This is an optimization exercise on Yosys and OpenROAD, whose aim is small area, a short achievable clock period and few clock cycles, not a production implementation. RTL that was checked went through simulation tests only; none was proved equivalent to the original. The series may have gaps, and a smaller design here may also do less where the tests do not look. For runs 3, 4 and 12, only the layout was checked, not whether the RTL still works. In runs 10 to 14 the design's own scripts or RTL, not TritonCTS, make the clock network. The clock port is modelled as an ideal driver, which makes a skipped or thinned clock tree look cheaper than it is; a real chip needs a root buffer or a tree.

===== flow/constraint.sdc =====
create_clock -name core_clock -period 13.0 [get_ports {clk}]
set_input_delay 2.6000 -clock core_clock [delete_from_list [all_inputs] [get_ports {clk}]]
set_output_delay 2.6000 -clock core_clock [all_outputs]
set_load 0.01 [all_outputs]

===== flow/run.sh =====
#!/bin/bash
# synth_recipe.tcl (not shown) runs the flow's synth.tcl, then flattens the netlist and writes it again
# the make line also repeats each setting of config.mk as NAME=value (left out here)
make -C /OpenROAD-flow-scripts/flow DESIGN_CONFIG=/design/flow/config.mk WORK_HOME=/design/flow/orfs CLKGATE_MAP_FILE= SYNTH_SCRIPT=/design/flow/synth_recipe.tcl finish

===== flow/config.mk =====
export PLATFORM = sky130hd
export DESIGN_NAME = ELA
export DESIGN_NICKNAME = ELA
export VERILOG_FILES = /design/flow/design.v
export SDC_FILE = /design/flow/constraint.sdc
export NUM_CORES = 4
export LEC_CHECK = 0
export CAP_MARGIN = 40
export CORE_MARGIN = 2
export CORE_UTILIZATION = 20
export GPL_ROUTABILITY_DRIVEN = 1
export PLACE_DENSITY = 0.35
export SLEW_MARGIN = 40

===== flow/design.v =====
`timescale 1ns/10ps
module ELA(clk, rst, ready, in_data, data_rd, req, wen, addr, data_wr, done);
	input				clk;
	input				rst;
	input				ready;
	input		[7:0]	in_data;
	input		[7:0]	data_rd;
	output 	reg			req;
	output 	reg			wen;
	output 	reg	[12:0]	addr;
	output 	reg	[7:0]	data_wr;
	output 	reg			done;
localparam S_IDLE = 3'd0, S_ARR = 3'd1, S_PRO = 3'd2, S_TRI = 3'd3, S_DONE = 3'd4;
reg [2:0] st;
reg [6:0] col;
reg [1:0] sub;
reg [4:0] row;
reg [7:0] Ua, Ub, La, Lb, Lc, bestd;
wire arr = (st == S_ARR);
wire pro = (st == S_PRO);
wire tri_ = (st == S_TRI);
wire c127 = (col == 7'd127);
always @(posedge clk or posedge rst) begin
  if (rst) begin
    st <= S_IDLE; col <= 7'd0; sub <= 2'd0; row <= 5'd0;
    req <= 1'b0; wen <= 1'b0; done <= 1'b0;
  end else begin
    req <= 1'b0;
    case (st)
      S_IDLE: if (ready) begin st <= S_ARR; req <= 1'b1; end
      S_ARR: begin
        col <= col + 7'd1;
        if (c127) begin
          if (row == 5'd0) begin row <= 5'd1; req <= 1'b1; end
          else st <= S_PRO;
        end
      end
      S_PRO: begin
        sub <= sub + 2'd1;
        if (sub == 2'd3) st <= S_TRI;
      end
      S_TRI: begin
        if (c127) begin
          sub <= 2'd0; col <= 7'd0;
          if (row == 5'd31) st <= S_DONE;
          else begin st <= S_ARR; row <= row + 5'd1; req <= 1'b1; end
        end else if (sub == 2'd2) begin
          sub <= 2'd0; col <= col + 7'd1;
        end else sub <= sub + 2'd1;
      end
      default: ;
    endcase
    wen  <= arr | (tri_ & (sub == 2'd2 | c127));
    done <= (st == S_DONE);
  end
end
reg [6:0] off;
always @(*) begin
  off = 7'd0;
  if (pro) off = {6'd0, sub == 2'd2};
  else if (tri_) begin
    if (sub == 2'd0) off = {6'd0, ~c127};
    else if (sub == 2'd1) off = 7'd2;
  end
end
wire urow = (pro & sub == 2'd0) | (tri_ & (sub != 2'd1));
wire orow = tri_ & (sub == 2'd2 | c127);
always @(posedge clk) begin
  addr <= {(urow ? row - 5'd1 : row), orow, col + off};
end
wire [7:0] opa = (sub == 2'd1) ? Ua : Ub;
wire [7:0] opb = (sub == 2'd0) ? Lb : (sub == 2'd1) ? Lc : La;
wire [8:0] dif = {1'b0, opa} - {1'b0, opb};
wire [7:0] d = dif[8] ? -dif[7:0] : dif[7:0];
wire [8:0] sum = {1'b0, opa} + {1'b0, opb};
wire take = (sub == 2'd0) | ((col != 7'd0) & (d < bestd));
always @(posedge clk) begin
  if (take) bestd <= d;
  if (arr) data_wr <= in_data;
  else if (take) data_wr <= sum[8:1];
  if (sub == 2'd1) begin Ua <= Ub; Ub <= data_rd; end
  if (sub[1]) begin La <= Lb; Lb <= Lc; Lc <= data_rd; end
end
endmodule

run_1/closeup.png
Scale bar: 5 µm. Region (107, 107) to (127, 127) µm. Cells in grey, sequential cells in the stronger grey; small squares are vias.
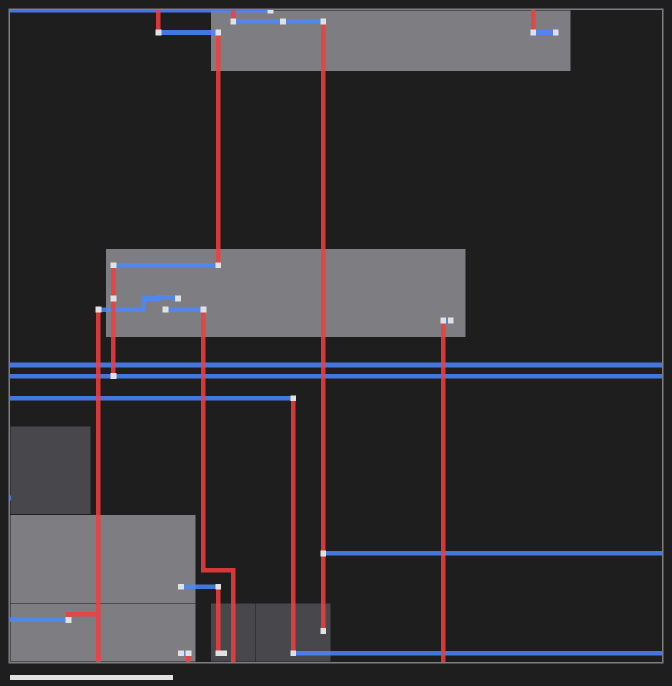
layer	colour
M2	red
M1	blue
netlist names of flops here include	bestd (3), data_wr (1)
sequential cells in the window	4
most frequent	edfxtp_1 (4), inv_1 (1), or2_2 (1)
cells with their middle in the window	6

run_1/sizing.png
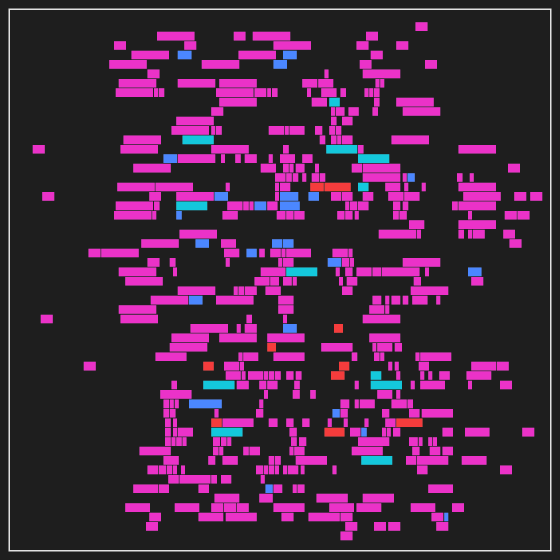
size	colour	cells	share
x2	blue	24	5.3%
x3 and x4	red	10	2.2%
x6 and larger	cyan	12	2.7%
x1 and smaller	magenta	404	90%
Final WS setup: 7.46 ns
fin area: 5630 µm²

run_1/class_map.png
Scale bar: 50 µm.
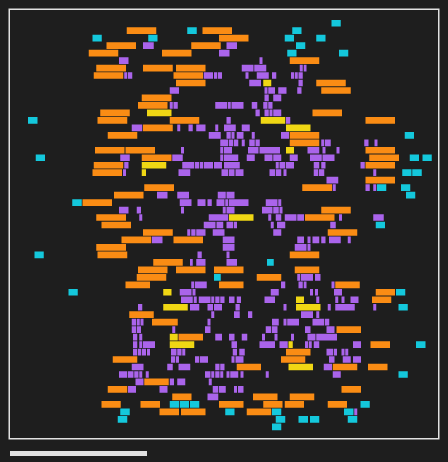
class	colour	cells	share of their area
remaining buffers and delay cells	cyan	44	8.3%
registers	orange	89	46%
remaining logic cells	purple	301	40%
clock drivers and dummy loads	yellow	16	5.3%
sequential portion of the cell area: 0.434
area of the placeable core: 22600 µm²

==> PnR_summary.wiki, run 1 <==
{| class="wikitable"
! Metric !! Value
|-
| Gate Count Post-Synth || 401
|-
| Most frequent standard cell in the layout excluding fill and tap cells || edfxtp_1
|-
| Number of routed nets with antenna violations || 0
|-
| Worst-skew pair later-pin latency || 0.35 ns
|-
| Yosys warns || 1
|-
| Number of DRC markers in iteration 0 || about 160
|-
| Vias after detailed routing || a little under 3000
|-
| Layout clock buffers || 9
|-
| Area growth, synth to finish || 22.2%
|-
| Site row count || 55
|-
| Most common flop cell mapped by yosys || edfxtp_1
|-
| Count of unresolved DRC violations after routing || 0
|-
| Actual transition at the worst max-transition pin || around 0.6 ns
|-
| Sequential-to-total area share from yosys stat || 0.530
|-
| Syn avg cell area || about 11 µm²
|-
| Headroom to the max-slew limit || 0.602
|-
| Hold Path Sink || Ua[6]
|-
| Nonclk buf count || 44
|-
| Die Outline Area || ~24000 µm²
|-
| Area share of buffers outside the clock network || 0.0773
|-
| Seq cells || 89
|-
| Most frequent cells after synthesis || 56 x edfxtp_1, 39 x inv_1, 35 x ha_1, 35 x nand2_1, 27 x o21ai_0
|-
| Portion of the layout cell area used by clock cells || 0.0495
|-
| Wire length of the first global-routing pass || 16000 µm
|-
| Share of layout cells above drive strength 1 || 0.102
|-
| Biggest cell delay along the critical path || around 0.73 ns
|-
| Final period util || 0.426
|-
| Outcome || finished clean
|-
| Startpoint of the most critical setup path || sub[1]
|-
| Inserted Clock Buffers || 9
|-
| Number of buffers inserted for hold repair after clock tree synthesis || 0
|-
| Setup TNS Final || 0 ns
|-
| Starting utilization of the core area || 0.203
|-
| Number of max-cap violations || 0
|-
| Post-CTS Repair Setup Buffers || 0
|-
| GR Overflow Total || 0
|-
| CP required || approximately 13 ns
|-
| Kind of end point of the critical path || register
|-
| Library cell with the largest summed area after synthesis || edfxtp_1
|-
| Peak fanout along the critical path || 32
|-
| Number of global-route vias before repair || a little over 3000
|-
| Register-to-register path setup slack || between 7 and 8 ns
|-
| I/O pin count || 43
|-
| Multi-input gate area in the final layout || slightly below 2000 µm²
|-
| Depth of the CTS H-tree || 3
|-
| Number of pins with negative max-slew slack in the final report || 0
|-
| #FFs+latches synth || about 90
|-
| Clock tree from TritonCTS || built
|-
| Commonest non-fill, non-tap cells in the layout || 56 x edfxtp_1, 42 x clkdlybuf4s50_1, 38 x inv_1
|-
| Count of flip-flops with a built-in enable after synthesis || between 50 and 60
|}
Testbench counts for the RTL of run 1, summed over its fixed seeds: cycles 128,512.
-- run 1: metrics by stage --
step,cells,setup slack (ns)
detailed placement,719,7.32
CTS,735,7.32
global route,735,6.80
global placement,719,7.16
finish,735,7.46
floorplan,401,7.41
-- run 1: state kept, by name, indices dropped and copies added (netlist names) --
signal and flops:
addr 13, La 8, Lb 8, Lc 8, Ua 8, Ub 8
bestd 8, data_wr 8, col 7, row 5, st 3, sub 2
done 1, req 1, wen 1
-- run 1: cell families after synthesis --
family	synth area share
AOI/OAI and AO/OA	0.109
xor gates and xnor gates	0.0589
adders and majority gates	0.108
buffers and inverters	0.0421
DFF	0.530
muxes	0.0464
and+or+nand+nor	0.105
-- run 1: routing by layer --
layer,part of all wire,vias to the layer above,track usage
met5,0,-,0
met4,0.019,0,0.0380
met3,0.029,11,0.0211
met2,0.44,34,0.131
met1,0.51,1362,0.113
li1,-,1478,-
run_1/placed.png
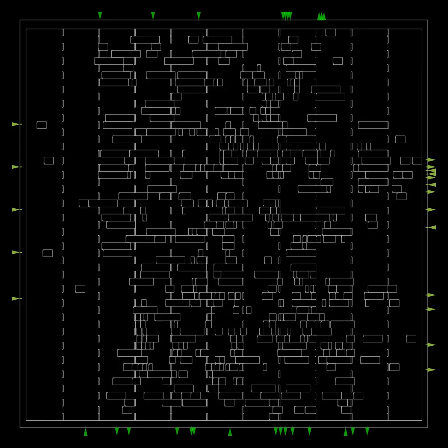

==> run 1 -> run 2 <==
--- a/flow/design.v
+++ b/flow/design.v
@@ -16,5 +16,5 @@
 reg [1:0] sub;
 reg [4:0] row;
-reg [7:0] Ua, Ub, La, Lb, Lc, bestd;
+reg [7:0] bestd;   
 wire arr = (st == S_ARR);
 wire pro = (st == S_PRO);
@@ -58,5 +58,5 @@
 always @(*) begin
   off = 7'd0;
-  if (pro) off = {6'd0, sub == 2'd2};
+  if (pro) off = {6'd0, sub == 2'd2};   
   else if (tri_) begin
     if (sub == 2'd0) off = {6'd0, ~c127};
@@ -64,14 +64,16 @@
   end
 end
-wire urow = (pro & sub == 2'd0) | (tri_ & (sub != 2'd1));
+wire urow = (pro & sub == 2'd1) | (tri_ & (sub != 2'd1));
 wire orow = tri_ & (sub == 2'd2 | c127);
 always @(posedge clk) begin
   addr <= {(urow ? row - 5'd1 : row), orow, col + off};
 end
-wire [7:0] opa = (sub == 2'd1) ? Ua : Ub;
-wire [7:0] opb = (sub == 2'd0) ? Lb : (sub == 2'd1) ? Lc : La;
-wire [8:0] dif = {1'b0, opa} - {1'b0, opb};
+reg [7:0] UA, UB, LA, LB, LC;
+wire u_swap = tri_ & (sub == 2'd0);
+wire u_load = (tri_ & (sub == 2'd1)) | (pro & (sub == 2'd2));
+wire l_ins  = pro | (tri_ & (sub == 2'd2));
+wire [8:0] dif = {1'b0, UA} - {1'b0, LA};
 wire [7:0] d = dif[8] ? -dif[7:0] : dif[7:0];
-wire [8:0] sum = {1'b0, opa} + {1'b0, opb};
+wire [8:0] sum = {1'b0, UA} + {1'b0, LA};
 wire take = (sub == 2'd0) | ((col != 7'd0) & (d < bestd));
 always @(posedge clk) begin
@@ -79,6 +81,8 @@
   if (arr) data_wr <= in_data;
   else if (take) data_wr <= sum[8:1];
-  if (sub == 2'd1) begin Ua <= Ub; Ub <= data_rd; end
-  if (sub[1]) begin La <= Lb; Lb <= Lc; Lc <= data_rd; end
+  if (u_swap) begin UA <= UB; UB <= UA; end
+  else if (u_load) UA <= data_rd;
+  if (l_ins) begin LA <= LC; LB <= data_rd; LC <= LB; end
+  else begin LA <= LB; LB <= LC; LC <= LA; end
 end
 endmodule
run_2/placed.png
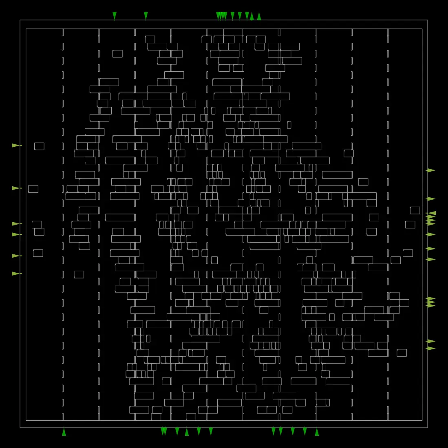
tapcells inserted: 285
sequential portion of the cell area: 0.392

run_2/sizing.png
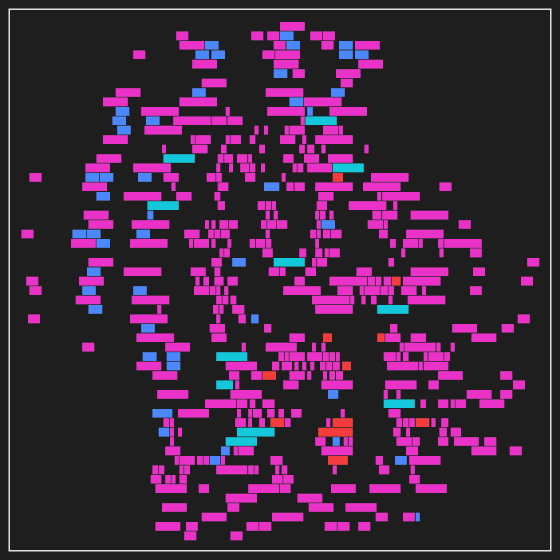
fin area: 5620 µm²
Final WS setup: 9.04 ns
nonclk buf count: 45
Area growth, synth to finish: 22.2%

run_2/ff_map.png
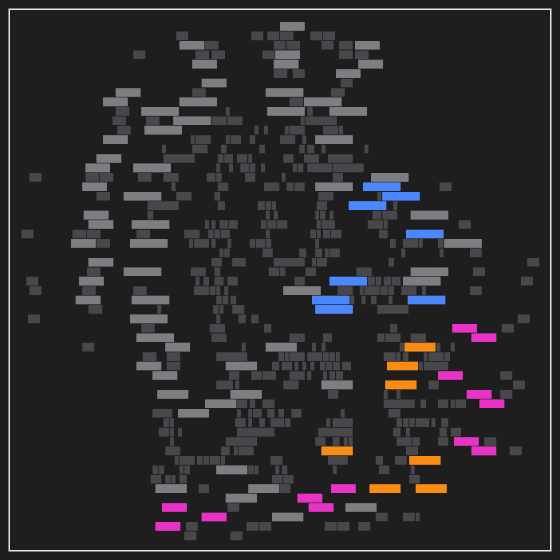
name in the netlist	colour	placed flops
bestd	blue	8
addr	magenta	13
col	orange	7
not coloured	61
Final Util: 0.248

==> PnR_summary.wiki, run 2 <==
{| class="wikitable"
! Metric !! Value
|-
| Outcome || finished clean
|-
| Share of synthesized cell area in and, or, nand and nor gates || 0.104 (-0.000974)
|-
| Hold Path Sink || LC[4]
|-
| Share of the synthesized area in compound gates (AO/OA/AOI/OAI) || 0.110 (+0.000935)
|-
| GR Overflow Total || 0 (unchanged)
|-
| Reg with most FFs || addr
|-
| Starting utilization of the core area || 0.203 (-0.000221)
|-
| XOR/XNOR Fraction of Synth Area || 0.0552 (-0.00374)
|-
| Number of DRC markers in iteration 0 || 126 (-23%)
|-
| Adder and majority gate portion of the synthesized area || 0.111 (+0.00284)
|-
| Met3 Routed Length || 315 µm (+14%)
|-
| I/O pin count || 43 (unchanged)
|-
| CP required || 12.99 ns (-0.05 ns)
|-
| Count of unresolved DRC violations after routing || 0 (unchanged)
|-
| Actual transition at the worst max-transition pin || 0.558 ns (-0.0400 ns)
|-
| Share of cell area taken by muxes after synthesis || 0.0873 (+0.0408)
|-
| Post-CTS Repair Setup Buffers || 0 (unchanged)
|-
| Area of the placeable core || 22600 µm² (unchanged)
|-
| Setup TNS Final || 0 ns (unchanged)
|-
| Depth of the CTS H-tree || 3 (unchanged)
|-
| Number of pins with negative max-slew slack in the final report || 0 (unchanged)
|-
| Detail Route met2 WL || 4590 µm (+9.8%)
|-
| Count of flip-flops with a built-in enable after synthesis || 32 (-43%)
|-
| Die Outline Area || 24200 µm² (-0.10%)
|-
| Sequential-to-total area share from yosys stat || 0.479 (-0.0516)
|-
| Peak fanout along the critical path || 8 (-75%)
|-
| Most common flop cell mapped by yosys || dfxtp_1
|-
| Number of max-cap violations || 0 (unchanged)
|-
| Number of buffers inserted for hold repair after clock tree synthesis || 0 (unchanged)
|-
| Worst-skew pair later-pin latency || 0.35 ns (about the same)
|-
| Syn avg cell area || 11.0 µm² (-4.2%)
|-
| Most frequent standard cell in the layout excluding fill and tap cells || inv_1
|-
| Gate Count Post-Synth || 418 (+4.2%)
|-
| Headroom to the max-slew limit || 0.628 (+0.0263)
|-
| Most frequent cells after synthesis || 45 x inv_1, 37 x dfxtp_1, 36 x ha_1
|-
| Vias after detailed routing || 3055 (+5.9%)
|-
| Biggest cell delay along the critical path || 0.43 ns (-0.30 ns)
|}
Testbench counts for the RTL of run 2, summed over its fixed seeds: cycles 128,512.
[run 2: critical path: cells and delay by family, from the launching register on]
| kind | cells | cell delay, ns |
|---|---|---|
| AOI/OAI and AO/OA | 9 | 1.46 |
| adders and majority gates | 3 | 0.84 |
| and+or+nand+nor | 1 | 0.43 |
| DFF | 1 | 0.42 |
| muxes | 1 | 0.31 |
| buffers and inverters | 2 | 0.14 |
[run 2: how the worst max path moves through the flow]
stage	start	end	slack, ns	cells past startpoint
after global placement	UA[0]	data_wr[2]	9.09	16
after detailed placement	UA[0]	data_wr[2]	9.05	16
after CTS	UA[0]	data_wr[3]	9.00	16
after global routing	UA[0]	data_wr[3]	8.62	16
final	UA[0]	data_wr[2]	9.04	16
after floorplan	UA[0]	data_wr[0]	8.96	16
[run 2: routing by layer]
| layer | vias up | global-route usage |
|---|---|---|
| li1 | 1529 | - |
| met1 | 1472 | 0.122 |
| met2 | 42 | 0.136 |
| met3 | 12 | 0.0192 |
| met4 | 0 | 0.0463 |
| met5 | - | 0 |
[run 2: cell type report]
type                       count  area share
multi-input combinational    272       0.383
clock inverter                 5     0.00979
tap                          285      0.0634
inverter                      45      0.0300
timing repair buffer          45      0.0788
clock buffer                  11      0.0432
sequential                    89       0.392
run_2/port_trees.png
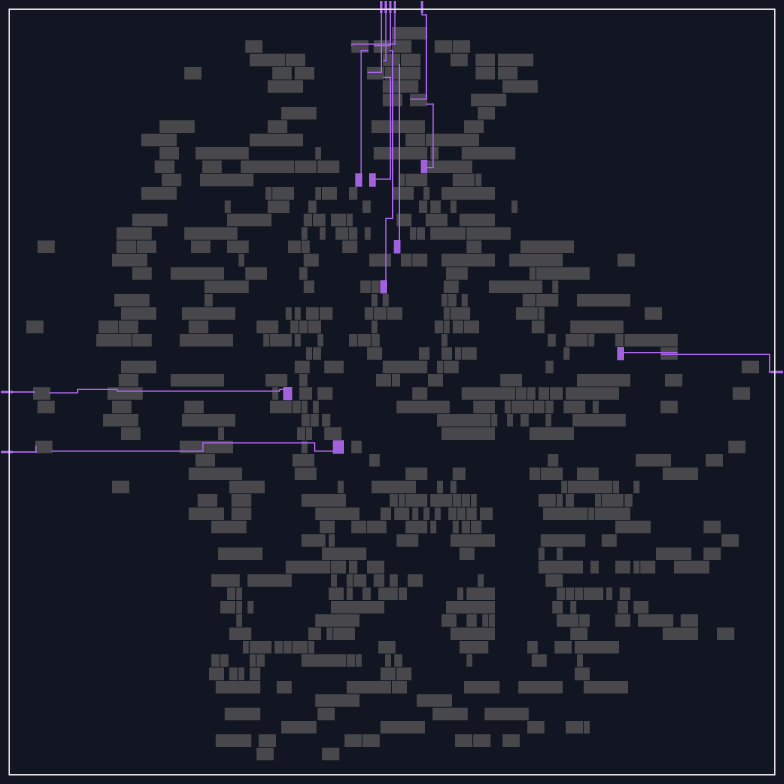

==> run 2 -> run 3 <==
==> flow/design.v (replaced) <==
`timescale 1ns/10ps
module ELA(clk, rst, ready, in_data, data_rd, req, wen, addr, data_wr, done);
	input				clk;
	input				rst;
	input				ready;
	input		[7:0]	in_data;
	input		[7:0]	data_rd;
	output 	reg			req;
	output 	reg			wen;
	output 	reg	[12:0]	addr;
	output 	reg	[7:0]	data_wr;
	output 	reg			done;
localparam S_IDLE = 3'd0, S_ARR = 3'd1, S_PRO = 3'd2, S_TRI = 3'd3, S_DONE = 3'd4;
reg [2:0] st;
reg [6:0] col;    
reg [1:0] sub;
reg [4:0] row;    
wire [4:0] row1 = row + 5'd1;
wire arr  = (st == S_ARR);
wire pro  = (st == S_PRO);
wire tri_ = (st == S_TRI);
wire c127 = (col == 7'd127);
wire c0   = (col == 7'd0);
wire last_arr = arr & c127 & (row != 5'd31);   
always @(posedge clk or posedge rst) begin
  if (rst) begin
    st <= S_IDLE; col <= 7'd0; sub <= 2'd0; row <= 5'd31;
    req <= 1'b0; wen <= 1'b0; done <= 1'b0;
  end else begin
    req <= 1'b0;
    case (st)
      S_IDLE: if (ready) begin st <= S_ARR; req <= 1'b1; end
      S_ARR: begin
        if (last_arr) st <= S_PRO;
        else begin
          col <= col + 7'd1;
          if (c127) begin row <= row1; req <= 1'b1; end
        end
      end
      S_PRO: begin
        sub <= sub + 2'd1;
        if (sub == 2'd3) st <= S_TRI;
      end
      S_TRI: begin
        sub <= (sub == 2'd2) ? 2'd0 : sub + 2'd1;
        if (sub == 2'd0) col <= col + 7'd1;
        if (sub == 2'd2 && c127) begin
          col <= 7'd0;
          if (row == 5'd30) st <= S_DONE;
          else begin st <= S_ARR; row <= row1; req <= 1'b1; end
        end
      end
      default: ;
    endcase
    wen  <= (arr & ~last_arr) | (pro & sub == 2'd0) | (tri_ & sub == 2'd2);
    done <= (st == S_DONE);
  end
end
reg [6:0] acol;
reg       urow, orow;
always @(*) begin
  acol = col; urow = 1'b0; orow = 1'b0;
  if (last_arr) acol = 7'd0;                           
  else if (pro) begin
    case (sub)
      2'd0: acol = 7'd127;                             
      2'd1: begin acol = 7'd0; urow = 1'b1; end        
      default: acol = 7'd1;                            
    endcase
  end else if (tri_) begin
    if (sub == 2'd2) begin                             
      urow = 1'b1; orow = 1'b1;
    end else begin                                     
      acol = {col[6:1] + 6'd1, col[0]};
      urow = (sub == 2'd0);
    end
  end
end
always @(posedge clk) begin
  addr <= {(urow ? row : row1), orow, acol};
end
reg [7:0] UA, UB, LA, LB, LC, bestd;
wire u_ld = (tri_ & (sub == 2'd1)) | (pro & (sub == 2'd2));
wire l_ld = (tri_ & (sub == 2'd2)) | (pro & (sub == 2'd0 | sub == 2'd3));
wire [8:0] dif = {1'b0, UA} - {1'b0, LA};
wire [7:0] d = dif[8] ? -dif[7:0] : dif[7:0];
wire [8:0] sum = {1'b0, UA} + {1'b0, LA};
wire take = tri_ & ((sub == 2'd0) |
                    (sub == 2'd1 & (c0 | c127 | d <= bestd)) |
                    (sub == 2'd2 & ~c0 & ~c127 & d < bestd));
always @(posedge clk) begin
  if (take) bestd <= d;
  if (arr) data_wr <= in_data;
  else if (take) data_wr <= sum[8:1];
  UB <= UA;
  UA <= u_ld ? data_rd : UB;
  if (l_ld) LA <= data_rd;
  else begin LA <= LB; LB <= LC; LC <= LA; end
end
endmodule
==> flow/flow/run.sh (new file) <==
#!/bin/bash
export BUFFER_PORTS_ARGS="-buffer_cell sky130_fd_sc_hd__buf_2"
export CTS_ARGS="-sink_clustering_enable -repair_clock_nets -dont_use_dummy_load -sink_clustering_size 60 -sink_clustering_max_diameter 200"
bash standard.sh > standard.log 2>&1
==> flow/standard.sh (new file) <==
#!/bin/bash
# synth_recipe.tcl (not shown) runs the flow's synth.tcl, then flattens the netlist and writes it again
# the make line also repeats each setting of config.mk as NAME=value (left out here)
make -C /OpenROAD-flow-scripts/flow DESIGN_CONFIG=/design/flow/config.mk WORK_HOME=/design/flow/orfs CLKGATE_MAP_FILE= SYNTH_SCRIPT=/design/flow/synth_recipe.tcl "${@:-finish}"
--- a/flow/config.mk
+++ b/flow/config.mk
@@ -8,6 +8,6 @@
 export CAP_MARGIN = 40
 export CORE_MARGIN = 2
-export CORE_UTILIZATION = 20
+export CORE_UTILIZATION = 50
 export GPL_ROUTABILITY_DRIVEN = 1
-export PLACE_DENSITY = 0.35
+export PLACE_DENSITY = 0.6
 export SLEW_MARGIN = 40
removed: flow/run.sh
run_3/port_trees.png
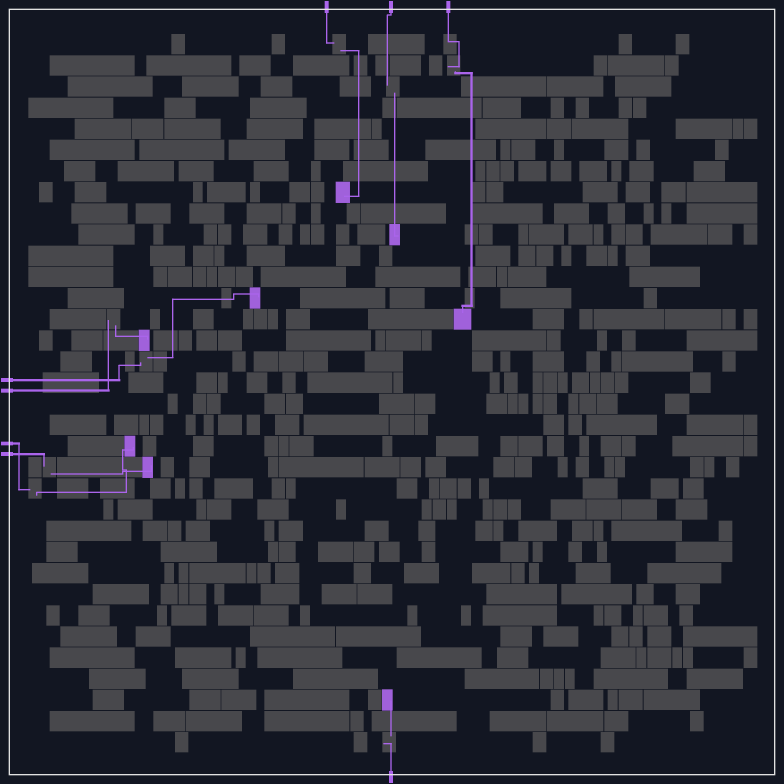
port	colour	bits	direction	edge	end cells	buffers	wire
in_data	purple	8	input	4 left, 3 top, 1 bottom	8	8	225 µm
I/O pin count: 43
count of port buffers added during placement: 42

run_3/sizing.png
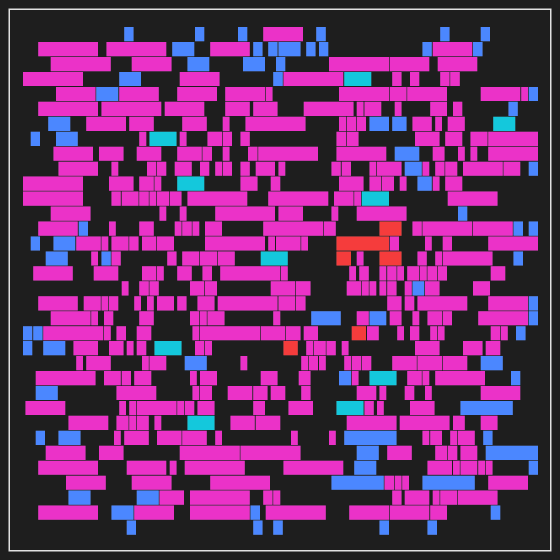
size	colour	cells	share
x1 and smaller	magenta	365	80%
x6 and larger	cyan	10	2.2%
x3 and x4	red	6	1.3%
x2	blue	76	17%
fin area: 4890 µm²
nonclk buf count: 46
Area growth, synth to finish: 10.2%
Final WS setup: 8.56 ns

run_3/class_map.png
Scale bar: 20 µm.
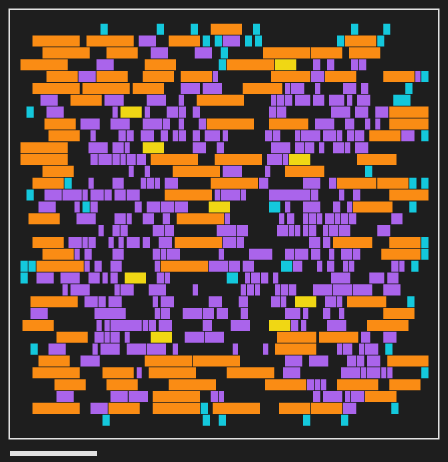
area of the placeable core: 8680 µm²
site row count: 34
sequential portion of the cell area: 0.451
Final Util: 0.564

==> PnR_summary.wiki, run 3 <==
{| class="wikitable"
! Metric !! Value
|-
| #FFs+latches synth || 89
|-
| Sequential-to-total area share from yosys stat || 0.497 (+0.0188)
|-
| GR Overflow Total || 0 (unchanged)
|-
| Wire length of the first global-routing pass || around 14000 µm
|-
| Maximum clock skew at final layout || 0.0293 ns
|-
| Total of cells resized after clock tree synthesis || 0
|-
| Number of routed nets with antenna violations || 0
|-
| Final Net Count || 516
|-
| Post-CTS Repair Setup Buffers || 0 (unchanged)
|-
| Setup TNS Final || 0 ns (unchanged)
|-
| Vertical die dimension || 98.2 µm
|-
| Number of max-cap violations || 0 (unchanged)
|-
| Outcome || finished clean
|-
| Actual transition at the worst max-transition pin || 0.816 ns (+0.259 ns)
|-
| Critical Setup Path Class || reg -> reg
|-
| Share of Yosys cell area claimed by the top area cell type || 0.216
|-
| Most common flop cell mapped by yosys || dfxtp_1
|-
| Busiest metal layer after global routing || met2
|-
| Met2 Resource Use GR || 0.318 (+0.182)
|-
| Number of buffers inserted for hold repair after clock tree synthesis || 0 (unchanged)
|-
| Post-route non-filler standard cell count || approximately 570
|-
| Peak fanout along the critical path || 8 (unchanged)
|-
| Startpoint of the most critical setup path || UA[0]
|-
| Largest delay share family, worst path || compound AO/OA/AOI/OAI gates
|-
| Most frequent cells after synthesis || 38 x inv_1, 37 x dfxtp_1, 36 x ha_1
|-
| Most frequent standard cell in the layout excluding fill and tap cells || buf_2
|-
| Number of DRC markers in iteration 0 || 93 (-26%)
|-
| Biggest cell delay along the critical path || 0.74 ns (+0.31 ns)
|-
| Reg with most FFs || addr
|-
| Die Outline Area || 9650 µm² (-60%)
|-
| Number of pins with negative max-slew slack in the final report || 0 (unchanged)
|-
| Met3 Routed Length || 263 µm (-17%)
|-
| CP required || 12.97 ns (-0.02 ns)
|-
| Global-route track usage on met1 || 0.234 (+0.112)
|-
| Placed Area || around 4800 µm²
|-
| Clock sink count || 89
|-
| Count of flip-flops with a built-in enable after synthesis || 32 (unchanged)
|-
| Starting utilization of the core area || 0.512 (+0.308)
|-
| Headroom to the max-slew limit || 0.456 (-0.172)
|-
| Count of unresolved DRC violations after routing || 0 (unchanged)
|-
| Number of buffer and inverter stages on the critical path || 2 (unchanged)
|-
| Setup repair after global routing missed its margin || no
|-
| Vias after detailed routing || 3017 (-1.2%)
|-
| Routing usage on met3 || 0.0372 (+0.0181)
|-
| Syn avg cell area || 10.7 µm² (-2.6%)
|-
| Gate Count Post-Synth || 414 (-0.96%)
|-
| Minimum hold slack || about 0.38 ns
|-
| Depth of the CTS H-tree || 3 (unchanged)
|-
| Detail Route met2 WL || 4100 µm (-11%)
|-
| Worst-skew pair later-pin latency || 0.36 ns (about the same)
|-
| Total Routed Length || just over 8000 µm
|}
-- run 3: final timing paths --
kind	slack [ns]	endpoint	cells after the start
setup reg to reg	8.56	bestd[1]	16
hold reg to reg	0.38	UB[0]	0
hold / removal	0.38	UB[0]	0
min in group asynchronous	2.17	col[2]	2
setup / recovery	8.56	bestd[1]	16
max in group asynchronous	10.31	row[4]	3
-- run 3: cells by family (layout without fill, tap and decap cells) --
kind of cell	after synthesis	after routing	synth area share
multiplexers	23	23	0.0575
adder cells (fa/ha/maj)	38	38	0.110
buffers and inverters	50	93	0.0451
flip-flops	89	89	0.497
AND/OR/NAND/NOR	106	106	0.121
XOR/XNOR	29	29	0.0572
AO/OA/AOI/OAI	79	79	0.111
-- run 3: cell type report --
cell class	instances	area, µm²	area share
well taps	108	135	0.0276
multi-input cells	275	2040	0.417
clock buffers	9	124	0.0253
inverters	38	143	0.0291
flip-flops and latches	89	2210	0.451
repair buffers	46	244	0.0498
run_3/placed.png
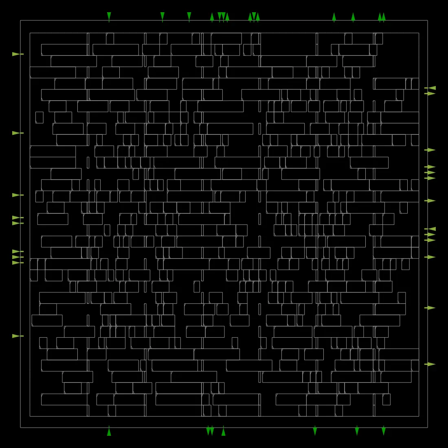

==> run 3 -> run 4 <==
==> flow/design.v (replaced) <==
`timescale 1ns/10ps
module ELA(clk, rst, ready, in_data, data_rd, req, wen, addr, data_wr, done);
	input				clk;
	input				rst;
	input				ready;
	input		[7:0]	in_data;
	input		[7:0]	data_rd;
	output 	reg			req;
	output 	reg			wen;
	output 	reg	[12:0]	addr;
	output 	reg	[7:0]	data_wr;
	output 	reg			done;
localparam S_IDLE = 3'd0, S_ARR = 3'd1, S_PRO = 3'd2, S_TRI = 3'd3, S_DONE = 3'd4;
reg [2:0] st;
reg [1:0] sub;
wire [4:0] R = addr[12:8];
wire       o = addr[7];
wire [6:0] C = addr[6:0];
wire arr  = (st == S_ARR);
wire pro  = (st == S_PRO);
wire tri_ = (st == S_TRI);
wire arr_end  = arr & (C == 7'd126);
wire last_arr = arr_end & (R != 5'd0);                
wire tri_end  = tri_ & (sub == 2'd2) & (C == 7'd1);   
always @(posedge clk or posedge rst) begin
  if (rst) begin
    st <= S_IDLE; sub <= 2'd0;
    req <= 1'b0; wen <= 1'b0; done <= 1'b0;
  end else begin
    req <= 1'b0;
    case (st)
      S_IDLE: if (ready) begin st <= S_ARR; req <= 1'b1; end
      S_ARR: begin
        if (last_arr) st <= S_PRO;
        else if (arr_end) req <= 1'b1;
      end
      S_PRO: begin
        sub <= sub + 2'd1;
        if (sub == 2'd3) st <= S_TRI;
      end
      S_TRI: begin
        sub <= (sub == 2'd2) ? 2'd0 : sub + 2'd1;
        if (tri_end) begin
          if (R == 5'd31) st <= S_DONE;
          else begin st <= S_ARR; req <= 1'b1; end
        end
      end
      default: ;
    endcase
    wen  <= (arr & ~last_arr) | (pro & sub == 2'd1) |
            (tri_ & sub == 2'd0 & C != 7'd1) | tri_end;
    done <= (st == S_DONE);
  end
end
reg [4:0] dR;
reg [6:0] dC;
reg       nO;
always @(*) begin
  dR = 5'd0; dC = 7'd0; nO = o;
  case (st)
    S_ARR: begin
      dC = last_arr ? 7'd2 : 7'd1;
      if (req) begin dR = {4'd0, 1'b1} + {4'd0, o}; nO = 1'b0; end
    end
    S_PRO: case (sub)
      2'd0: dR = -5'd1;
      2'd1: begin dR = 5'd1; dC = -7'd1; end
      2'd2: dC = 7'd2;
      default: dR = -5'd1;
    endcase
    S_TRI: case (sub)
      2'd0: begin dC = -7'd2; nO = 1'b1; end
      2'd1: begin dR = 5'd1; dC = 7'd3; nO = 1'b0; end
      default: begin
        dR = -5'd1;
        if (C == 7'd1) begin dC = -7'd2; nO = 1'b1; end
      end
    endcase
    default: ;
  endcase
end
always @(posedge clk or posedge rst) begin
  if (rst) addr <= {5'd31, 1'b0, 7'd127};
  else addr <= {R + dR, nO, C + dC};
end
reg [7:0] UA, UB, LA, LB, LC;
reg [7:0] dq, aq, bestd;
wire u_ld = (tri_ & (sub == 2'd0)) | (pro & (sub == 2'd1));
wire l_ld = (tri_ & (sub == 2'd2)) | (pro & (sub == 2'd0 | sub == 2'd3));
wire [8:0] dif = {1'b0, UA} - {1'b0, LA};
wire [8:0] sum = {1'b0, UA} + {1'b0, LA};
wire lt = dq < bestd;
wire le = dq <= bestd;
wire take = tri_ & ((sub == 2'd1) |
                    (sub == 2'd2 & (C == 7'd1 | C == 7'd2 | le)) |
                    (sub == 2'd0 & C != 7'd2 & lt));
always @(posedge clk) begin
  dq <= dif[8] ? -dif[7:0] : dif[7:0];
  aq <= sum[8:1];
  if (take) bestd <= dq;
  if (arr) data_wr <= in_data;
  else if (take) data_wr <= aq;
  UA <= UB;
  UB <= u_ld ? data_rd : UA;
  if (l_ld) LA <= data_rd;
  else begin LA <= LB; LB <= LC; LC <= LA; end
end
endmodule
run_4/placed.png
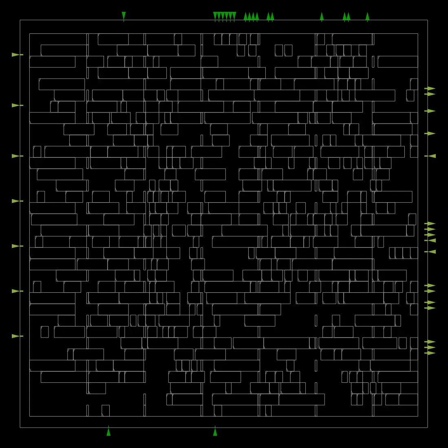
total of fill cells in the finished design: 778
Final Util: 0.568
sequential portion of the cell area: 0.467
Seq cells: 93
post-route non-filler standard cell count: 535

run_4/class_map.png
Scale bar: 20 µm.
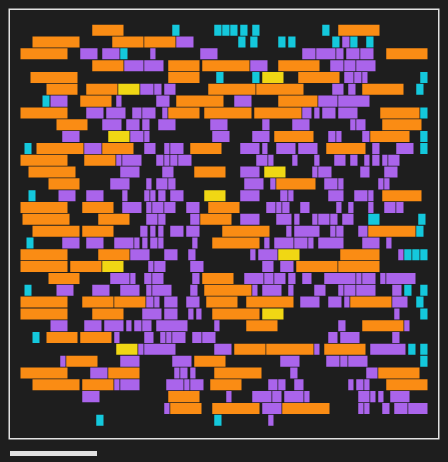
class	colour	cells	share of their area
remaining logic cells	purple	282	45%
remaining buffers and delay cells	cyan	43	4.5%
registers	orange	93	48%
clock-net drivers	yellow	9	2.6%
fin area: 4930 µm²

==> PnR_summary.wiki, run 4 <==
{| class="wikitable"
! Metric !! Value
|-
| Outcome || finished clean
|-
| Site row count || 34 (unchanged)
|-
| Detail Route met2 WL || 3760 µm (-8.4%)
|-
| Number of cells on the worst reg-to-reg path || 11 (-5)
|-
| Count of flip-flops with a built-in enable after synthesis || 32 (unchanged)
|-
| Sequential-to-total area share from yosys stat || 0.516 (+0.0184)
|-
| Comb_multi_in || 240 (-13%)
|-
| Routing usage on met3 || 0.0248 (-0.0124)
|-
| CP required || 10.40 ns (-2.57 ns)
|-
| Starting utilization of the core area || 0.514 (+0.00274)
|-
| Cell type taking the most area || sequential cells
|-
| Largest delay share family, worst path || flip-flops
|-
| Area of the placeable core || 8680 µm² (unchanged)
|-
| Most frequent standard cell in the layout excluding fill and tap cells || buf_2
|-
| Setup repair after global routing missed its margin || no
|-
| Number of buffers inserted for hold repair after clock tree synthesis || 0 (unchanged)
|-
| Tapcells inserted || 108 (unchanged)
|-
| Number of buffer and inverter stages on the critical path || 1 (-1)
|-
| Worst-skew pair later-pin latency || 0.35 ns (about the same)
|-
| Portion of the layout cell area used by clock cells || 0.0251 (-0.000167)
|-
| Most common flop cell mapped by yosys || dfxtp_1
|-
| Clock sink count || 93 (+4.5%)
|-
| Depth of the CTS H-tree || 3 (unchanged)
|-
| Non-clock inverter count || 42 (+11%)
|-
| Met2 Resource Use GR || 0.288 (-0.0304)
|-
| Met3 Routed Length || 203 µm (-23%)
|-
| Post-CTS Repair Setup Buffers || 0 (unchanged)
|-
| Most frequent cells after synthesis || 41 x ha_1, 41 x inv_1, 40 x dfxtp_1
|-
| Vertical die dimension || 98.5 µm (+0.25%)
|}
run_4/sizing.png
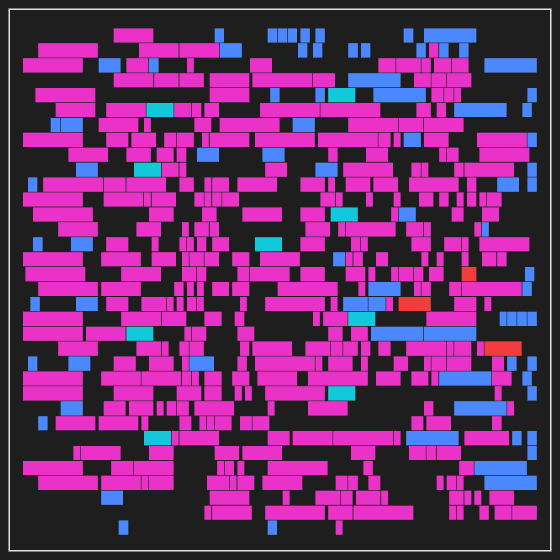
size	colour	cells	share
x3 and x4	red	3	0.70%
x6 and larger	cyan	9	2.1%
x2	blue	77	18%
x1 and smaller	magenta	338	79%
Final WS setup: 9.30 ns
nonclk buf count: 43
Area growth, synth to finish: 10.4%

run 4: cell types whose count changed in the layout (fill, tap and decap cells not counted), sizes merged, moves of 5 or more:
| cell | before | now |
|---|---|---|
| nand2 | 24 | 10 |
| mux2 | 20 | 28 |
| o21ai | 19 | 11 |
| a21oi | 30 | 23 |
| dfstp | 5 | 12 |
| dfrtp | 15 | 9 |
| nand3 | 8 | 2 |
| ha | 36 | 41 |
run 4: path summary, 6_finish.rpt:
check / slack [ns] / to / from
worst max-delay path: 9.30 / addr[1] / addr[1]
worst min-delay path: 0.33 / UA[2] / UB[2]
worst max register to register: 9.97 / addr[6] / sub[1]
worst min register to register: 0.33 / UA[2] / UB[2]
max in group asynchronous: 10.39 / addr[0] / rst
min in group asynchronous: 2.26 / st[0] / rst
run 4: cells by family (layout without fill, tap and decap cells):
logic type	after synthesis	count (layout)	share of synthesized area
DFF	93	93	0.516
muxes	29	29	0.0729
buffers and inverters	48	94	0.0415
adders and majority gates	45	45	0.133
AOI/OAI and AO/OA	73	73	0.111
and+or+nand+nor	67	67	0.0718
xor gates and xnor gates	26	26	0.0541
run_4/port_trees.png
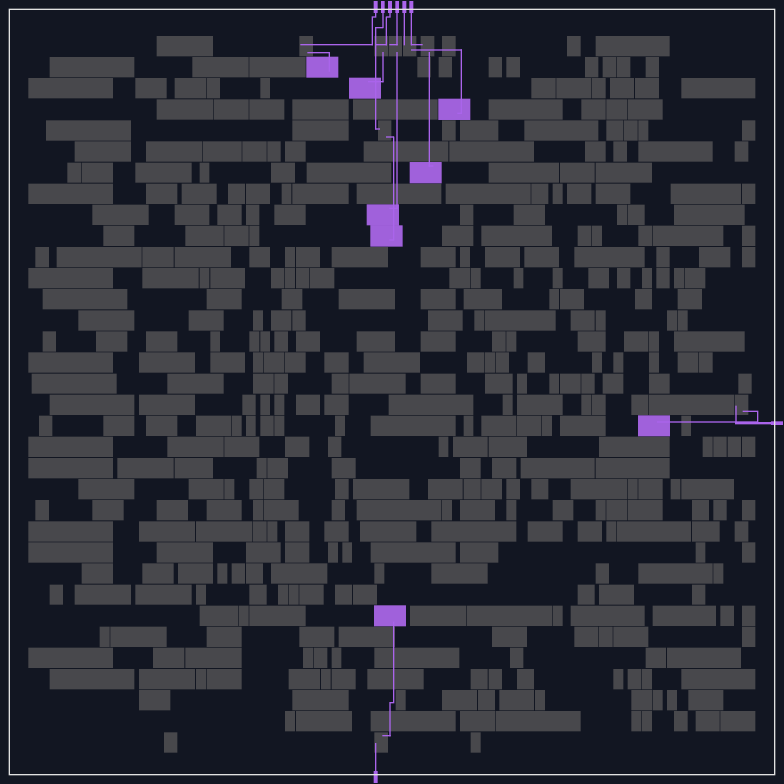

==> run 4 -> run 5 <==
--- a/flow/design.v
+++ b/flow/design.v
@@ -80,6 +80,6 @@
   endcase
 end
-always @(posedge clk or posedge rst) begin
-  if (rst) addr <= {5'd31, 1'b0, 7'd127};
+always @(posedge clk) begin
+  if (st == S_IDLE) addr <= {5'd31, 1'b0, 7'd127};
   else addr <= {R + dR, nO, C + dC};
 end
run_5/port_trees.png
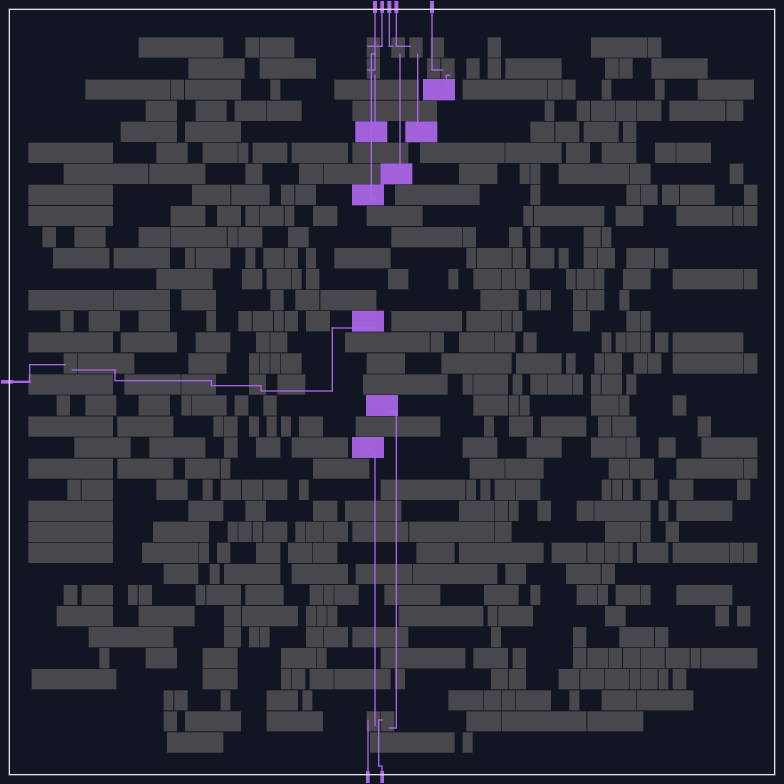
port	colour	bits	direction	edge	end cells	buffers	wire
in_data	purple	8	input	5 top, 2 bottom, 1 left	8	8	239 µm

run_5/placed.png
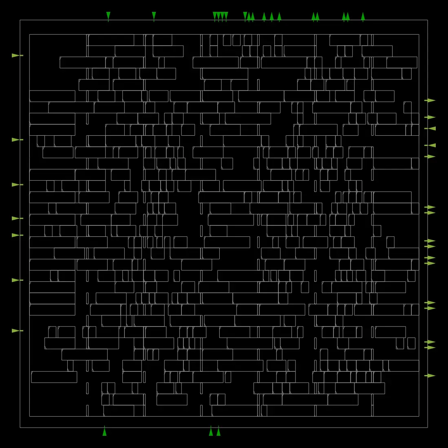
post-route non-filler standard cell count: 559
sequential portion of the cell area: 0.450
total of fill cells in the finished design: 765
area of the placeable core: 8720 µm²
tapcells inserted: 108

==> PnR_summary.wiki, run 5 <==
{| class="wikitable"
! Metric !! Value
|-
| Final WS setup || 9.32 ns (+0.0179 ns)
|-
| Capture point of the worst path || addr[6]
|-
| Worst setup slack before clock tree synthesis || slightly below 10 ns
|-
| Starting utilization of the core area || 0.514 (about the same)
|-
| Number of buffers inserted for hold repair after clock tree synthesis || 0 (unchanged)
|-
| XOR/XNOR Fraction of Synth Area || 0.0488 (-0.00525)
|-
| Post-CTS Repair Setup Buffers || 0 (unchanged)
|-
| Depth of the CTS H-tree || 3 (unchanged)
|-
| Worst-skew pair later-pin latency || 0.36 ns (about the same)
|-
| Fin area || 4940 µm² (+0.18%)
|-
| Sequential-to-total area share from yosys stat || 0.496 (-0.0200)
|-
| Share of synthesized cell area in and, or, nand and nor gates || 0.105 (+0.0329)
|-
| Largest delay share family, worst path || flip-flops
|-
| Number of cells on the worst reg-to-reg path || 11 (unchanged)
|-
| Outcome || finished clean
|-
| Adder and majority gate portion of the synthesized area || 0.132 (-0.000556)
|-
| Number of buffer and inverter stages on the critical path || 1 (unchanged)
|-
| Setup repair after global routing missed its margin || no
|-
| Clock sink count || 93 (unchanged)
|-
| Area growth, synth to finish || 10.1%
|-
| Largest family of logic cells by synthesized area || adder cells
|-
| Most common flop cell mapped by yosys || dfxtp_1
|-
| Headroom to the max-slew limit || 0.600
|-
| Worst hold path startpoint || UB[5]
|-
| Final Util || 0.566 (-0.00177)
|-
| Vertical die dimension || 98.7 µm (+0.20%)
|-
| Hold Path Sink || UA[5]
|-
| Count of flip-flops with a built-in enable after synthesis || 32 (unchanged)
|-
| CP required || 10.40 ns (about the same)
|-
| Worst flop-to-flop path startpoint || addr[3]
|-
| Final HPWL DP || a little over 6000 µm
|-
| Leading cell types by total area after synthesis || dfxtp_1 24%, edfxtp_1 21%, ha_1 11%
|-
| Site row count || 34 (unchanged)
|-
| Most frequent cells after synthesis || 53 x dfxtp_1, 41 x ha_1, 39 x inv_1
|-
| Register-to-register path setup slack || 9.75 ns (-0.22 ns)
|-
| Most frequent standard cell in the layout excluding fill and tap cells || dfxtp_1
|-
| #FFs+latches synth || a little over 90
|}
Testbench counts for the RTL of run 5, summed over its fixed seeds: cycles 129,008.
run_5/closeup.png
Scale bar: 5 µm. Region (64, 64) to (84, 84) µm. Cells in grey, sequential cells in the stronger grey; small squares are vias.
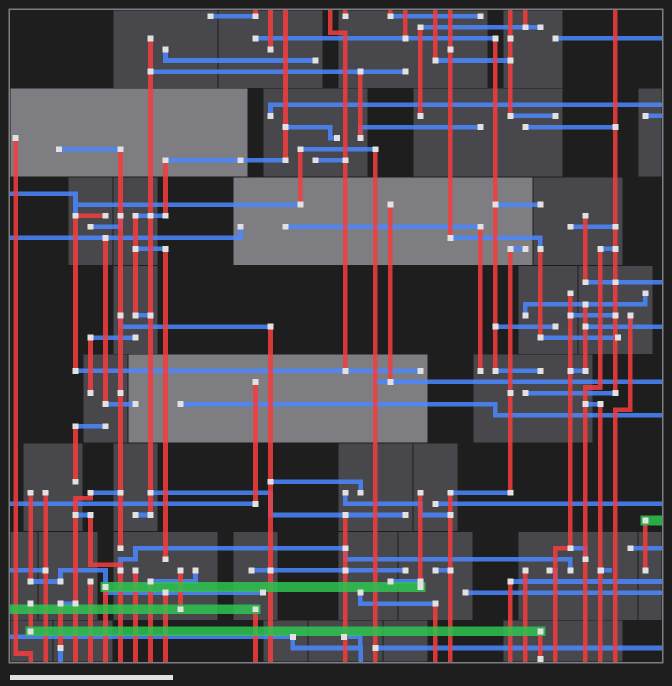

==> run 5: changes by cell type in the layout (fill, tap and decap cells not counted), moves of 3 or more <==
cell / previous run / this run
dfstp_2: 12 / 0
dfxtp_1: 40 / 53
mux2_1: 15 / 0
mux2_2: 13 / 23
nand2_1: 10 / 22
nand2b_1: 5 / 12
nor3_1: 6 / 9
o21ai_0: 5 / 17
o21ai_1: 4 / 0
o31ai_1: 5 / 2
==> run 5: area by class of cell <==
| type | count | area (µm²) |
|---|---|---|
| clock buffers | 9 | 124 |
| fillers | 765 | 3780 |
| inverters | 39 | 146 |
| multi-input cells | 267 | 2090 |
| flip-flops and latches | 93 | 2220 |
| well taps | 108 | 135 |
| repair buffers | 43 | 218 |
==> run 5: routing by layer <==
| metal | GRT usage | part of all wire | up-vias |
|---|---|---|---|
| li1 | - | - | 1498 |
| met1 | 0.216 | 0.45 | 1334 |
| met2 | 0.298 | 0.49 | 62 |
| met3 | 0.0390 | 0.044 | 13 |
| met4 | 0.0674 | 0.017 | 0 |
| met5 | 0 | 0 | - |
run_5/sizing.png
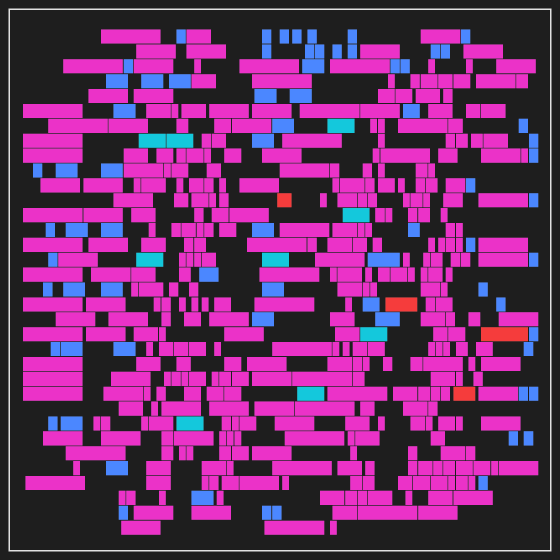

==> run 5 -> run 6 <==
==> flow/flow/run.sh (replaced) <==
#!/bin/bash
export BUFFER_PORTS_ARGS="-buffer_cell sky130_fd_sc_hd__buf_2"
export CTS_ARGS="-sink_clustering_enable -repair_clock_nets -dont_use_dummy_load -sink_clustering_size 110 -sink_clustering_max_diameter 1000 -buf_list sky130_fd_sc_hd__clkbuf_16"
bash standard.sh > standard.log 2>&1
run_6/sizing.png
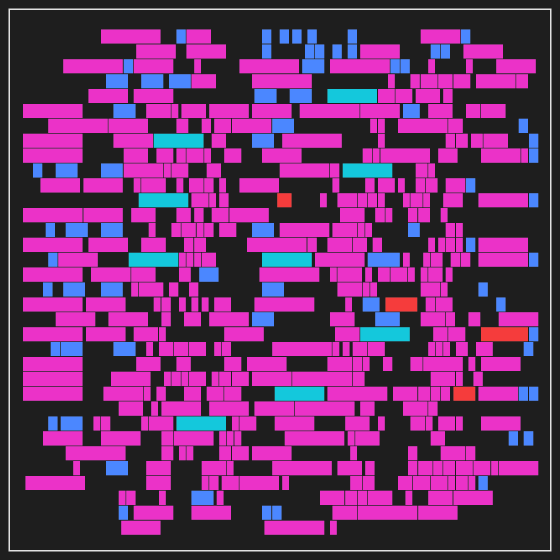
size	colour	cells	share
x1 and smaller	magenta	367	81%
x3 and x4	red	4	0.89%
x2	blue	71	16%
x6 and larger	cyan	9	2.0%
Final WS setup: 9.34 ns
fin area: 5040 µm²
Area growth, synth to finish: 12.4%

run_6/port_trees.png
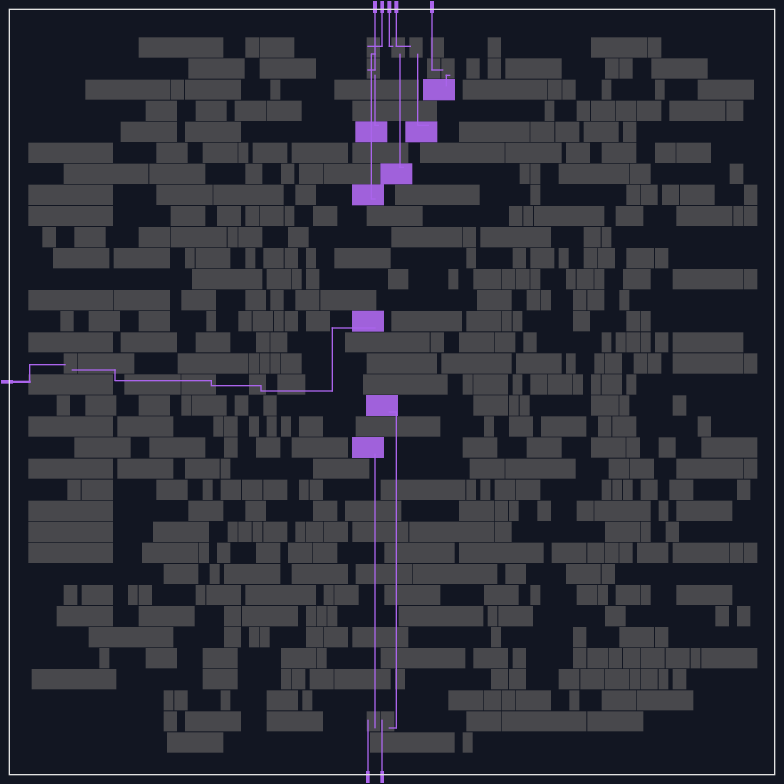
port	colour	bits	direction	edge	end cells	buffers	wire
in_data	purple	8	input	5 top, 2 bottom, 1 left	8	8	238 µm

==> PnR_summary.wiki, run 6 <==
{| class="wikitable"
! Metric !! Value
|-
| Outcome || finished clean
|-
| Capture point of the worst path || addr[6]
|-
| Most frequent cells after synthesis || 53 x dfxtp_1, 41 x ha_1, 39 x inv_1
|-
| Worst flop-to-flop path startpoint || addr[2]
|-
| Multi-input gate area in the final layout || 2090 µm² (unchanged)
|-
| Site row count || 34 (unchanged)
|-
| Sequential-to-total area share from yosys stat || 0.496 (unchanged)
|-
| Count of flip-flops with a built-in enable after synthesis || 32 (unchanged)
|-
| Total area of sequential cells || 2220 µm² (unchanged)
|-
| Hold Path Sink || UA[5]
|-
| Headroom to the max-slew limit || 0.605 (+0.00500)
|-
| Most common flop cell mapped by yosys || dfxtp_1
|-
| Clock sink count || 93 (unchanged)
|-
| Number of buffers inserted for hold repair after clock tree synthesis || 0 (unchanged)
|-
| #FFs+latches synth || 93 (unchanged)
|-
| Leading cell types by total area after synthesis || dfxtp_1 24%, edfxtp_1 21%, ha_1 11%
|-
| Most frequent standard cell in the layout excluding fill and tap cells || dfxtp_1
|-
| Final HPWL DP || 6120 µm (unchanged)
|-
| CP required || 10.40 ns (about the same)
|-
| Post-CTS Repair Setup Buffers || 0 (unchanged)
|-
| Setup repair after global routing missed its margin || no
|-
| Vertical die dimension || 98.7 µm (unchanged)
|}
run_6/class_map.png
Scale bar: 20 µm.
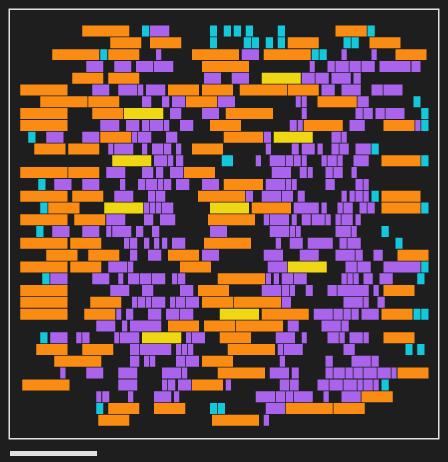
Final Util: 0.578
sequential portion of the cell area: 0.441

run 6: cell types whose count changed in the layout (fill, tap and decap cells not counted):
| cell | previous run | this run |
|---|---|---|
| clkbuf_16 | 0 | 9 |
| clkbuf_8 | 9 | 0 |
run 6: logic make-up after synthesis:
| logic type | count (synthesis) | share of synthesized area |
|---|---|---|
| simple gates | 95 | 0.105 |
| flops | 93 | 0.496 |
| compound gates | 76 | 0.112 |
| buf+inv | 48 | 0.0416 |
| fa+ha+maj | 45 | 0.132 |
| mux | 26 | 0.0645 |
| xor+xnor | 25 | 0.0488 |
run 6: metal layers:
| layer | global-route usage | part of all wire | vias up | wire length (µm) |
|---|---|---|---|---|
| met5 | 0 | 0 | - | 0 |
| li1 | - | - | 1503 | - |
| met1 | 0.217 | 0.45 | 1338 | 3650 |
| met2 | 0.300 | 0.49 | 52 | 3990 |
| met4 | 0.0611 | 0.012 | 0 | 95 |
| met3 | 0.0433 | 0.040 | 8 | 322 |
run 6: final cells by class:
type                       count  area share
clock buffer                   9      0.0447
sequential                    93       0.441
tap                          108      0.0268
multi-input combinational    267       0.415
inverter                      39      0.0291
timing repair buffer          43      0.0432
==> run 6 -> run 7 <==
==> flow/flow/run.sh (replaced) <==
#!/bin/bash
export BUFFER_PORTS_ARGS="-buffer_cell sky130_fd_sc_hd__buf_2"
export CTS_ARGS="-repair_clock_nets -dont_use_dummy_load -buf_list sky130_fd_sc_hd__clkbuf_16 -root_buf sky130_fd_sc_hd__clkbuf_16"
bash standard.sh > standard.log 2>&1
run_7/placed.png
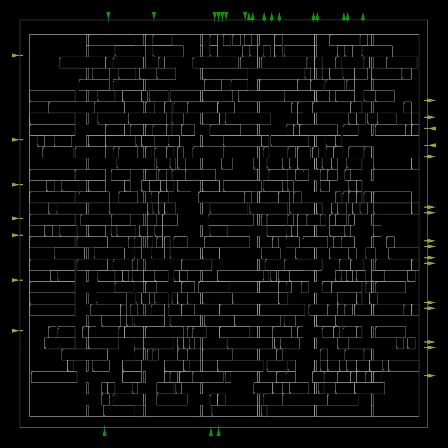
total of fill cells in the finished design: 754

==> PnR_summary.wiki, run 7 <==
{| class="wikitable"
! Metric !! Value
|-
| Outcome || finished clean
|-
| Clock tree from TritonCTS || built
|-
| Final Util || 0.578 (unchanged)
|-
| Most common flop cell mapped by yosys || dfxtp_1
|-
| Worst-skew pair later-pin latency || 0.33 ns
|-
| Worst hold stages || 0
|-
| Multi-input gate area in the final layout || 2090 µm² (unchanged)
|-
| Area growth, synth to finish || 12.4% (unchanged)
|-
| Capture point of the worst path || addr[6]
|-
| Final HPWL DP || 6120 µm (unchanged)
|-
| Count of flip-flops with a built-in enable after synthesis || 32 (unchanged)
|-
| Initial antenna violation count || 0
|-
| Depth of the CTS H-tree || 3
|-
| Area of the placeable core || 8720 µm²
|-
| Avg WL per Cell || roughly 14 µm
|-
| Sequential-to-total area share from yosys stat || 0.496 (unchanged)
|-
| Headroom to the max-slew limit || 0.605 (unchanged)
|-
| Most frequent standard cell in the layout excluding fill and tap cells || dfxtp_1
|-
| Path category of the worst min-delay check || reg -> reg
|-
| Global-route track usage on met1 || 0.217 (unchanged)
|-
| CP required || 10.40 ns (about the same)
|-
| Final WS setup || 9.34 ns (unchanged)
|-
| Met2 Resource Use GR || 0.300 (unchanged)
|-
| #FFs+latches synth || 93 (unchanged)
|-
| Fin area || 5040 µm² (unchanged)
|-
| Setup TNS Final || 0 ns
|-
| Library cell with the largest summed area after synthesis || dfxtp_1
|-
| Clock sink count || 93 (unchanged)
|-
| Site row count || 34 (unchanged)
|-
| Share of layout cells above drive strength 1 || 0.186
|-
| Final Net Count || 517
|-
| Post-CTS Repair Setup Buffers || 0 (unchanged)
|-
| Die width || 98.7 µm
|-
| Kind of end point of the critical path || output port
|-
| Number of buffers inserted for hold repair after clock tree synthesis || 0 (unchanged)
|-
| Most frequent cells after synthesis || 53 x dfxtp_1, 41 x ha_1, 39 x inv_1
|-
| Busiest metal layer after global routing || met2
|-
| Wire length of the first global-routing pass || between 10000 and 15000 µm
|-
| Worst flop-to-flop path startpoint || addr[2]
|-
| Hold Path Sink || UA[5]
|-
| Vertical die dimension || 98.7 µm (unchanged)
|-
| Setup repair after global routing missed its margin || no
|-
| Leading cell types by total area after synthesis || dfxtp_1 24%, edfxtp_1 21%, ha_1 11%
|-
| Routing usage on met3 || 0.0433 (unchanged)
|-
| Total area of sequential cells || 2220 µm² (unchanged)
|}
run_7/closeup.png
Scale bar: 5 µm. Region (64, 64) to (84, 84) µm. Cells in grey, sequential cells in the stronger grey; small squares are vias.
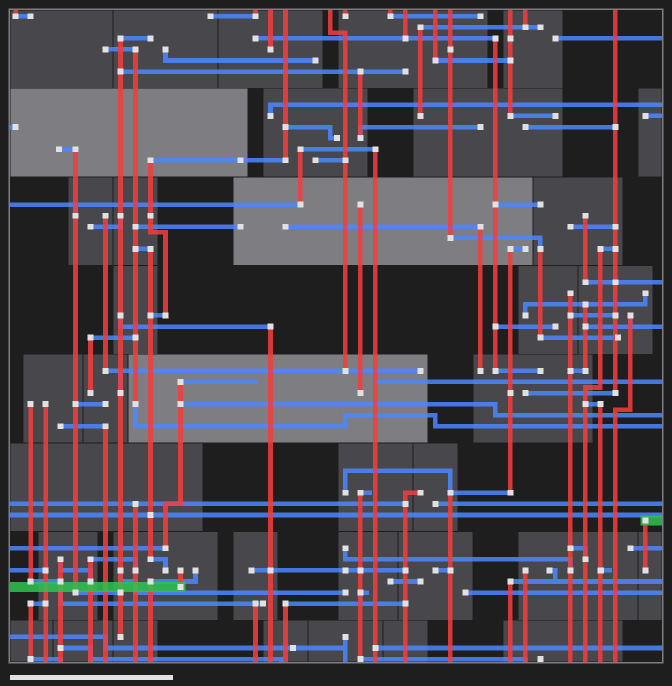
layer	colour
M1	blue
M2	red
M3	green
cells with their middle in the window	27
sequential cells in the window	3
most frequent	nand2_1 (3)

-- run 7: cell counts in the layout (fill, tap and decap cells not counted) --
Identical to the previous run, type by type.
-- run 7: cell families after synthesis --
kind of cell	count (synthesis)	share of synthesized area
xor gates and xnor gates	25	0.0488
muxes	26	0.0645
adders and majority gates	45	0.132
buffers and inverters	48	0.0416
AOI/OAI and AO/OA	76	0.112
and+or+nand+nor	95	0.105
DFF	93	0.496
-- run 7: layer usage --
metal | up-vias | wire, µm
li1 | 1503 | -
met1 | 1338 | 3650
met2 | 52 | 3990
met3 | 8 | 322
met4 | 0 | 95
met5 | - | 0
-- run 7: worst register-to-register path: stages, from the launching register on --
cell      delay (ns)
dfxtp_1         0.33
or4_4           0.57
nor4b_4         0.44
a21oi_2         0.13
o21ai_4         0.22
ha_1            0.30
nor2b_1         0.15
o21a_1          0.19
o21a_1          0.18
o311ai_0        0.40
xnor2_1         0.17
nand2_1         0.06
-- run 7: area by class of cell --
type | instances | share of cell area
Inverter | 39 | 0.0291
Clock buffer | 9 | 0.0447
Timing Repair Buffer | 43 | 0.0432
Sequential cell | 93 | 0.441
Tap cell | 108 | 0.0268
Multi-Input combinational cell | 267 | 0.415
==> run 7 -> run 8 <==
==> flow/flow/run.sh (replaced) <==
#!/bin/bash
export BUFFER_PORTS_ARGS="-buffer_cell sky130_fd_sc_hd__buf_2"
export CTS_ARGS="-sink_clustering_enable -repair_clock_nets -dont_use_dummy_load -sink_clustering_size 110 -sink_clustering_max_diameter 1000 -sink_buffer_max_cap_derate 1.0 -buf_list sky130_fd_sc_hd__clkbuf_16"
bash standard.sh > standard.log 2>&1
==> PnR_summary.wiki, run 8 <==
{| class="wikitable"
! Metric !! Value
|-
| Met3 Routed Length || 322 µm (unchanged)
|-
| Final HPWL DP || 6120 µm (unchanged)
|-
| Hold Path Sink || UA[5]
|-
| Vertical die dimension || 98.7 µm (unchanged)
|-
| Global-route track usage on met1 || 0.217 (unchanged)
|-
| Routing usage on met3 || 0.0433 (unchanged)
|-
| CP required || 10.40 ns (about the same)
|-
| #FFs+latches synth || 93 (unchanged)
|-
| Site row count || 34 (unchanged)
|-
| Most frequent cells after synthesis || 53 x dfxtp_1, 41 x ha_1, 39 x inv_1
|-
| Most frequent standard cell in the layout excluding fill and tap cells || dfxtp_1
|-
| Area growth, synth to finish || 12.4% (unchanged)
|-
| Uppermost metal layer occupied by signal nets || met4
|-
| Final Net Count || 517 (unchanged)
|-
| Avg WL per Cell || 14.4 µm (unchanged)
|-
| Outcome || finished clean
|-
| Number of buffers inserted for hold repair after clock tree synthesis || 0 (unchanged)
|-
| Library cell with the largest summed area after synthesis || dfxtp_1
|-
| Count of flip-flops with a built-in enable after synthesis || 32 (unchanged)
|-
| Setup TNS Final || 0 ns (unchanged)
|-
| Path category of the worst min-delay check || reg -> reg
|-
| Detail Route met2 WL || 3990 µm (unchanged)
|-
| Kind of end point of the critical path || output port
|-
| Leading cell types by total area after synthesis || dfxtp_1 24%, edfxtp_1 21%, ha_1 11%
|-
| Final Util || 0.578 (unchanged)
|-
| Headroom to the max-slew limit || 0.605 (unchanged)
|-
| Area of the placeable core || 8720 µm² (unchanged)
|-
| Clock tree from TritonCTS || built
|-
| Clock sink count || 93 (unchanged)
|-
| Worst hold stages || 0 (unchanged)
|-
| Initial antenna violation count || 0 (unchanged)
|-
| Sequential-to-total area share from yosys stat || 0.496 (unchanged)
|}
run 8: layout make-up:
cell class	instances	area (µm²)	area share
timing repair buffer	43	218	0.0432
sequential	93	2220	0.441
multi-input combinational	267	2090	0.415
tap	108	135	0.0268
inverter	39	146	0.0291
clock buffer	9	225	0.0447
run 8: worst max-delay path by stage:
stage                            end  slack [ns]  depth (start not counted)       start
after CTS                    addr[6]        9.33                          1     addr[6]
after floorplan           data_wr[0]        9.90                          1  in_data[0]
after detailed placement     addr[6]        9.70                          1     addr[6]
after global placement       addr[6]        9.61                         13       st[0]
after global routing         addr[6]        9.27                          1     addr[6]
final                        addr[6]        9.34                          1     addr[6]
run 8: cells by family after synthesis:
group,synth area share
compound gates,0.112
mux,0.0645
xor+xnor,0.0488
fa+ha+maj,0.132
flops,0.496
simple gates,0.105
buf+inv,0.0416
run 8: through the flow:
| stage | hold WS [ns] | worst slack [ns] |
|---|---|---|
| after floorplan | 0.310 | 9.90 |
| after global placement | 0.311 | 9.61 |
| after detailed placement | 0.315 | 9.70 |
| after CTS | 0.317 | 9.33 |
| after global routing | 0.335 | 9.27 |
| final | 0.312 | 9.34 |
==> run 8 -> run 9 <==
==> flow/flow/run.sh (replaced) <==
#!/bin/bash
export BUFFER_PORTS_ARGS="-buffer_cell sky130_fd_sc_hd__buf_2"
export CTS_ARGS="-sink_clustering_enable -repair_clock_nets -dont_use_dummy_load -sink_clustering_size 110 -sink_clustering_max_diameter 1000 -sink_clustering_levels 1 -buf_list sky130_fd_sc_hd__clkbuf_16"
bash standard.sh > standard.log 2>&1
==> PnR_summary.wiki, run 9 <==
{| class="wikitable"
! Metric !! Value
|-
| Capture point of the worst path || addr[6]
|-
| Path category of the worst min-delay check || reg -> reg
|-
| Worst hold stages || 0 (unchanged)
|-
| Library cell with the largest summed area after synthesis || dfxtp_1
|-
| Initial antenna violation count || 0 (unchanged)
|-
| Final WS setup || 9.34 ns (unchanged)
|-
| Minimum hold slack || 0.312 ns (unchanged)
|-
| Count of flip-flops with a built-in enable after synthesis || 32 (unchanged)
|-
| Setup TNS Final || 0 ns (unchanged)
|-
| Site row count || 34 (unchanged)
|-
| Outcome || finished clean
|-
| Vertical die dimension || 98.7 µm (unchanged)
|-
| Met3 Routed Length || 322 µm (unchanged)
|-
| Most frequent cells after synthesis || 53 x dfxtp_1, 41 x ha_1, 39 x inv_1
|-
| Most frequent standard cell in the layout excluding fill and tap cells || dfxtp_1
|-
| Area growth, synth to finish || 12.4% (unchanged)
|-
| Number of pins with negative max-slew slack in the final report || 0
|-
| Largest register FFs || 13
|-
| Number of vias per cell || between 5 and 6
|-
| Avg WL per Cell || 14.4 µm (unchanged)
|-
| Headroom to the max-slew limit || 0.605 (unchanged)
|-
| Final Util || 0.578 (unchanged)
|-
| Uppermost metal layer occupied by signal nets || met4
|-
| Kind of end point of the critical path || output port
|-
| Final Net Count || 517 (unchanged)
|-
| Routing usage on met3 || 0.0433 (unchanged)
|-
| Hold Path Sink || UA[5]
|-
| Number of DRC markers in iteration 0 || about 160
|-
| Final HPWL DP || 6120 µm (unchanged)
|-
| Clock tree from TritonCTS || built
|-
| Total stage count of the critical path || 1 (unchanged)
|-
| Number of buffers inserted for hold repair after clock tree synthesis || 0 (unchanged)
|-
| Clock sink count || 93 (unchanged)
|-
| Detail Route met2 WL || 3990 µm (unchanged)
|-
| CP required || 10.40 ns (about the same)
|-
| Worst setup slack before clock tree synthesis || 9.70 ns (unchanged)
|-
| Leading cell types by total area after synthesis || dfxtp_1 24%, edfxtp_1 21%, ha_1 11%
|}
-- run 9: cell counts in the layout (fill, tap and decap cells not counted) --
Identical to the previous run, type by type.
-- run 9: kinds of logic after synthesis --
family | count (synthesis) | share of synthesized area
adders and majority gates | 45 | 0.132
DFF | 93 | 0.496
buffers and inverters | 48 | 0.0416
AOI/OAI and AO/OA | 76 | 0.112
xor gates and xnor gates | 25 | 0.0488
muxes | 26 | 0.0645
and+or+nand+nor | 95 | 0.105
-- run 9: layout make-up --
class | instances | area [µm²] | area share
repair buffers | 43 | 218 | 0.0432
multi-input cells | 267 | 2090 | 0.415
well taps | 108 | 135 | 0.0268
flip-flops and latches | 93 | 2220 | 0.441
inverters | 39 | 146 | 0.0291
clock buffers | 9 | 225 | 0.0447
==> run 9 -> run 10 <==
==> flow/flow/run.sh (replaced) <==
#!/bin/bash
# The standard layout with two changes:
#  - port buffers are buf_2 cells (BUFFER_PORTS_ARGS);
#  - the clock tree is one level: the clock port drives four clkbuf_16 cells,
#    each driving the flip-flops of one quarter of the die
#    (flow/cts.tcl), instead of TritonCTS's two-level H-tree.
# Each tool's output goes to a log file of its own in this folder.
set -euo pipefail
export BUFFER_PORTS_ARGS="-buffer_cell sky130_fd_sc_hd__buf_2"
bash standard.sh place > place.log 2>&1
RES=$PWD/orfs/results/$FLOW_PLATFORM/ELA/base
RES=$RES openroad -no_init -exit flow/cts.tcl > cts.log 2>&1
cp $RES/4_1_cts.odb $RES/4_cts.odb
cp $RES/4_cts.sdc.tmp $RES/4_cts.sdc
bash standard.sh finish > finish.log 2>&1
==> flow/flow/cts.tcl (new file) <==
# One-level clock tree: split the clock sinks into four quadrant groups, give each
# group a clkbuf_16 at its centroid, legalize, and write the CTS results that
# the rest of the ORFS flow reads.
set plat $::env(FLOW_HOME)/platforms/$::env(FLOW_PLATFORM)
read_liberty $plat/lib/sky130_fd_sc_hd__tt_025C_1v80.lib
read_db $::env(RES)/3_place.odb
read_sdc $::env(RES)/3_place.sdc
source $plat/setRC.tcl

set db [ord::get_db]
set block [ord::get_db_block]
set master [$db findMaster sky130_fd_sc_hd__clkbuf_16]
set clk [$block findNet clk]
set sinks {}
foreach it [$clk getITerms] {
  set inst [$it getInst]
  set bb [$inst getBBox]
  lappend sinks [list [expr {([$bb xMin] + [$bb xMax]) / 2}] [expr {([$bb yMin] + [$bb yMax]) / 2}] $it]
}
# groups: split by x into two halves, then each half by y into two
set sinks [lsort -integer -index 0 $sinks]
set n [llength $sinks]
set h [expr {$n / 2}]
set groups {}
foreach half [list [lrange $sinks 0 [expr {$h - 1}]] [lrange $sinks $h end]] {
  set half [lsort -integer -index 1 $half]
  set m [llength $half]
  set q [expr {$m / 2}]
  lappend groups [lrange $half 0 [expr {$q - 1}]] [lrange $half $q end]
}
puts "clock sinks: $n"
set g 0
foreach grp $groups {
  set sx 0; set sy 0
  foreach s $grp { incr sx [lindex $s 0]; incr sy [lindex $s 1] }
  set cx [expr {$sx / [llength $grp]}]
  set cy [expr {$sy / [llength $grp]}]
  set buf [odb::dbInst_create $block $master "clkbuf_leaf_$g"]
  set net [odb::dbNet_create $block "clknet_leaf_$g"]
  $net setSigType CLOCK
  foreach s $grp {
    set it [lindex $s 2]
    $it disconnect
    $it connect $net
  }
  [$buf findITerm A] connect $clk
  [$buf findITerm X] connect $net
  $buf setLocation $cx $cy
  $buf setPlacementStatus PLACED
  puts "buffer $g: [llength $grp] sinks at $cx $cy"
  incr g
}
$clk setSigType CLOCK
set_propagated_clock [all_clocks]
detailed_placement
estimate_parasitics -placement
report_clock_skew
repair_timing -hold -verbose
detailed_placement
check_placement -verbose
report_checks -path_delay max -group_path_count 3 -format end
write_db $::env(RES)/4_1_cts.odb
write_sdc -no_timestamp $::env(RES)/4_cts.sdc.tmp
run_10/class_map.png
Scale bar: 20 µm.
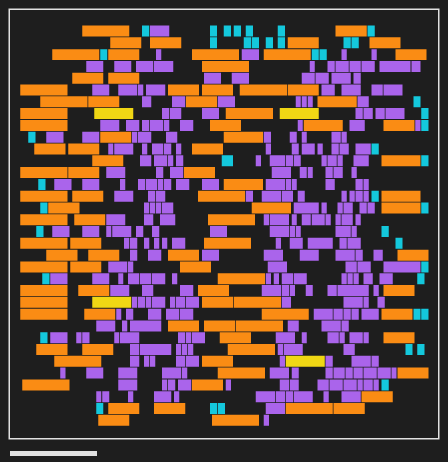
fin area: 4910 µm²
sequential portion of the cell area: 0.452

run_10/placed.png
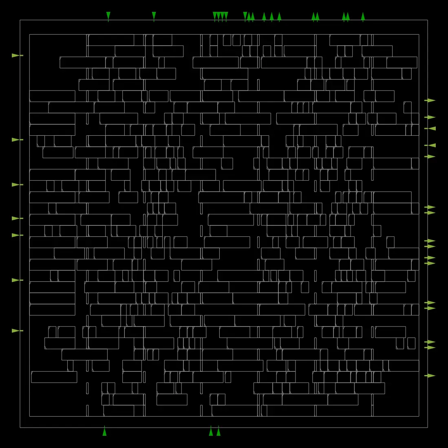
Final Util: 0.563
post-route non-filler standard cell count: 554
total of fill cells in the finished design: 762

run_10/sizing.png
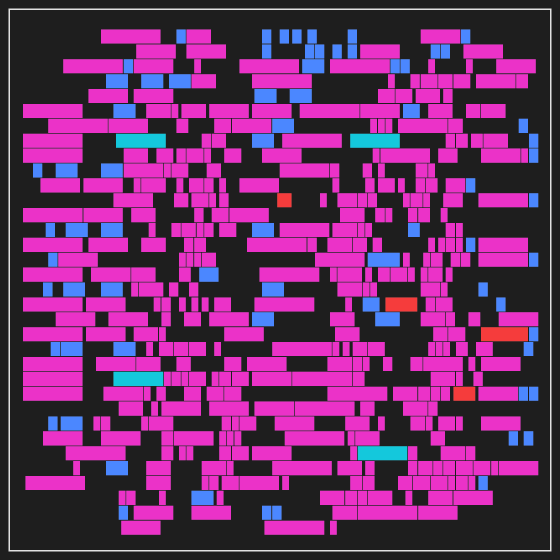
size	colour	cells	share
x3 and x4	red	4	0.90%
x1 and smaller	magenta	367	82%
x6 and larger	cyan	4	0.90%
x2	blue	71	16%
Area growth, synth to finish: 9.57%
Final WS setup: 9.53 ns

==> PnR_summary.wiki, run 10 <==
{| class="wikitable"
! Metric !! Value
|-
| Met3 Routed Length || 275 µm (-15%)
|-
| Detail Route met2 WL || 3910 µm (-1.9%)
|-
| Number of pins with negative max-slew slack in the final report || 0 (unchanged)
|-
| Final HPWL DP || 6120 µm (unchanged)
|-
| Worst flop-to-flop path startpoint || addr[2]
|-
| Largest register FFs || 13 (unchanged)
|-
| Final Net Count || 512 (-0.97%)
|-
| Library cell with the largest summed area after synthesis || dfxtp_1
|-
| #FFs+latches synth || 93
|-
| R2R Path End || addr[6]
|-
| Worst setup slack before clock tree synthesis || 9.70 ns (unchanged)
|-
| Number of DRC markers in iteration 0 || 103 (-35%)
|-
| Setup TNS Final || 0 ns (unchanged)
|-
| Number of vias per cell || 5.16 (-0.63%)
|-
| Synthesized cell area || 4480 µm²
|-
| Uppermost metal layer occupied by signal nets || met4
|-
| Vertical die dimension || 98.7 µm (unchanged)
|-
| Minimum hold slack || 0.333 ns (+0.0207 ns)
|-
| Share of Yosys cell area claimed by the top area cell type || 0.237
|-
| Outcome || finished clean
|-
| Leading cell types by total area after synthesis || dfxtp_1 24%, edfxtp_1 21%, ha_1 11%
|-
| Number of cells on the worst reg-to-reg path || 11
|-
| Headroom to the max-slew limit || 0.605 (about the same)
|-
| Number of antenna repair diodes || 0
|-
| Initial antenna violation count || 0 (unchanged)
|-
| Hold Path Sink || UA[2]
|-
| Site row count || 34 (unchanged)
|-
| Critical Setup Path Class || reg -> out
|-
| Count of flip-flops with a built-in enable after synthesis || 32 (unchanged)
|-
| Path category of the worst min-delay check || reg -> reg
|-
| Most frequent standard cell in the layout excluding fill and tap cells || dfxtp_1
|-
| Area of the placeable core || about 8700 µm²
|-
| Worst hold stages || 0 (unchanged)
|-
| Global Route Usage Sum || 0.160
|-
| Total Routed Length || between 7000 and 8000 µm
|-
| Avg WL per Cell || 14.1 µm (-2.4%)
|-
| CP required || 10.40 ns (about the same)
|-
| Cell count after placement || 550
|-
| Setup repair after global routing missed its margin || no
|-
| Die Outline Area || slightly below 10000 µm²
|-
| Clock-pin slew on the worst setup and hold paths || about 0.09 ns
|-
| Kind of end point of the critical path || output port
|-
| Most frequent cells after synthesis || 53 x dfxtp_1, 41 x ha_1, 39 x inv_1
|}
-- run 10: how the worst max path moves through the flow --
stage	start	to	cells after the start	slack [ns]
finish	addr[6]	addr[6]	1	9.53
global route	addr[6]	addr[6]	1	9.45
detailed placement	addr[6]	addr[6]	1	9.70
global placement	st[0]	addr[6]	13	9.61
floorplan	in_data[0]	data_wr[0]	1	9.90
-- run 10: final cells by class --
cell class,instances,area (µm²)
buffer,4,100
timing repair buffer,43,218
tap,108,135
sequential,93,2220
fill,762,3810
inverter,39,146
multi-input combinational,267,2090
-- run 10: cell families (layout without fill, tap and decap cells) --
group                      after synthesis  in the layout  synth area share
AOI/OAI and AO/OA                       76             76             0.112
xor gates and xnor gates                25             25            0.0488
adders and majority gates               45             45             0.132
buffers and inverters                   48             86            0.0416
DFF                                     93             93             0.496
muxes                                   26             26            0.0645
and+or+nand+nor                         95             95             0.105
-- run 10: routing by layer --
metal / up-vias / GRT usage
met5: - / 0
met1: 1309 / 0.203
li1: 1491 / -
met2: 50 / 0.300
met4: 0 / 0.0221
met3: 7 / 0.0156
run_10/closeup.png
Scale bar: 5 µm. Region (64, 64) to (84, 84) µm. Cells in grey, sequential cells in the stronger grey; small squares are vias.
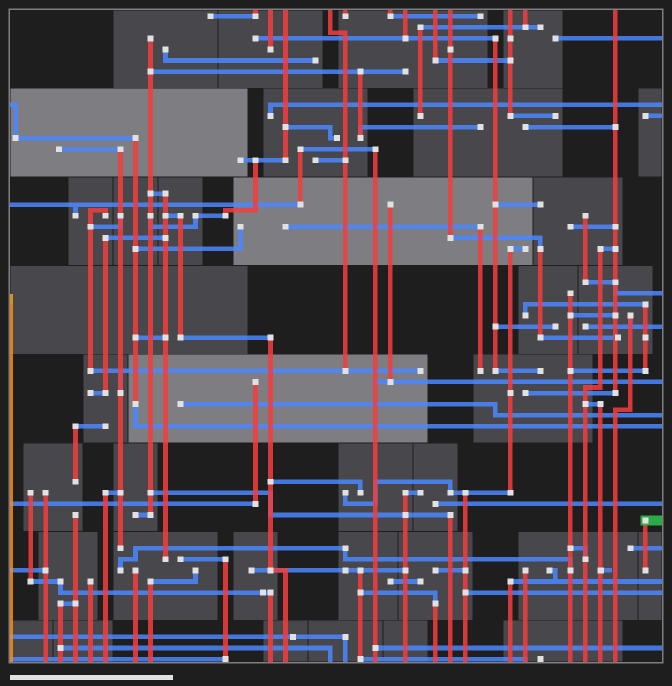

==> run 10 -> run 11 <==
--- a/flow/flow/cts.tcl
+++ b/flow/flow/cts.tcl
@@ -10,4 +10,21 @@
 set db [ord::get_db]
 set block [ord::get_db_block]
+
+# Flip-flops that drive an output port's buffer and also internal logic get
+# the 4x drive strength of their cell, so the output path stays short.
+foreach bt [$block getBTerms] {
+  if {[$bt getIoType] ne "OUTPUT"} continue
+  set obuf [[lindex [[$bt getNet] getITerms] 0] getInst]
+  set q [[$obuf findITerm A] getNet]
+  foreach it [$q getITerms] {
+    if {![$it isOutputSignal]} continue
+    set ff [$it getInst]
+    set mname [[$ff getMaster] getName]
+    if {[llength [$q getITerms]] > 2 && [regexp {^(sky130_fd_sc_hd__df[a-z]+p)_1$} $mname -> base]} {
+      puts "upsize [$ff getName] $mname -> ${base}_4"
+      $ff swapMaster [$db findMaster ${base}_4]
+    }
+  }
+}
 set master [$db findMaster sky130_fd_sc_hd__clkbuf_16]
 set clk [$block findNet clk]
run_11/closeup.png
Scale bar: 5 µm. Region (64, 64) to (84, 84) µm. Cells in grey, sequential cells in the stronger grey; small squares are vias.
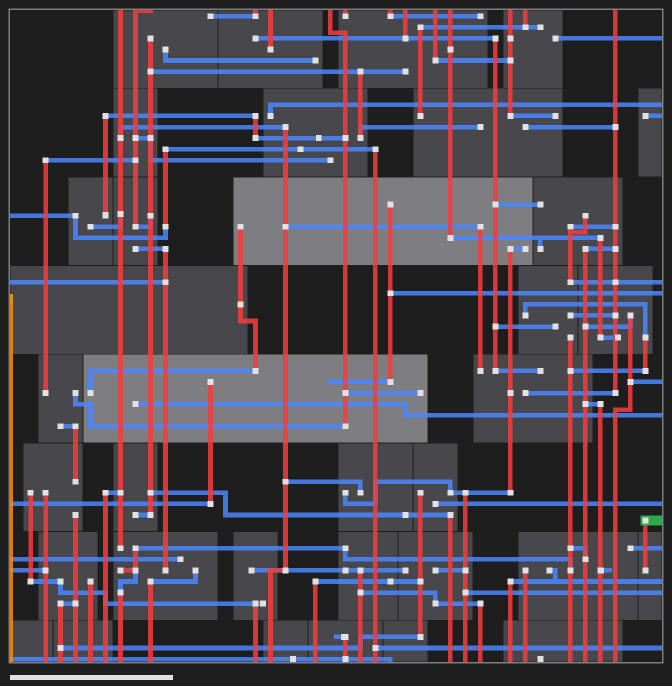
layer	colour
M1	blue
M3	green
M2	red
M4	orange
cells with their middle in the window	27
most frequent	nor2_1 (3), nand2_1 (3)
netlist names of flops here include	req (1), st (1)
sequential cells in the window	2

run_11/class_map.png
Scale bar: 20 µm.
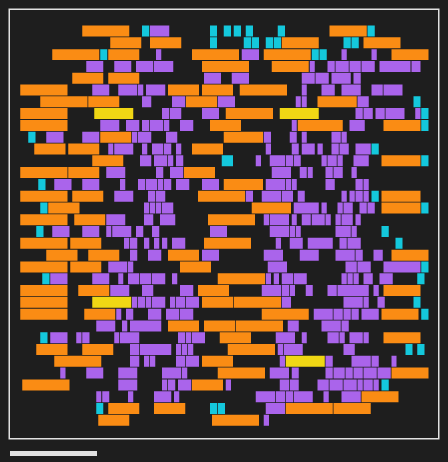
class	colour	cells	share of their area
remaining buffers and delay cells	cyan	43	4.5%
remaining logic cells	purple	306	46%
clock-net drivers	yellow	4	2.1%
registers	orange	93	47%
sequential portion of the cell area: 0.458
fin area: 4960 µm²

==> PnR_summary.wiki, run 11 <==
{| class="wikitable"
! Metric !! Value
|-
| Routing usage on met3 || 0.0156 (unchanged)
|-
| Post-route non-filler standard cell count || 554 (unchanged)
|-
| Library cell with the largest summed area after synthesis || dfxtp_1
|-
| Critical Setup Path Class || reg -> out
|-
| Number of vias per cell || 5.16 (+0.14%)
|-
| Setup TNS Final || 0 ns (unchanged)
|-
| CP required || 10.40 ns (about the same)
|-
| Setup repair after global routing missed its margin || no
|-
| Site row count || 34 (unchanged)
|-
| Final Net Count || 512 (unchanged)
|-
| Minimum hold slack || 0.333 ns (-0.000212 ns)
|-
| Leading cell types by total area after synthesis || dfxtp_1 24%, edfxtp_1 21%, ha_1 11%
|-
| Number of antenna repair diodes || 0 (unchanged)
|-
| Met3 Routed Length || 304 µm (+11%)
|-
| Synthesized cell area || 4480 µm² (unchanged)
|-
| Detail Route met2 WL || 3920 µm (+0.15%)
|-
| Count of flip-flops with a built-in enable after synthesis || 32 (unchanged)
|-
| Number of DRC markers in iteration 0 || 84 (-18%)
|-
| Die Outline Area || 9740 µm² (unchanged)
|-
| Area of the placeable core || 8720 µm² (unchanged)
|-
| Share of Yosys cell area claimed by the top area cell type || 0.237 (unchanged)
|-
| Largest register FFs || 13 (unchanged)
|-
| Most frequent standard cell in the layout excluding fill and tap cells || buf_2
|-
| Uppermost metal layer occupied by signal nets || met4
|-
| Vertical die dimension || 98.7 µm (unchanged)
|-
| Final HPWL DP || 6120 µm (unchanged)
|-
| Busiest metal layer after global routing || met2
|-
| Path category of the worst min-delay check || reg -> reg
|-
| Global Route Usage Sum || 0.160 (+0.000697)
|-
| Outcome || finished clean
|-
| Headroom to the max-slew limit || 0.597 (-0.00721)
|}
run_11/sizing.png
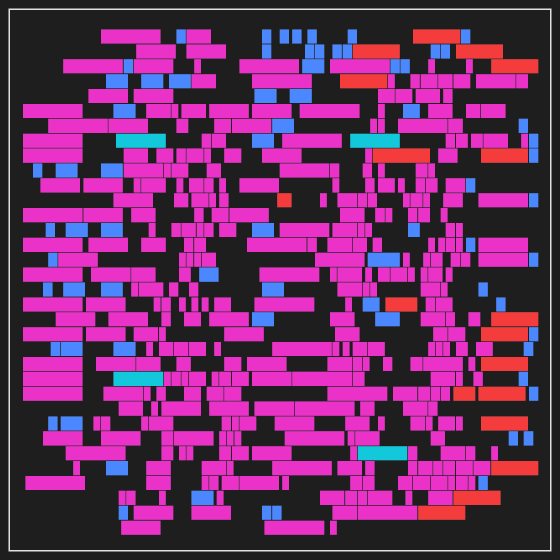
size	colour	cells	share
x6 and larger	cyan	4	0.90%
x1 and smaller	magenta	353	79%
x2	blue	71	16%
x3 and x4	red	18	4.0%
Area growth, synth to finish: 10.7%
Final WS setup: 9.59 ns

run 11: changes by cell type in the layout (fill, tap and decap cells not counted):
cell	delta
dfxtp_1	-13
dfxtp_4	+13
dfrtp_1	-1
dfrtp_4	+1
run 11: path summary, 6_finish.rpt:
kind | from | end | slack [ns] | depth (start not counted)
max | req | req | 9.59 | 1
min in group asynchronous | rst | done | 2.38 | 2
max reg2reg | addr[2] | addr[6] | 9.75 | 11
min reg2reg | UB[2] | UA[2] | 0.33 | 0
max in group asynchronous | rst | req | 10.33 | 2
min | UB[2] | UA[2] | 0.33 | 0
run 11: cell families after synthesis:
| family | share of synthesized area |
|---|---|
| buf+inv | 0.0416 |
| compound gates | 0.112 |
| xor+xnor | 0.0488 |
| mux | 0.0645 |
| flops | 0.496 |
| fa+ha+maj | 0.132 |
| simple gates | 0.105 |
run 11: cell type report:
class                   instances  area [µm²]
plain buffers                   4         100
fillers                       756        3760
inverters                      39         146
multi-input cells             267        2090
flip-flops and latches         93        2270
well taps                     108         135
repair buffers                 43         218
run_11/port_trees.png
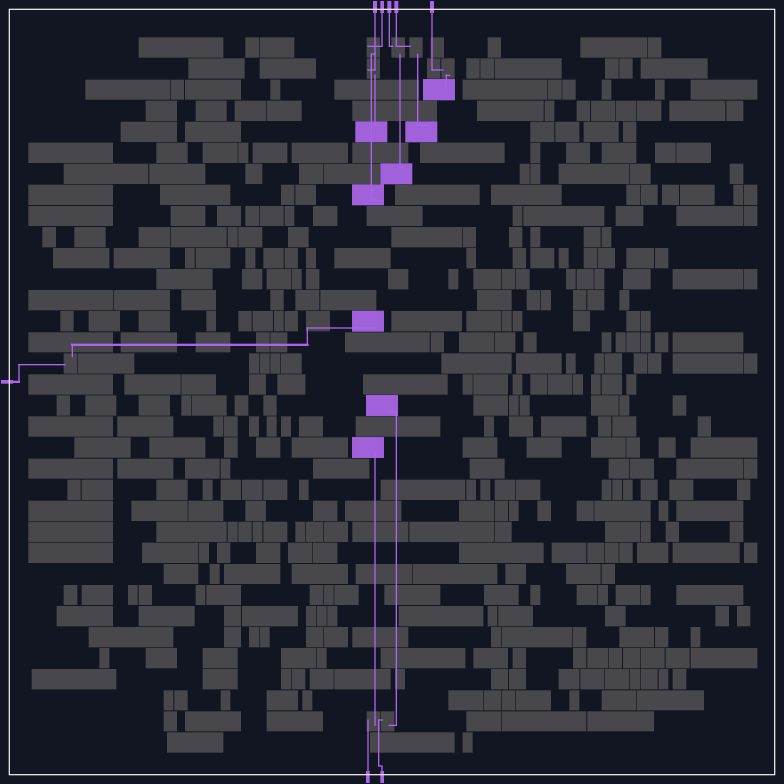

==> run 11 -> run 12 <==
--- a/flow/design.v
+++ b/flow/design.v
@@ -61,5 +61,5 @@
     S_ARR: begin
       dC = last_arr ? 7'd2 : 7'd1;
-      if (req) begin dR = {4'd0, 1'b1} + {4'd0, o}; nO = 1'b0; end
+      if (C == 7'd127) begin dR = {4'd0, 1'b1} + {4'd0, o}; nO = 1'b0; end
     end
     S_PRO: case (sub)
--- a/flow/flow/cts.tcl
+++ b/flow/flow/cts.tcl
@@ -12,5 +12,5 @@
 
 # Flip-flops that drive an output port's buffer and also internal logic get
-# the 4x drive strength of their cell, so the output path stays short.
+# the 2x drive strength of their cell, so the output path stays short.
 foreach bt [$block getBTerms] {
   if {[$bt getIoType] ne "OUTPUT"} continue
@@ -22,6 +22,6 @@
     set mname [[$ff getMaster] getName]
     if {[llength [$q getITerms]] > 2 && [regexp {^(sky130_fd_sc_hd__df[a-z]+p)_1$} $mname -> base]} {
-      puts "upsize [$ff getName] $mname -> ${base}_4"
-      $ff swapMaster [$db findMaster ${base}_4]
+      puts "upsize [$ff getName] $mname -> ${base}_2"
+      $ff swapMaster [$db findMaster ${base}_2]
     }
   }
run_12/port_trees.png
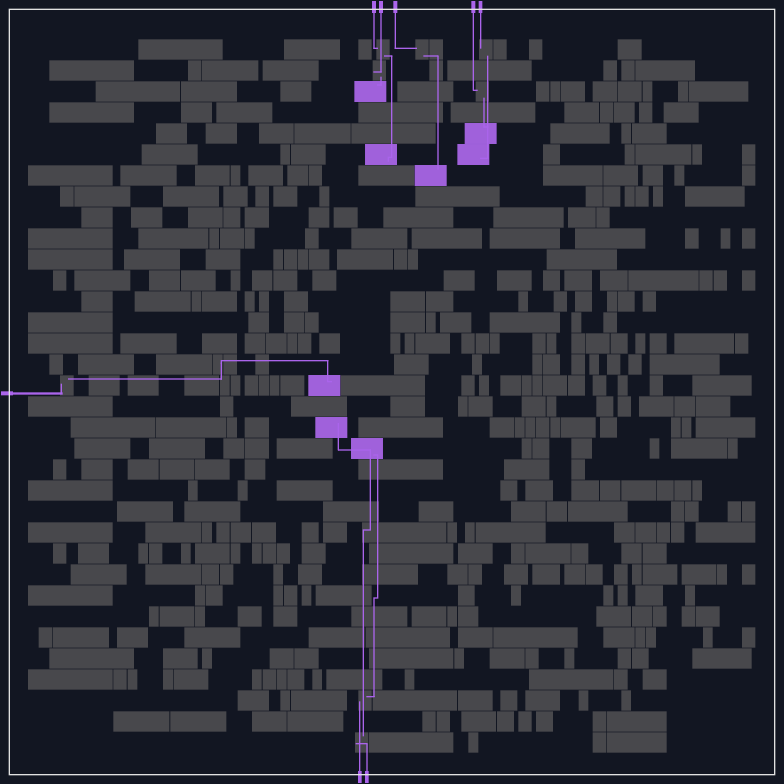

run_12/class_map.png
Scale bar: 20 µm.
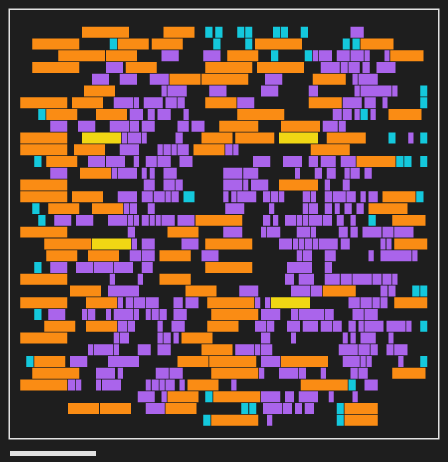
class	colour	cells	share of their area
registers	orange	93	46%
remaining buffers and delay cells	cyan	43	4.5%
remaining logic cells	purple	311	47%
clock-net drivers	yellow	4	2.1%
fin area: 4960 µm²
Final Util: 0.568
sequential portion of the cell area: 0.452

==> PnR_summary.wiki, run 12 <==
{| class="wikitable"
! Metric !! Value
|-
| Register-to-register path setup slack || 9.47 ns (-0.28 ns)
|-
| Worst flop-to-flop path startpoint || st[0]
|-
| Share of synthesized cell area in and, or, nand and nor gates || 0.0993 (-0.00533)
|-
| Total stage count of the critical path || 13 (+12)
|-
| Uppermost metal layer occupied by signal nets || met4
|-
| Detail Route met2 WL || 4110 µm (+4.8%)
|-
| CP required || 13.05 ns (+2.65 ns)
|-
| Number of vias per cell || 5.19 (+0.53%)
|-
| Vertical die dimension || 99.0 µm (+0.28%)
|-
| Reg with most FFs || addr
|-
| Area of the placeable core || 8720 µm² (unchanged)
|-
| Busiest metal layer after global routing || met2
|-
| XOR/XNOR Fraction of Synth Area || 0.0447 (-0.00417)
|-
| Routing usage on met3 || 0.00851 (-0.00709)
|-
| Synthesized cell area || 4510 µm² (+0.59%)
|-
| Path category of the worst min-delay check || reg -> reg
|-
| Hold Path Sink || UA[3]
|-
| Capture point of the worst path || addr[6]
|-
| Largest register FFs || 13 (unchanged)
|-
| R2R Path End || addr[6]
|-
| Adder and majority gate portion of the synthesized area || 0.132 (-0.000771)
|-
| Leading cell types by total area after synthesis || dfxtp_1 24%, edfxtp_1 21%, ha_1 11%
|-
| Share of Yosys cell area claimed by the top area cell type || 0.235 (-0.00138)
|-
| #FFs+latches synth || 93
|-
| Number of DRC markers in iteration 0 || 74 (-12%)
|-
| Outcome || finished clean
|-
| Site row count || 34 (unchanged)
|-
| Headroom to the max-slew limit || 0.572 (-0.0251)
|-
| Share of cell area taken by muxes after synthesis || 0.0713 (+0.00684)
|-
| Startpoint of the most critical setup path || st[0]
|-
| Count of flip-flops with a built-in enable after synthesis || 32 (unchanged)
|-
| CP arrival || approximately 3.6 ns
|-
| Largest family of logic cells by synthesized area || adder cells
|-
| Final HPWL DP || 6320 µm (+3.3%)
|-
| Share of the synthesized area in compound gates (AO/OA/AOI/OAI) || 0.113 (+0.00101)
|-
| Initial antenna violation count || 0
|-
| Largest delay share family, worst path || simple AND/OR/NAND/NOR gates
|-
| Global Route Usage Sum || 0.165 (+0.00424)
|-
| Number of antenna repair diodes || 0 (unchanged)
|-
| Library cell with the largest summed area after synthesis || dfxtp_1
|-
| Critical Setup Path Class || reg -> reg
|-
| Most frequent standard cell in the layout excluding fill and tap cells || inv_1
|-
| Met3 Routed Length || 214 µm (-30%)
|-
| Die Outline Area || 9790 µm² (+0.56%)
|-
| Setup TNS Final || 0 ns (unchanged)
|-
| Worst hold path startpoint || UB[3]
|-
| Setup repair after global routing missed its margin || no
|-
| Worst hold stages || 0 (unchanged)
|-
| Final Net Count || 517 (+0.98%)
|-
| Number of cells on the worst reg-to-reg path || 13 (+2)
|-
| Largest net degree at the start of global routing || 25
|}
run_12/sizing.png
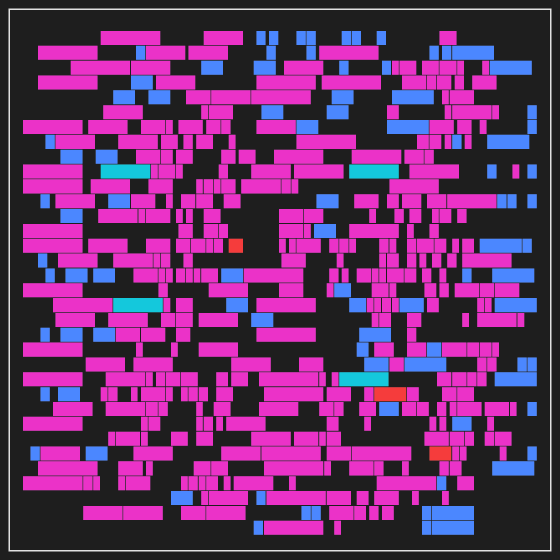
size	colour	cells	share
x6 and larger	cyan	4	0.89%
x1 and smaller	magenta	355	79%
x3 and x4	red	3	0.67%
x2	blue	89	20%
Final WS setup: 9.47 ns
Area growth, synth to finish: 9.91%

[run 12: cell count changes after synthesis, moves of 3 or more]
cell / delta
a221oi_1: -3
inv_1: +7
nand3_1: +3
nor2_1: -4
nor3_1: -6
[run 12: stage by stage]
step	hold slack [ns]	worst slack, ns	std cells
floorplan	0.310	9.85	413
global route	0.341	9.15	559
detailed placement	0.312	9.50	555
finish	0.331	9.47	559
global placement	0.310	9.35	555
[run 12: area by class of cell]
class	count	area, µm²
plain buffers	4	100
fillers	764	3760
inverters	46	173
multi-input cells	265	2090
flip-flops and latches	93	2240
well taps	108	135
repair buffers	43	218
[run 12: cell families (layout without fill, tap and decap cells)]
group                    count (synthesis)  count (layout)
AND/OR/NAND/NOR                         89              89
XOR/XNOR                                23              23
AO/OA/AOI/OAI                           79              79
multiplexers                            29              29
flip-flops                              93              93
adder cells (fa/ha/maj)                 45              45
buffers and inverters                   55              93
run_12/closeup.png
Scale bar: 5 µm. Region (64, 64) to (84, 84) µm. Cells in grey, sequential cells in the stronger grey; small squares are vias.
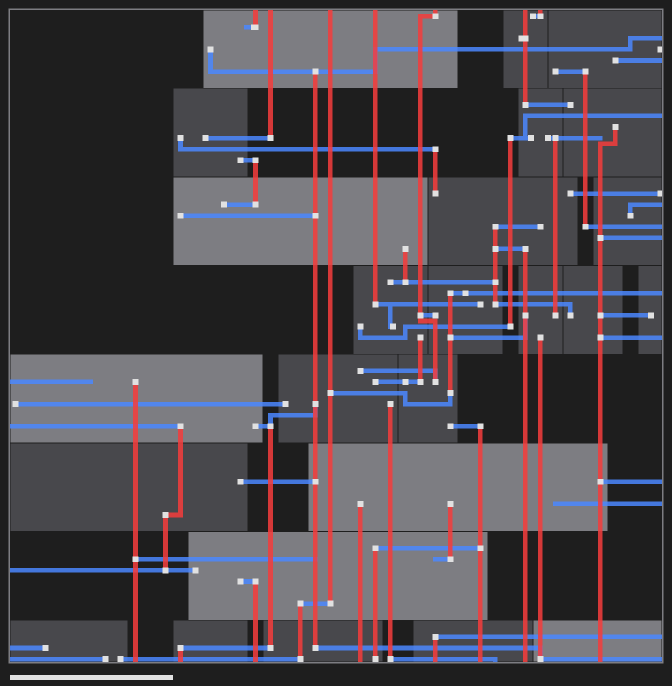

==> run 12 -> run 13 <==
==> flow/design.v (replaced) <==
`timescale 1ns/10ps
module ELA(clk, rst, ready, in_data, data_rd, req, wen, addr, data_wr, done);
	input				clk;
	input				rst;
	input				ready;
	input		[7:0]	in_data;
	input		[7:0]	data_rd;
	output 	reg			req;
	output 	reg			wen;
	output 	reg	[12:0]	addr;
	output 	reg	[7:0]	data_wr;
	output 	reg			done;
reg idle, arr, pro, tri_, dne;
reg [1:0] sub;
wire [4:0] R = addr[12:8];
wire       o = addr[7];
wire [6:0] C = addr[6:0];
wire arr_end  = arr & (C == 7'd126);
wire last_arr = arr_end & (R != 5'd0);                
wire tri_end  = tri_ & (sub == 2'd2) & (C == 7'd1);   
always @(posedge clk or posedge rst) begin
  if (rst) begin
    idle <= 1'b1; arr <= 1'b0; pro <= 1'b0; tri_ <= 1'b0; dne <= 1'b0;
    sub <= 2'd0;
    req <= 1'b0; wen <= 1'b0; done <= 1'b0;
  end else begin
    req <= 1'b0;
    if (idle & ready) begin idle <= 1'b0; arr <= 1'b1; req <= 1'b1; end
    if (arr) begin
      if (last_arr) begin arr <= 1'b0; pro <= 1'b1; end
      else if (arr_end) req <= 1'b1;
    end
    if (pro) begin
      sub <= sub + 2'd1;
      if (sub == 2'd3) begin pro <= 1'b0; tri_ <= 1'b1; end
    end
    if (tri_) begin
      sub <= (sub == 2'd2) ? 2'd0 : sub + 2'd1;
      if (tri_end) begin
        tri_ <= 1'b0;
        if (R == 5'd31) dne <= 1'b1;
        else begin arr <= 1'b1; req <= 1'b1; end
      end
    end
    wen  <= (arr & ~last_arr) | (pro & sub == 2'd1) |
            (tri_ & sub == 2'd0 & C != 7'd1) | tri_end;
    done <= dne;
  end
end
reg [4:0] dR;
reg [6:0] dC;
reg       nO;
always @(*) begin
  dR = 5'd0; dC = 7'd0; nO = o;
  if (arr) begin
    dC = last_arr ? 7'd2 : 7'd1;
    if (C == 7'd127) begin dR = {4'd0, 1'b1} + {4'd0, o}; nO = 1'b0; end
  end
  if (pro) case (sub)
    2'd0: dR = -5'd1;
    2'd1: begin dR = 5'd1; dC = -7'd1; end
    2'd2: dC = 7'd2;
    default: dR = -5'd1;
  endcase
  if (tri_) case (sub)
    2'd0: begin dC = -7'd2; nO = 1'b1; end
    2'd1: begin dR = 5'd1; dC = 7'd3; nO = 1'b0; end
    default: begin
      dR = -5'd1;
      if (C == 7'd1) begin dC = -7'd2; nO = 1'b1; end
    end
  endcase
end
always @(posedge clk) begin
  if (idle) addr <= {5'd31, 1'b0, 7'd127};
  else addr <= {R + dR, nO, C + dC};
end
reg [7:0] UA, UB, LA, LB, LC;
reg [7:0] dq, aq, bestd;
wire u_ld = (tri_ & (sub == 2'd0)) | (pro & (sub == 2'd1));
wire l_ld = (tri_ & (sub == 2'd2)) | (pro & (sub == 2'd0 | sub == 2'd3));
wire [8:0] dif = {1'b0, UA} - {1'b0, LA};
wire [8:0] sum = {1'b0, UA} + {1'b0, LA};
wire lt = dq < bestd;
wire le = dq <= bestd;
wire take = tri_ & ((sub == 2'd1) |
                    (sub == 2'd2 & (C == 7'd1 | C == 7'd2 | le)) |
                    (sub == 2'd0 & C != 7'd2 & lt));
always @(posedge clk) begin
  dq <= dif[8] ? -dif[7:0] : dif[7:0];
  aq <= sum[8:1];
  if (take) bestd <= dq;
  if (arr) data_wr <= in_data;
  else if (take) data_wr <= aq;
  UA <= UB;
  UB <= u_ld ? data_rd : UA;
  if (l_ld) LA <= data_rd;
  else begin LA <= LB; LB <= LC; LC <= LA; end
end
endmodule
--- a/flow/flow/cts.tcl
+++ b/flow/flow/cts.tcl
@@ -12,5 +12,5 @@
 
 # Flip-flops that drive an output port's buffer and also internal logic get
-# the 2x drive strength of their cell, so the output path stays short.
+# the 4x drive strength of their cell, so the output path stays short.
 foreach bt [$block getBTerms] {
   if {[$bt getIoType] ne "OUTPUT"} continue
@@ -22,6 +22,6 @@
     set mname [[$ff getMaster] getName]
     if {[llength [$q getITerms]] > 2 && [regexp {^(sky130_fd_sc_hd__df[a-z]+p)_1$} $mname -> base]} {
-      puts "upsize [$ff getName] $mname -> ${base}_2"
-      $ff swapMaster [$db findMaster ${base}_2]
+      puts "upsize [$ff getName] $mname -> ${base}_4"
+      $ff swapMaster [$db findMaster ${base}_4]
     }
   }
run_13/closeup.png
Scale bar: 5 µm. Region (64, 64) to (84, 84) µm. Cells in grey, sequential cells in the stronger grey; small squares are vias.
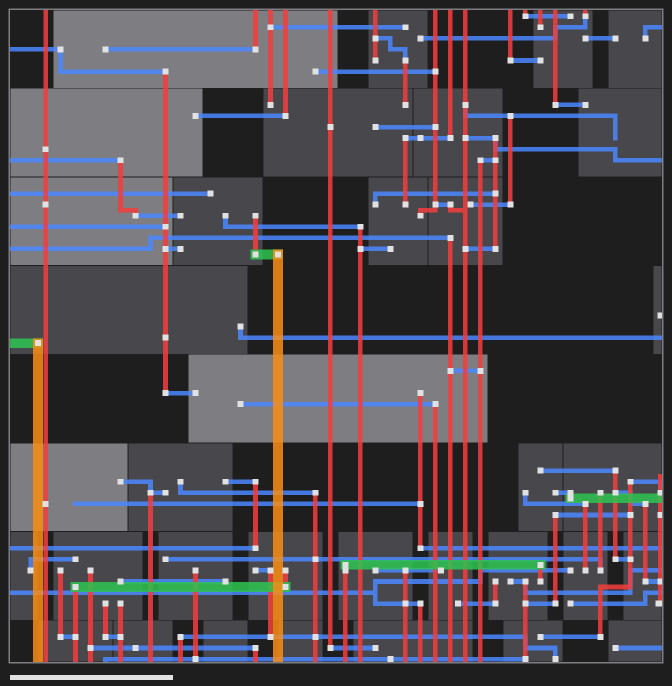

run_13/placed.png
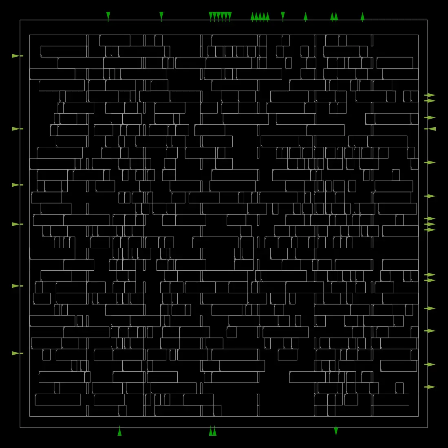
Final Util: 0.565
total of fill cells in the finished design: 766
post-route non-filler standard cell count: 551
sequential portion of the cell area: 0.471

==> PnR_summary.wiki, run 13 <==
{| class="wikitable"
! Metric !! Value
|-
| Outcome || finished clean
|-
| Setup TNS Final || 0 ns (unchanged)
|-
| Area of the placeable core || 8720 µm² (unchanged)
|-
| Vertical die dimension || 98.8 µm (-0.17%)
|-
| Count of flip-flops with a built-in enable after synthesis || 32 (unchanged)
|-
| Path category of the worst min-delay check || reg -> reg
|-
| CP arrival || 0.71 ns (-2.88 ns)
|-
| #FFs+latches synth || 95 (+2.2%)
|-
| Hold Path Sink || UA[1]
|-
| Library cell with the largest summed area after synthesis || dfxtp_1
|-
| Largest delay share family, worst path || flip-flops
|-
| Final WS setup || 9.69 ns (+0.218 ns)
|-
| Area growth, synth to finish || 9.66%
|-
| Number of cells on the worst reg-to-reg path || 14 (+1)
|-
| Most frequent standard cell in the layout excluding fill and tap cells || buf_2
|-
| Worst flop-to-flop path startpoint || arr
|-
| Headroom to the max-slew limit || 0.644 (+0.0720)
|-
| Worst hold path startpoint || UB[1]
|-
| Site row count || 34 (unchanged)
|-
| Synthesized cell area || 4490 µm² (-0.36%)
|-
| Capture point of the worst path || data_wr[2]
|-
| Number of DRC markers in iteration 0 || 119 (+61%)
|-
| Share of Yosys cell area claimed by the top area cell type || 0.236 (+0.000852)
|-
| Worst hold stages || 0 (unchanged)
|-
| Die Outline Area || 9760 µm² (-0.34%)
|-
| Global Route Usage Sum || 0.161 (-0.00335)
|-
| Cell count after placement || 547 (-1.4%)
|-
| Initial antenna violation count || 0 (unchanged)
|-
| R2R Path End || addr[6]
|-
| Largest register FFs || 13 (unchanged)
|-
| Critical Setup Path Class || reg -> out
|-
| Setup repair after global routing missed its margin || no
|-
| CP required || 10.40 ns (-2.65 ns)
|-
| Total stage count of the critical path || 1 (-12)
|}
Testbench counts for the RTL of run 13, summed over its fixed seeds: cycles 129,008.
run_13/class_map.png
Scale bar: 20 µm.
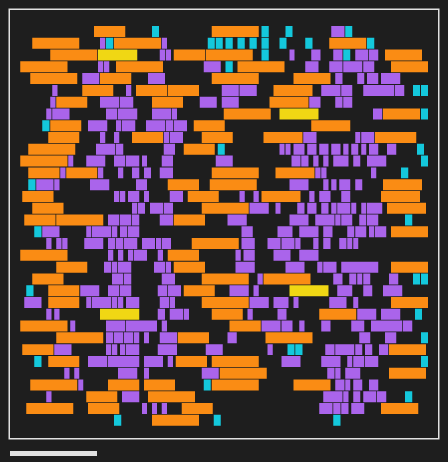
fin area: 4930 µm²

## run 13: area by class of cell
type,count,area [µm²],area share
Timing Repair Buffer,42,210,0.0427
Buffer,4,100,0.0203
Sequential cell,95,2320,0.471
Tap cell,108,135,0.0274
Multi-Input combinational cell,264,2020,0.409
Inverter,38,143,0.0289
## run 13: layer usage
metal	part of all wire	GRT usage	routed length, µm	up-vias
li1	-	-	-	1465
met5	0	0	0	-
met3	0.031	0.00780	237	9
met2	0.52	0.301	4030	47
met4	0.017	0.0253	133	0
met1	0.43	0.210	3310	1355
## run 13: cells by family after synthesis
family | synth area share
AND/OR/NAND/NOR | 0.124
XOR/XNOR | 0.0526
multiplexers | 0.0471
buffers and inverters | 0.0451
flip-flops | 0.506
AO/OA/AOI/OAI | 0.0955
adder cells (fa/ha/maj) | 0.129
run_13/sizing.png
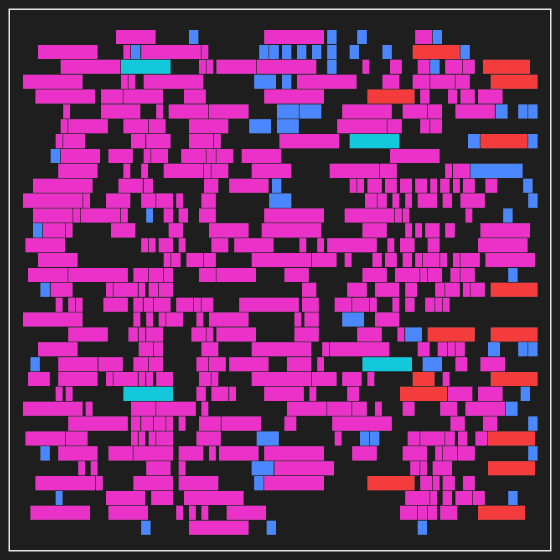

==> run 13 -> run 14 <==
--- a/flow/flow/cts.tcl
+++ b/flow/flow/cts.tcl
@@ -12,5 +12,5 @@
 
 # Flip-flops that drive an output port's buffer and also internal logic get
-# the 4x drive strength of their cell, so the output path stays short.
+# the 2x drive strength of their cell, so the output path stays short.
 foreach bt [$block getBTerms] {
   if {[$bt getIoType] ne "OUTPUT"} continue
@@ -22,6 +22,6 @@
     set mname [[$ff getMaster] getName]
     if {[llength [$q getITerms]] > 2 && [regexp {^(sky130_fd_sc_hd__df[a-z]+p)_1$} $mname -> base]} {
-      puts "upsize [$ff getName] $mname -> ${base}_4"
-      $ff swapMaster [$db findMaster ${base}_4]
+      puts "upsize [$ff getName] $mname -> ${base}_2"
+      $ff swapMaster [$db findMaster ${base}_2]
     }
   }
run_14/sizing.png
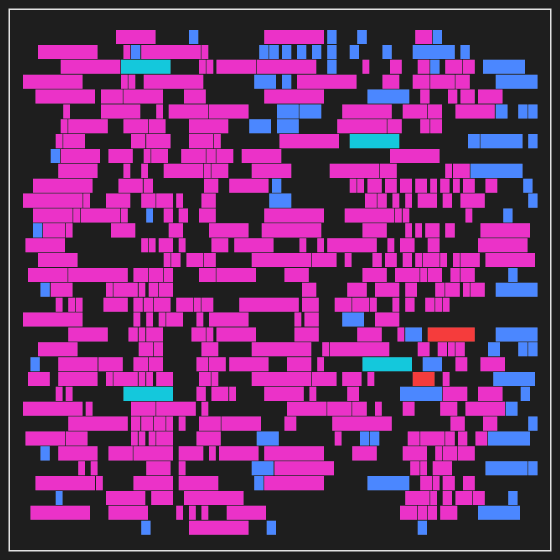
Area growth, synth to finish: 8.94%
fin area: 4890 µm²
Final WS setup: 9.66 ns

run_14/port_trees.png
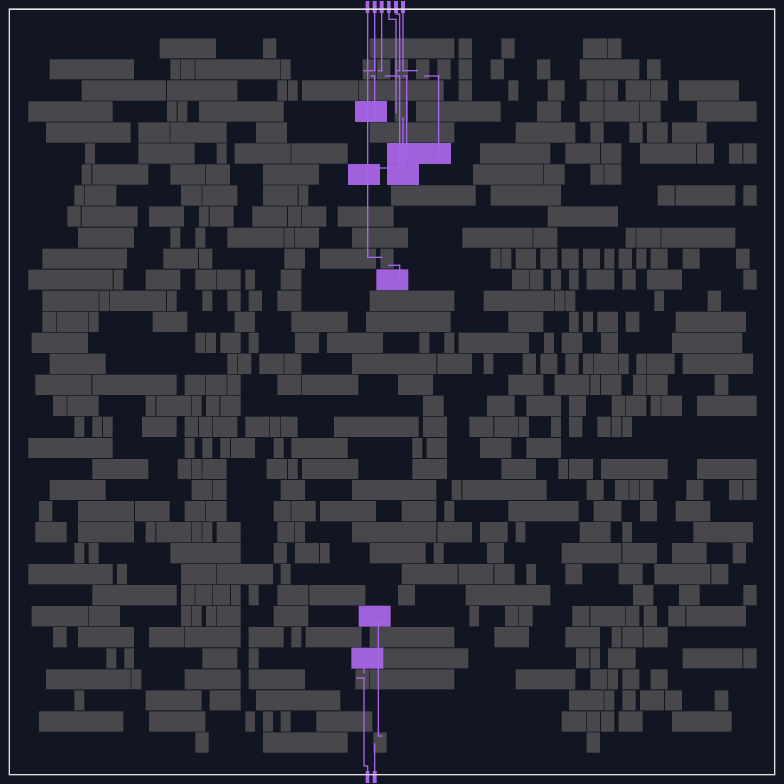
port	colour	bits	direction	edge	end cells	buffers	wire
in_data	purple	8	input	6 top, 2 bottom	8	8	177 µm

==> PnR_summary.wiki, run 14 <==
{| class="wikitable"
! Metric !! Value
|-
| Outcome || finished clean
|-
| Die Outline Area || 9760 µm² (unchanged)
|-
| Setup TNS Final || 0 ns (unchanged)
|-
| Vertical die dimension || 98.8 µm (unchanged)
|-
| Synthesized cell area || 4490 µm² (unchanged)
|-
| Uppermost metal layer occupied by signal nets || met4
|-
| Largest delay share family, worst path || flip-flops
|-
| Met3 Routed Length || 199 µm (-16%)
|-
| Total area of sequential cells || 2290 µm² (-1.4%)
|-
| Seq cells || 95 (unchanged)
|-
| Area of the placeable core || 8720 µm² (unchanged)
|-
| Cell type taking the most area || sequential cells
|-
| Tapcells inserted || 108 (unchanged)
|-
| Path category of the worst min-delay check || reg -> reg
|-
| CP arrival || 0.74 ns (+0.03 ns)
|-
| Most frequent standard cell in the layout excluding fill and tap cells || buf_2
|-
| Post-route non-filler standard cell count || 551 (unchanged)
|}
run_14/closeup.png
Scale bar: 5 µm. Region (64, 64) to (84, 84) µm. Cells in grey, sequential cells in the stronger grey; small squares are vias.
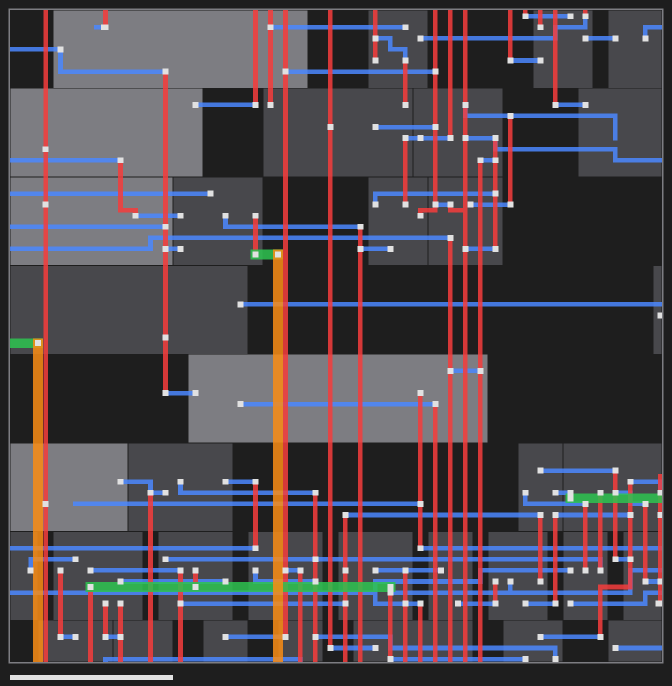

run 14: changes by cell type in the layout (fill, tap and decap cells not counted):
cell	before	now
dfxtp_4	13	0
dfxtp_2	0	13
run 14: worst paths after layout:
kind,depth (start not counted),endpoint,startpoint
worst min register to register,0,UA[1],UB[1]
worst max-delay path,1,addr[1],addr[1]
worst max register to register,14,addr[6],arr
max in group asynchronous,2,idle,rst
min in group asynchronous,2,pro,rst
worst min-delay path,0,UA[1],UB[1]
run 14: logic make-up (layout without fill, tap and decap cells):
kind of cell	Yosys count	count (layout)	synth area share
and+or+nand+nor	110	110	0.124
xor gates and xnor gates	27	27	0.0526
buffers and inverters	48	84	0.0451
muxes	19	19	0.0471
AOI/OAI and AO/OA	64	64	0.0955
adders and majority gates	44	44	0.129
DFF	95	95	0.506
run 14: metal layers:
metal,track usage,vias to the layer above
li1,-,1466
met1,0.210,1349
met2,0.300,47
met3,0.00780,9
met4,0.0253,0
met5,0,-
run 14: metrics by stage:
stage | util | area (µm²)
final | 0.561 | 4890
after global routing | 0.561 | 4890
after detailed placement | 0.548 | 4780
after global placement | 0.548 | 4780
after floorplan | - | 4490

==> layout pictures side by side <==
Cell classes on the final placement.
image #1
Scale bar: 50 µm.
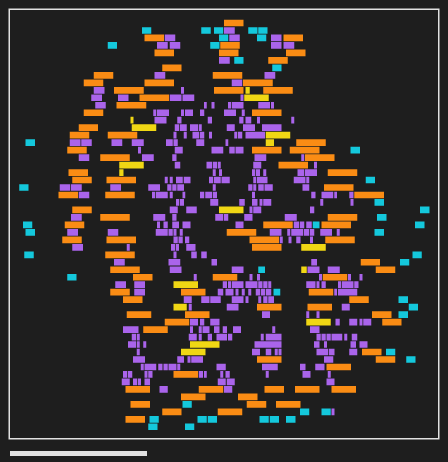
image #2
Scale bar: 20 µm.
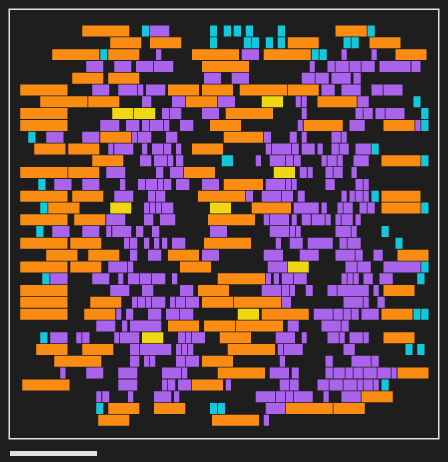
image #3
Scale bar: 20 µm.
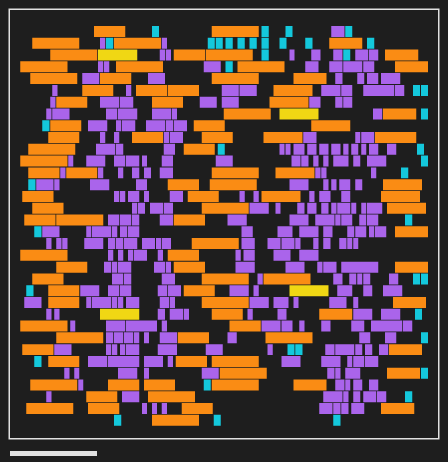
The one with the largest die is image #1.
For run 5, see image #2.
For run 2, see image #1.
For run 14, see image #3.

static timing again, ports no longer ideal:
How much do the figures lean on ideal ports? The routed layouts below were timed once more, with nothing changed but the port constraints. Step 1 sets driving cells, clkbuf_16 on the clock port and buf_2 on the other inputs (assumed; they add their load-dependent delay and slew). Step 2 also shifts input and output timing later by t, the mid clock arrival at the registers, as if the neighbouring blocks saw the same clock. Slacks: ideal / step 1 / step 2; pairs: ideal / step 1.
run | t (ns) | slack for setup (ns) | worst data-port slew with drivers (ns) | pins driven straight from the clock port
run 1 | 0.389 | 7.461 / 7.461 / 7.461 | 0.04 | 1
run 2 | 0.388 | 9.039 / 9.039 / 9.039 | 0.04 | 1
run 3 | 0.382 | 8.558 / 8.558 / 8.558 | 0.03 | 1
run 4 | 0.377 | 9.299 / 9.267 / 9.644 | 0.03 | 1
run 5 | 0.377 | 9.317 / 9.286 / 9.663 | 0.03 | 1
run 6 | 0.361 | 9.343 / 9.307 / 9.668 | 0.03 | 1
run 7 | 0.361 | 9.343 / 9.307 / 9.668 | 0.03 | 1
run 8 | 0.361 | 9.343 / 9.307 / 9.668 | 0.03 | 1
run 9 | 0.361 | 9.343 / 9.307 / 9.668 | 0.03 | 1
run 10 | 0.230 | 9.526 / 9.447 / 9.677 | 0.03 | 4
run 11 | 0.230 | 9.589 / 9.510 / 9.740 | 0.03 | 4
run 12 | 0.225 | 9.468 / 9.468 / 9.468 | 0.03 | 4
run 13 | 0.230 | 9.686 / 9.609 / 9.757 | 0.04 | 4
run 14 | 0.229 | 9.661 / 9.585 / 9.753 | 0.04 | 4
After both steps setup and hold are still met in every run listed.
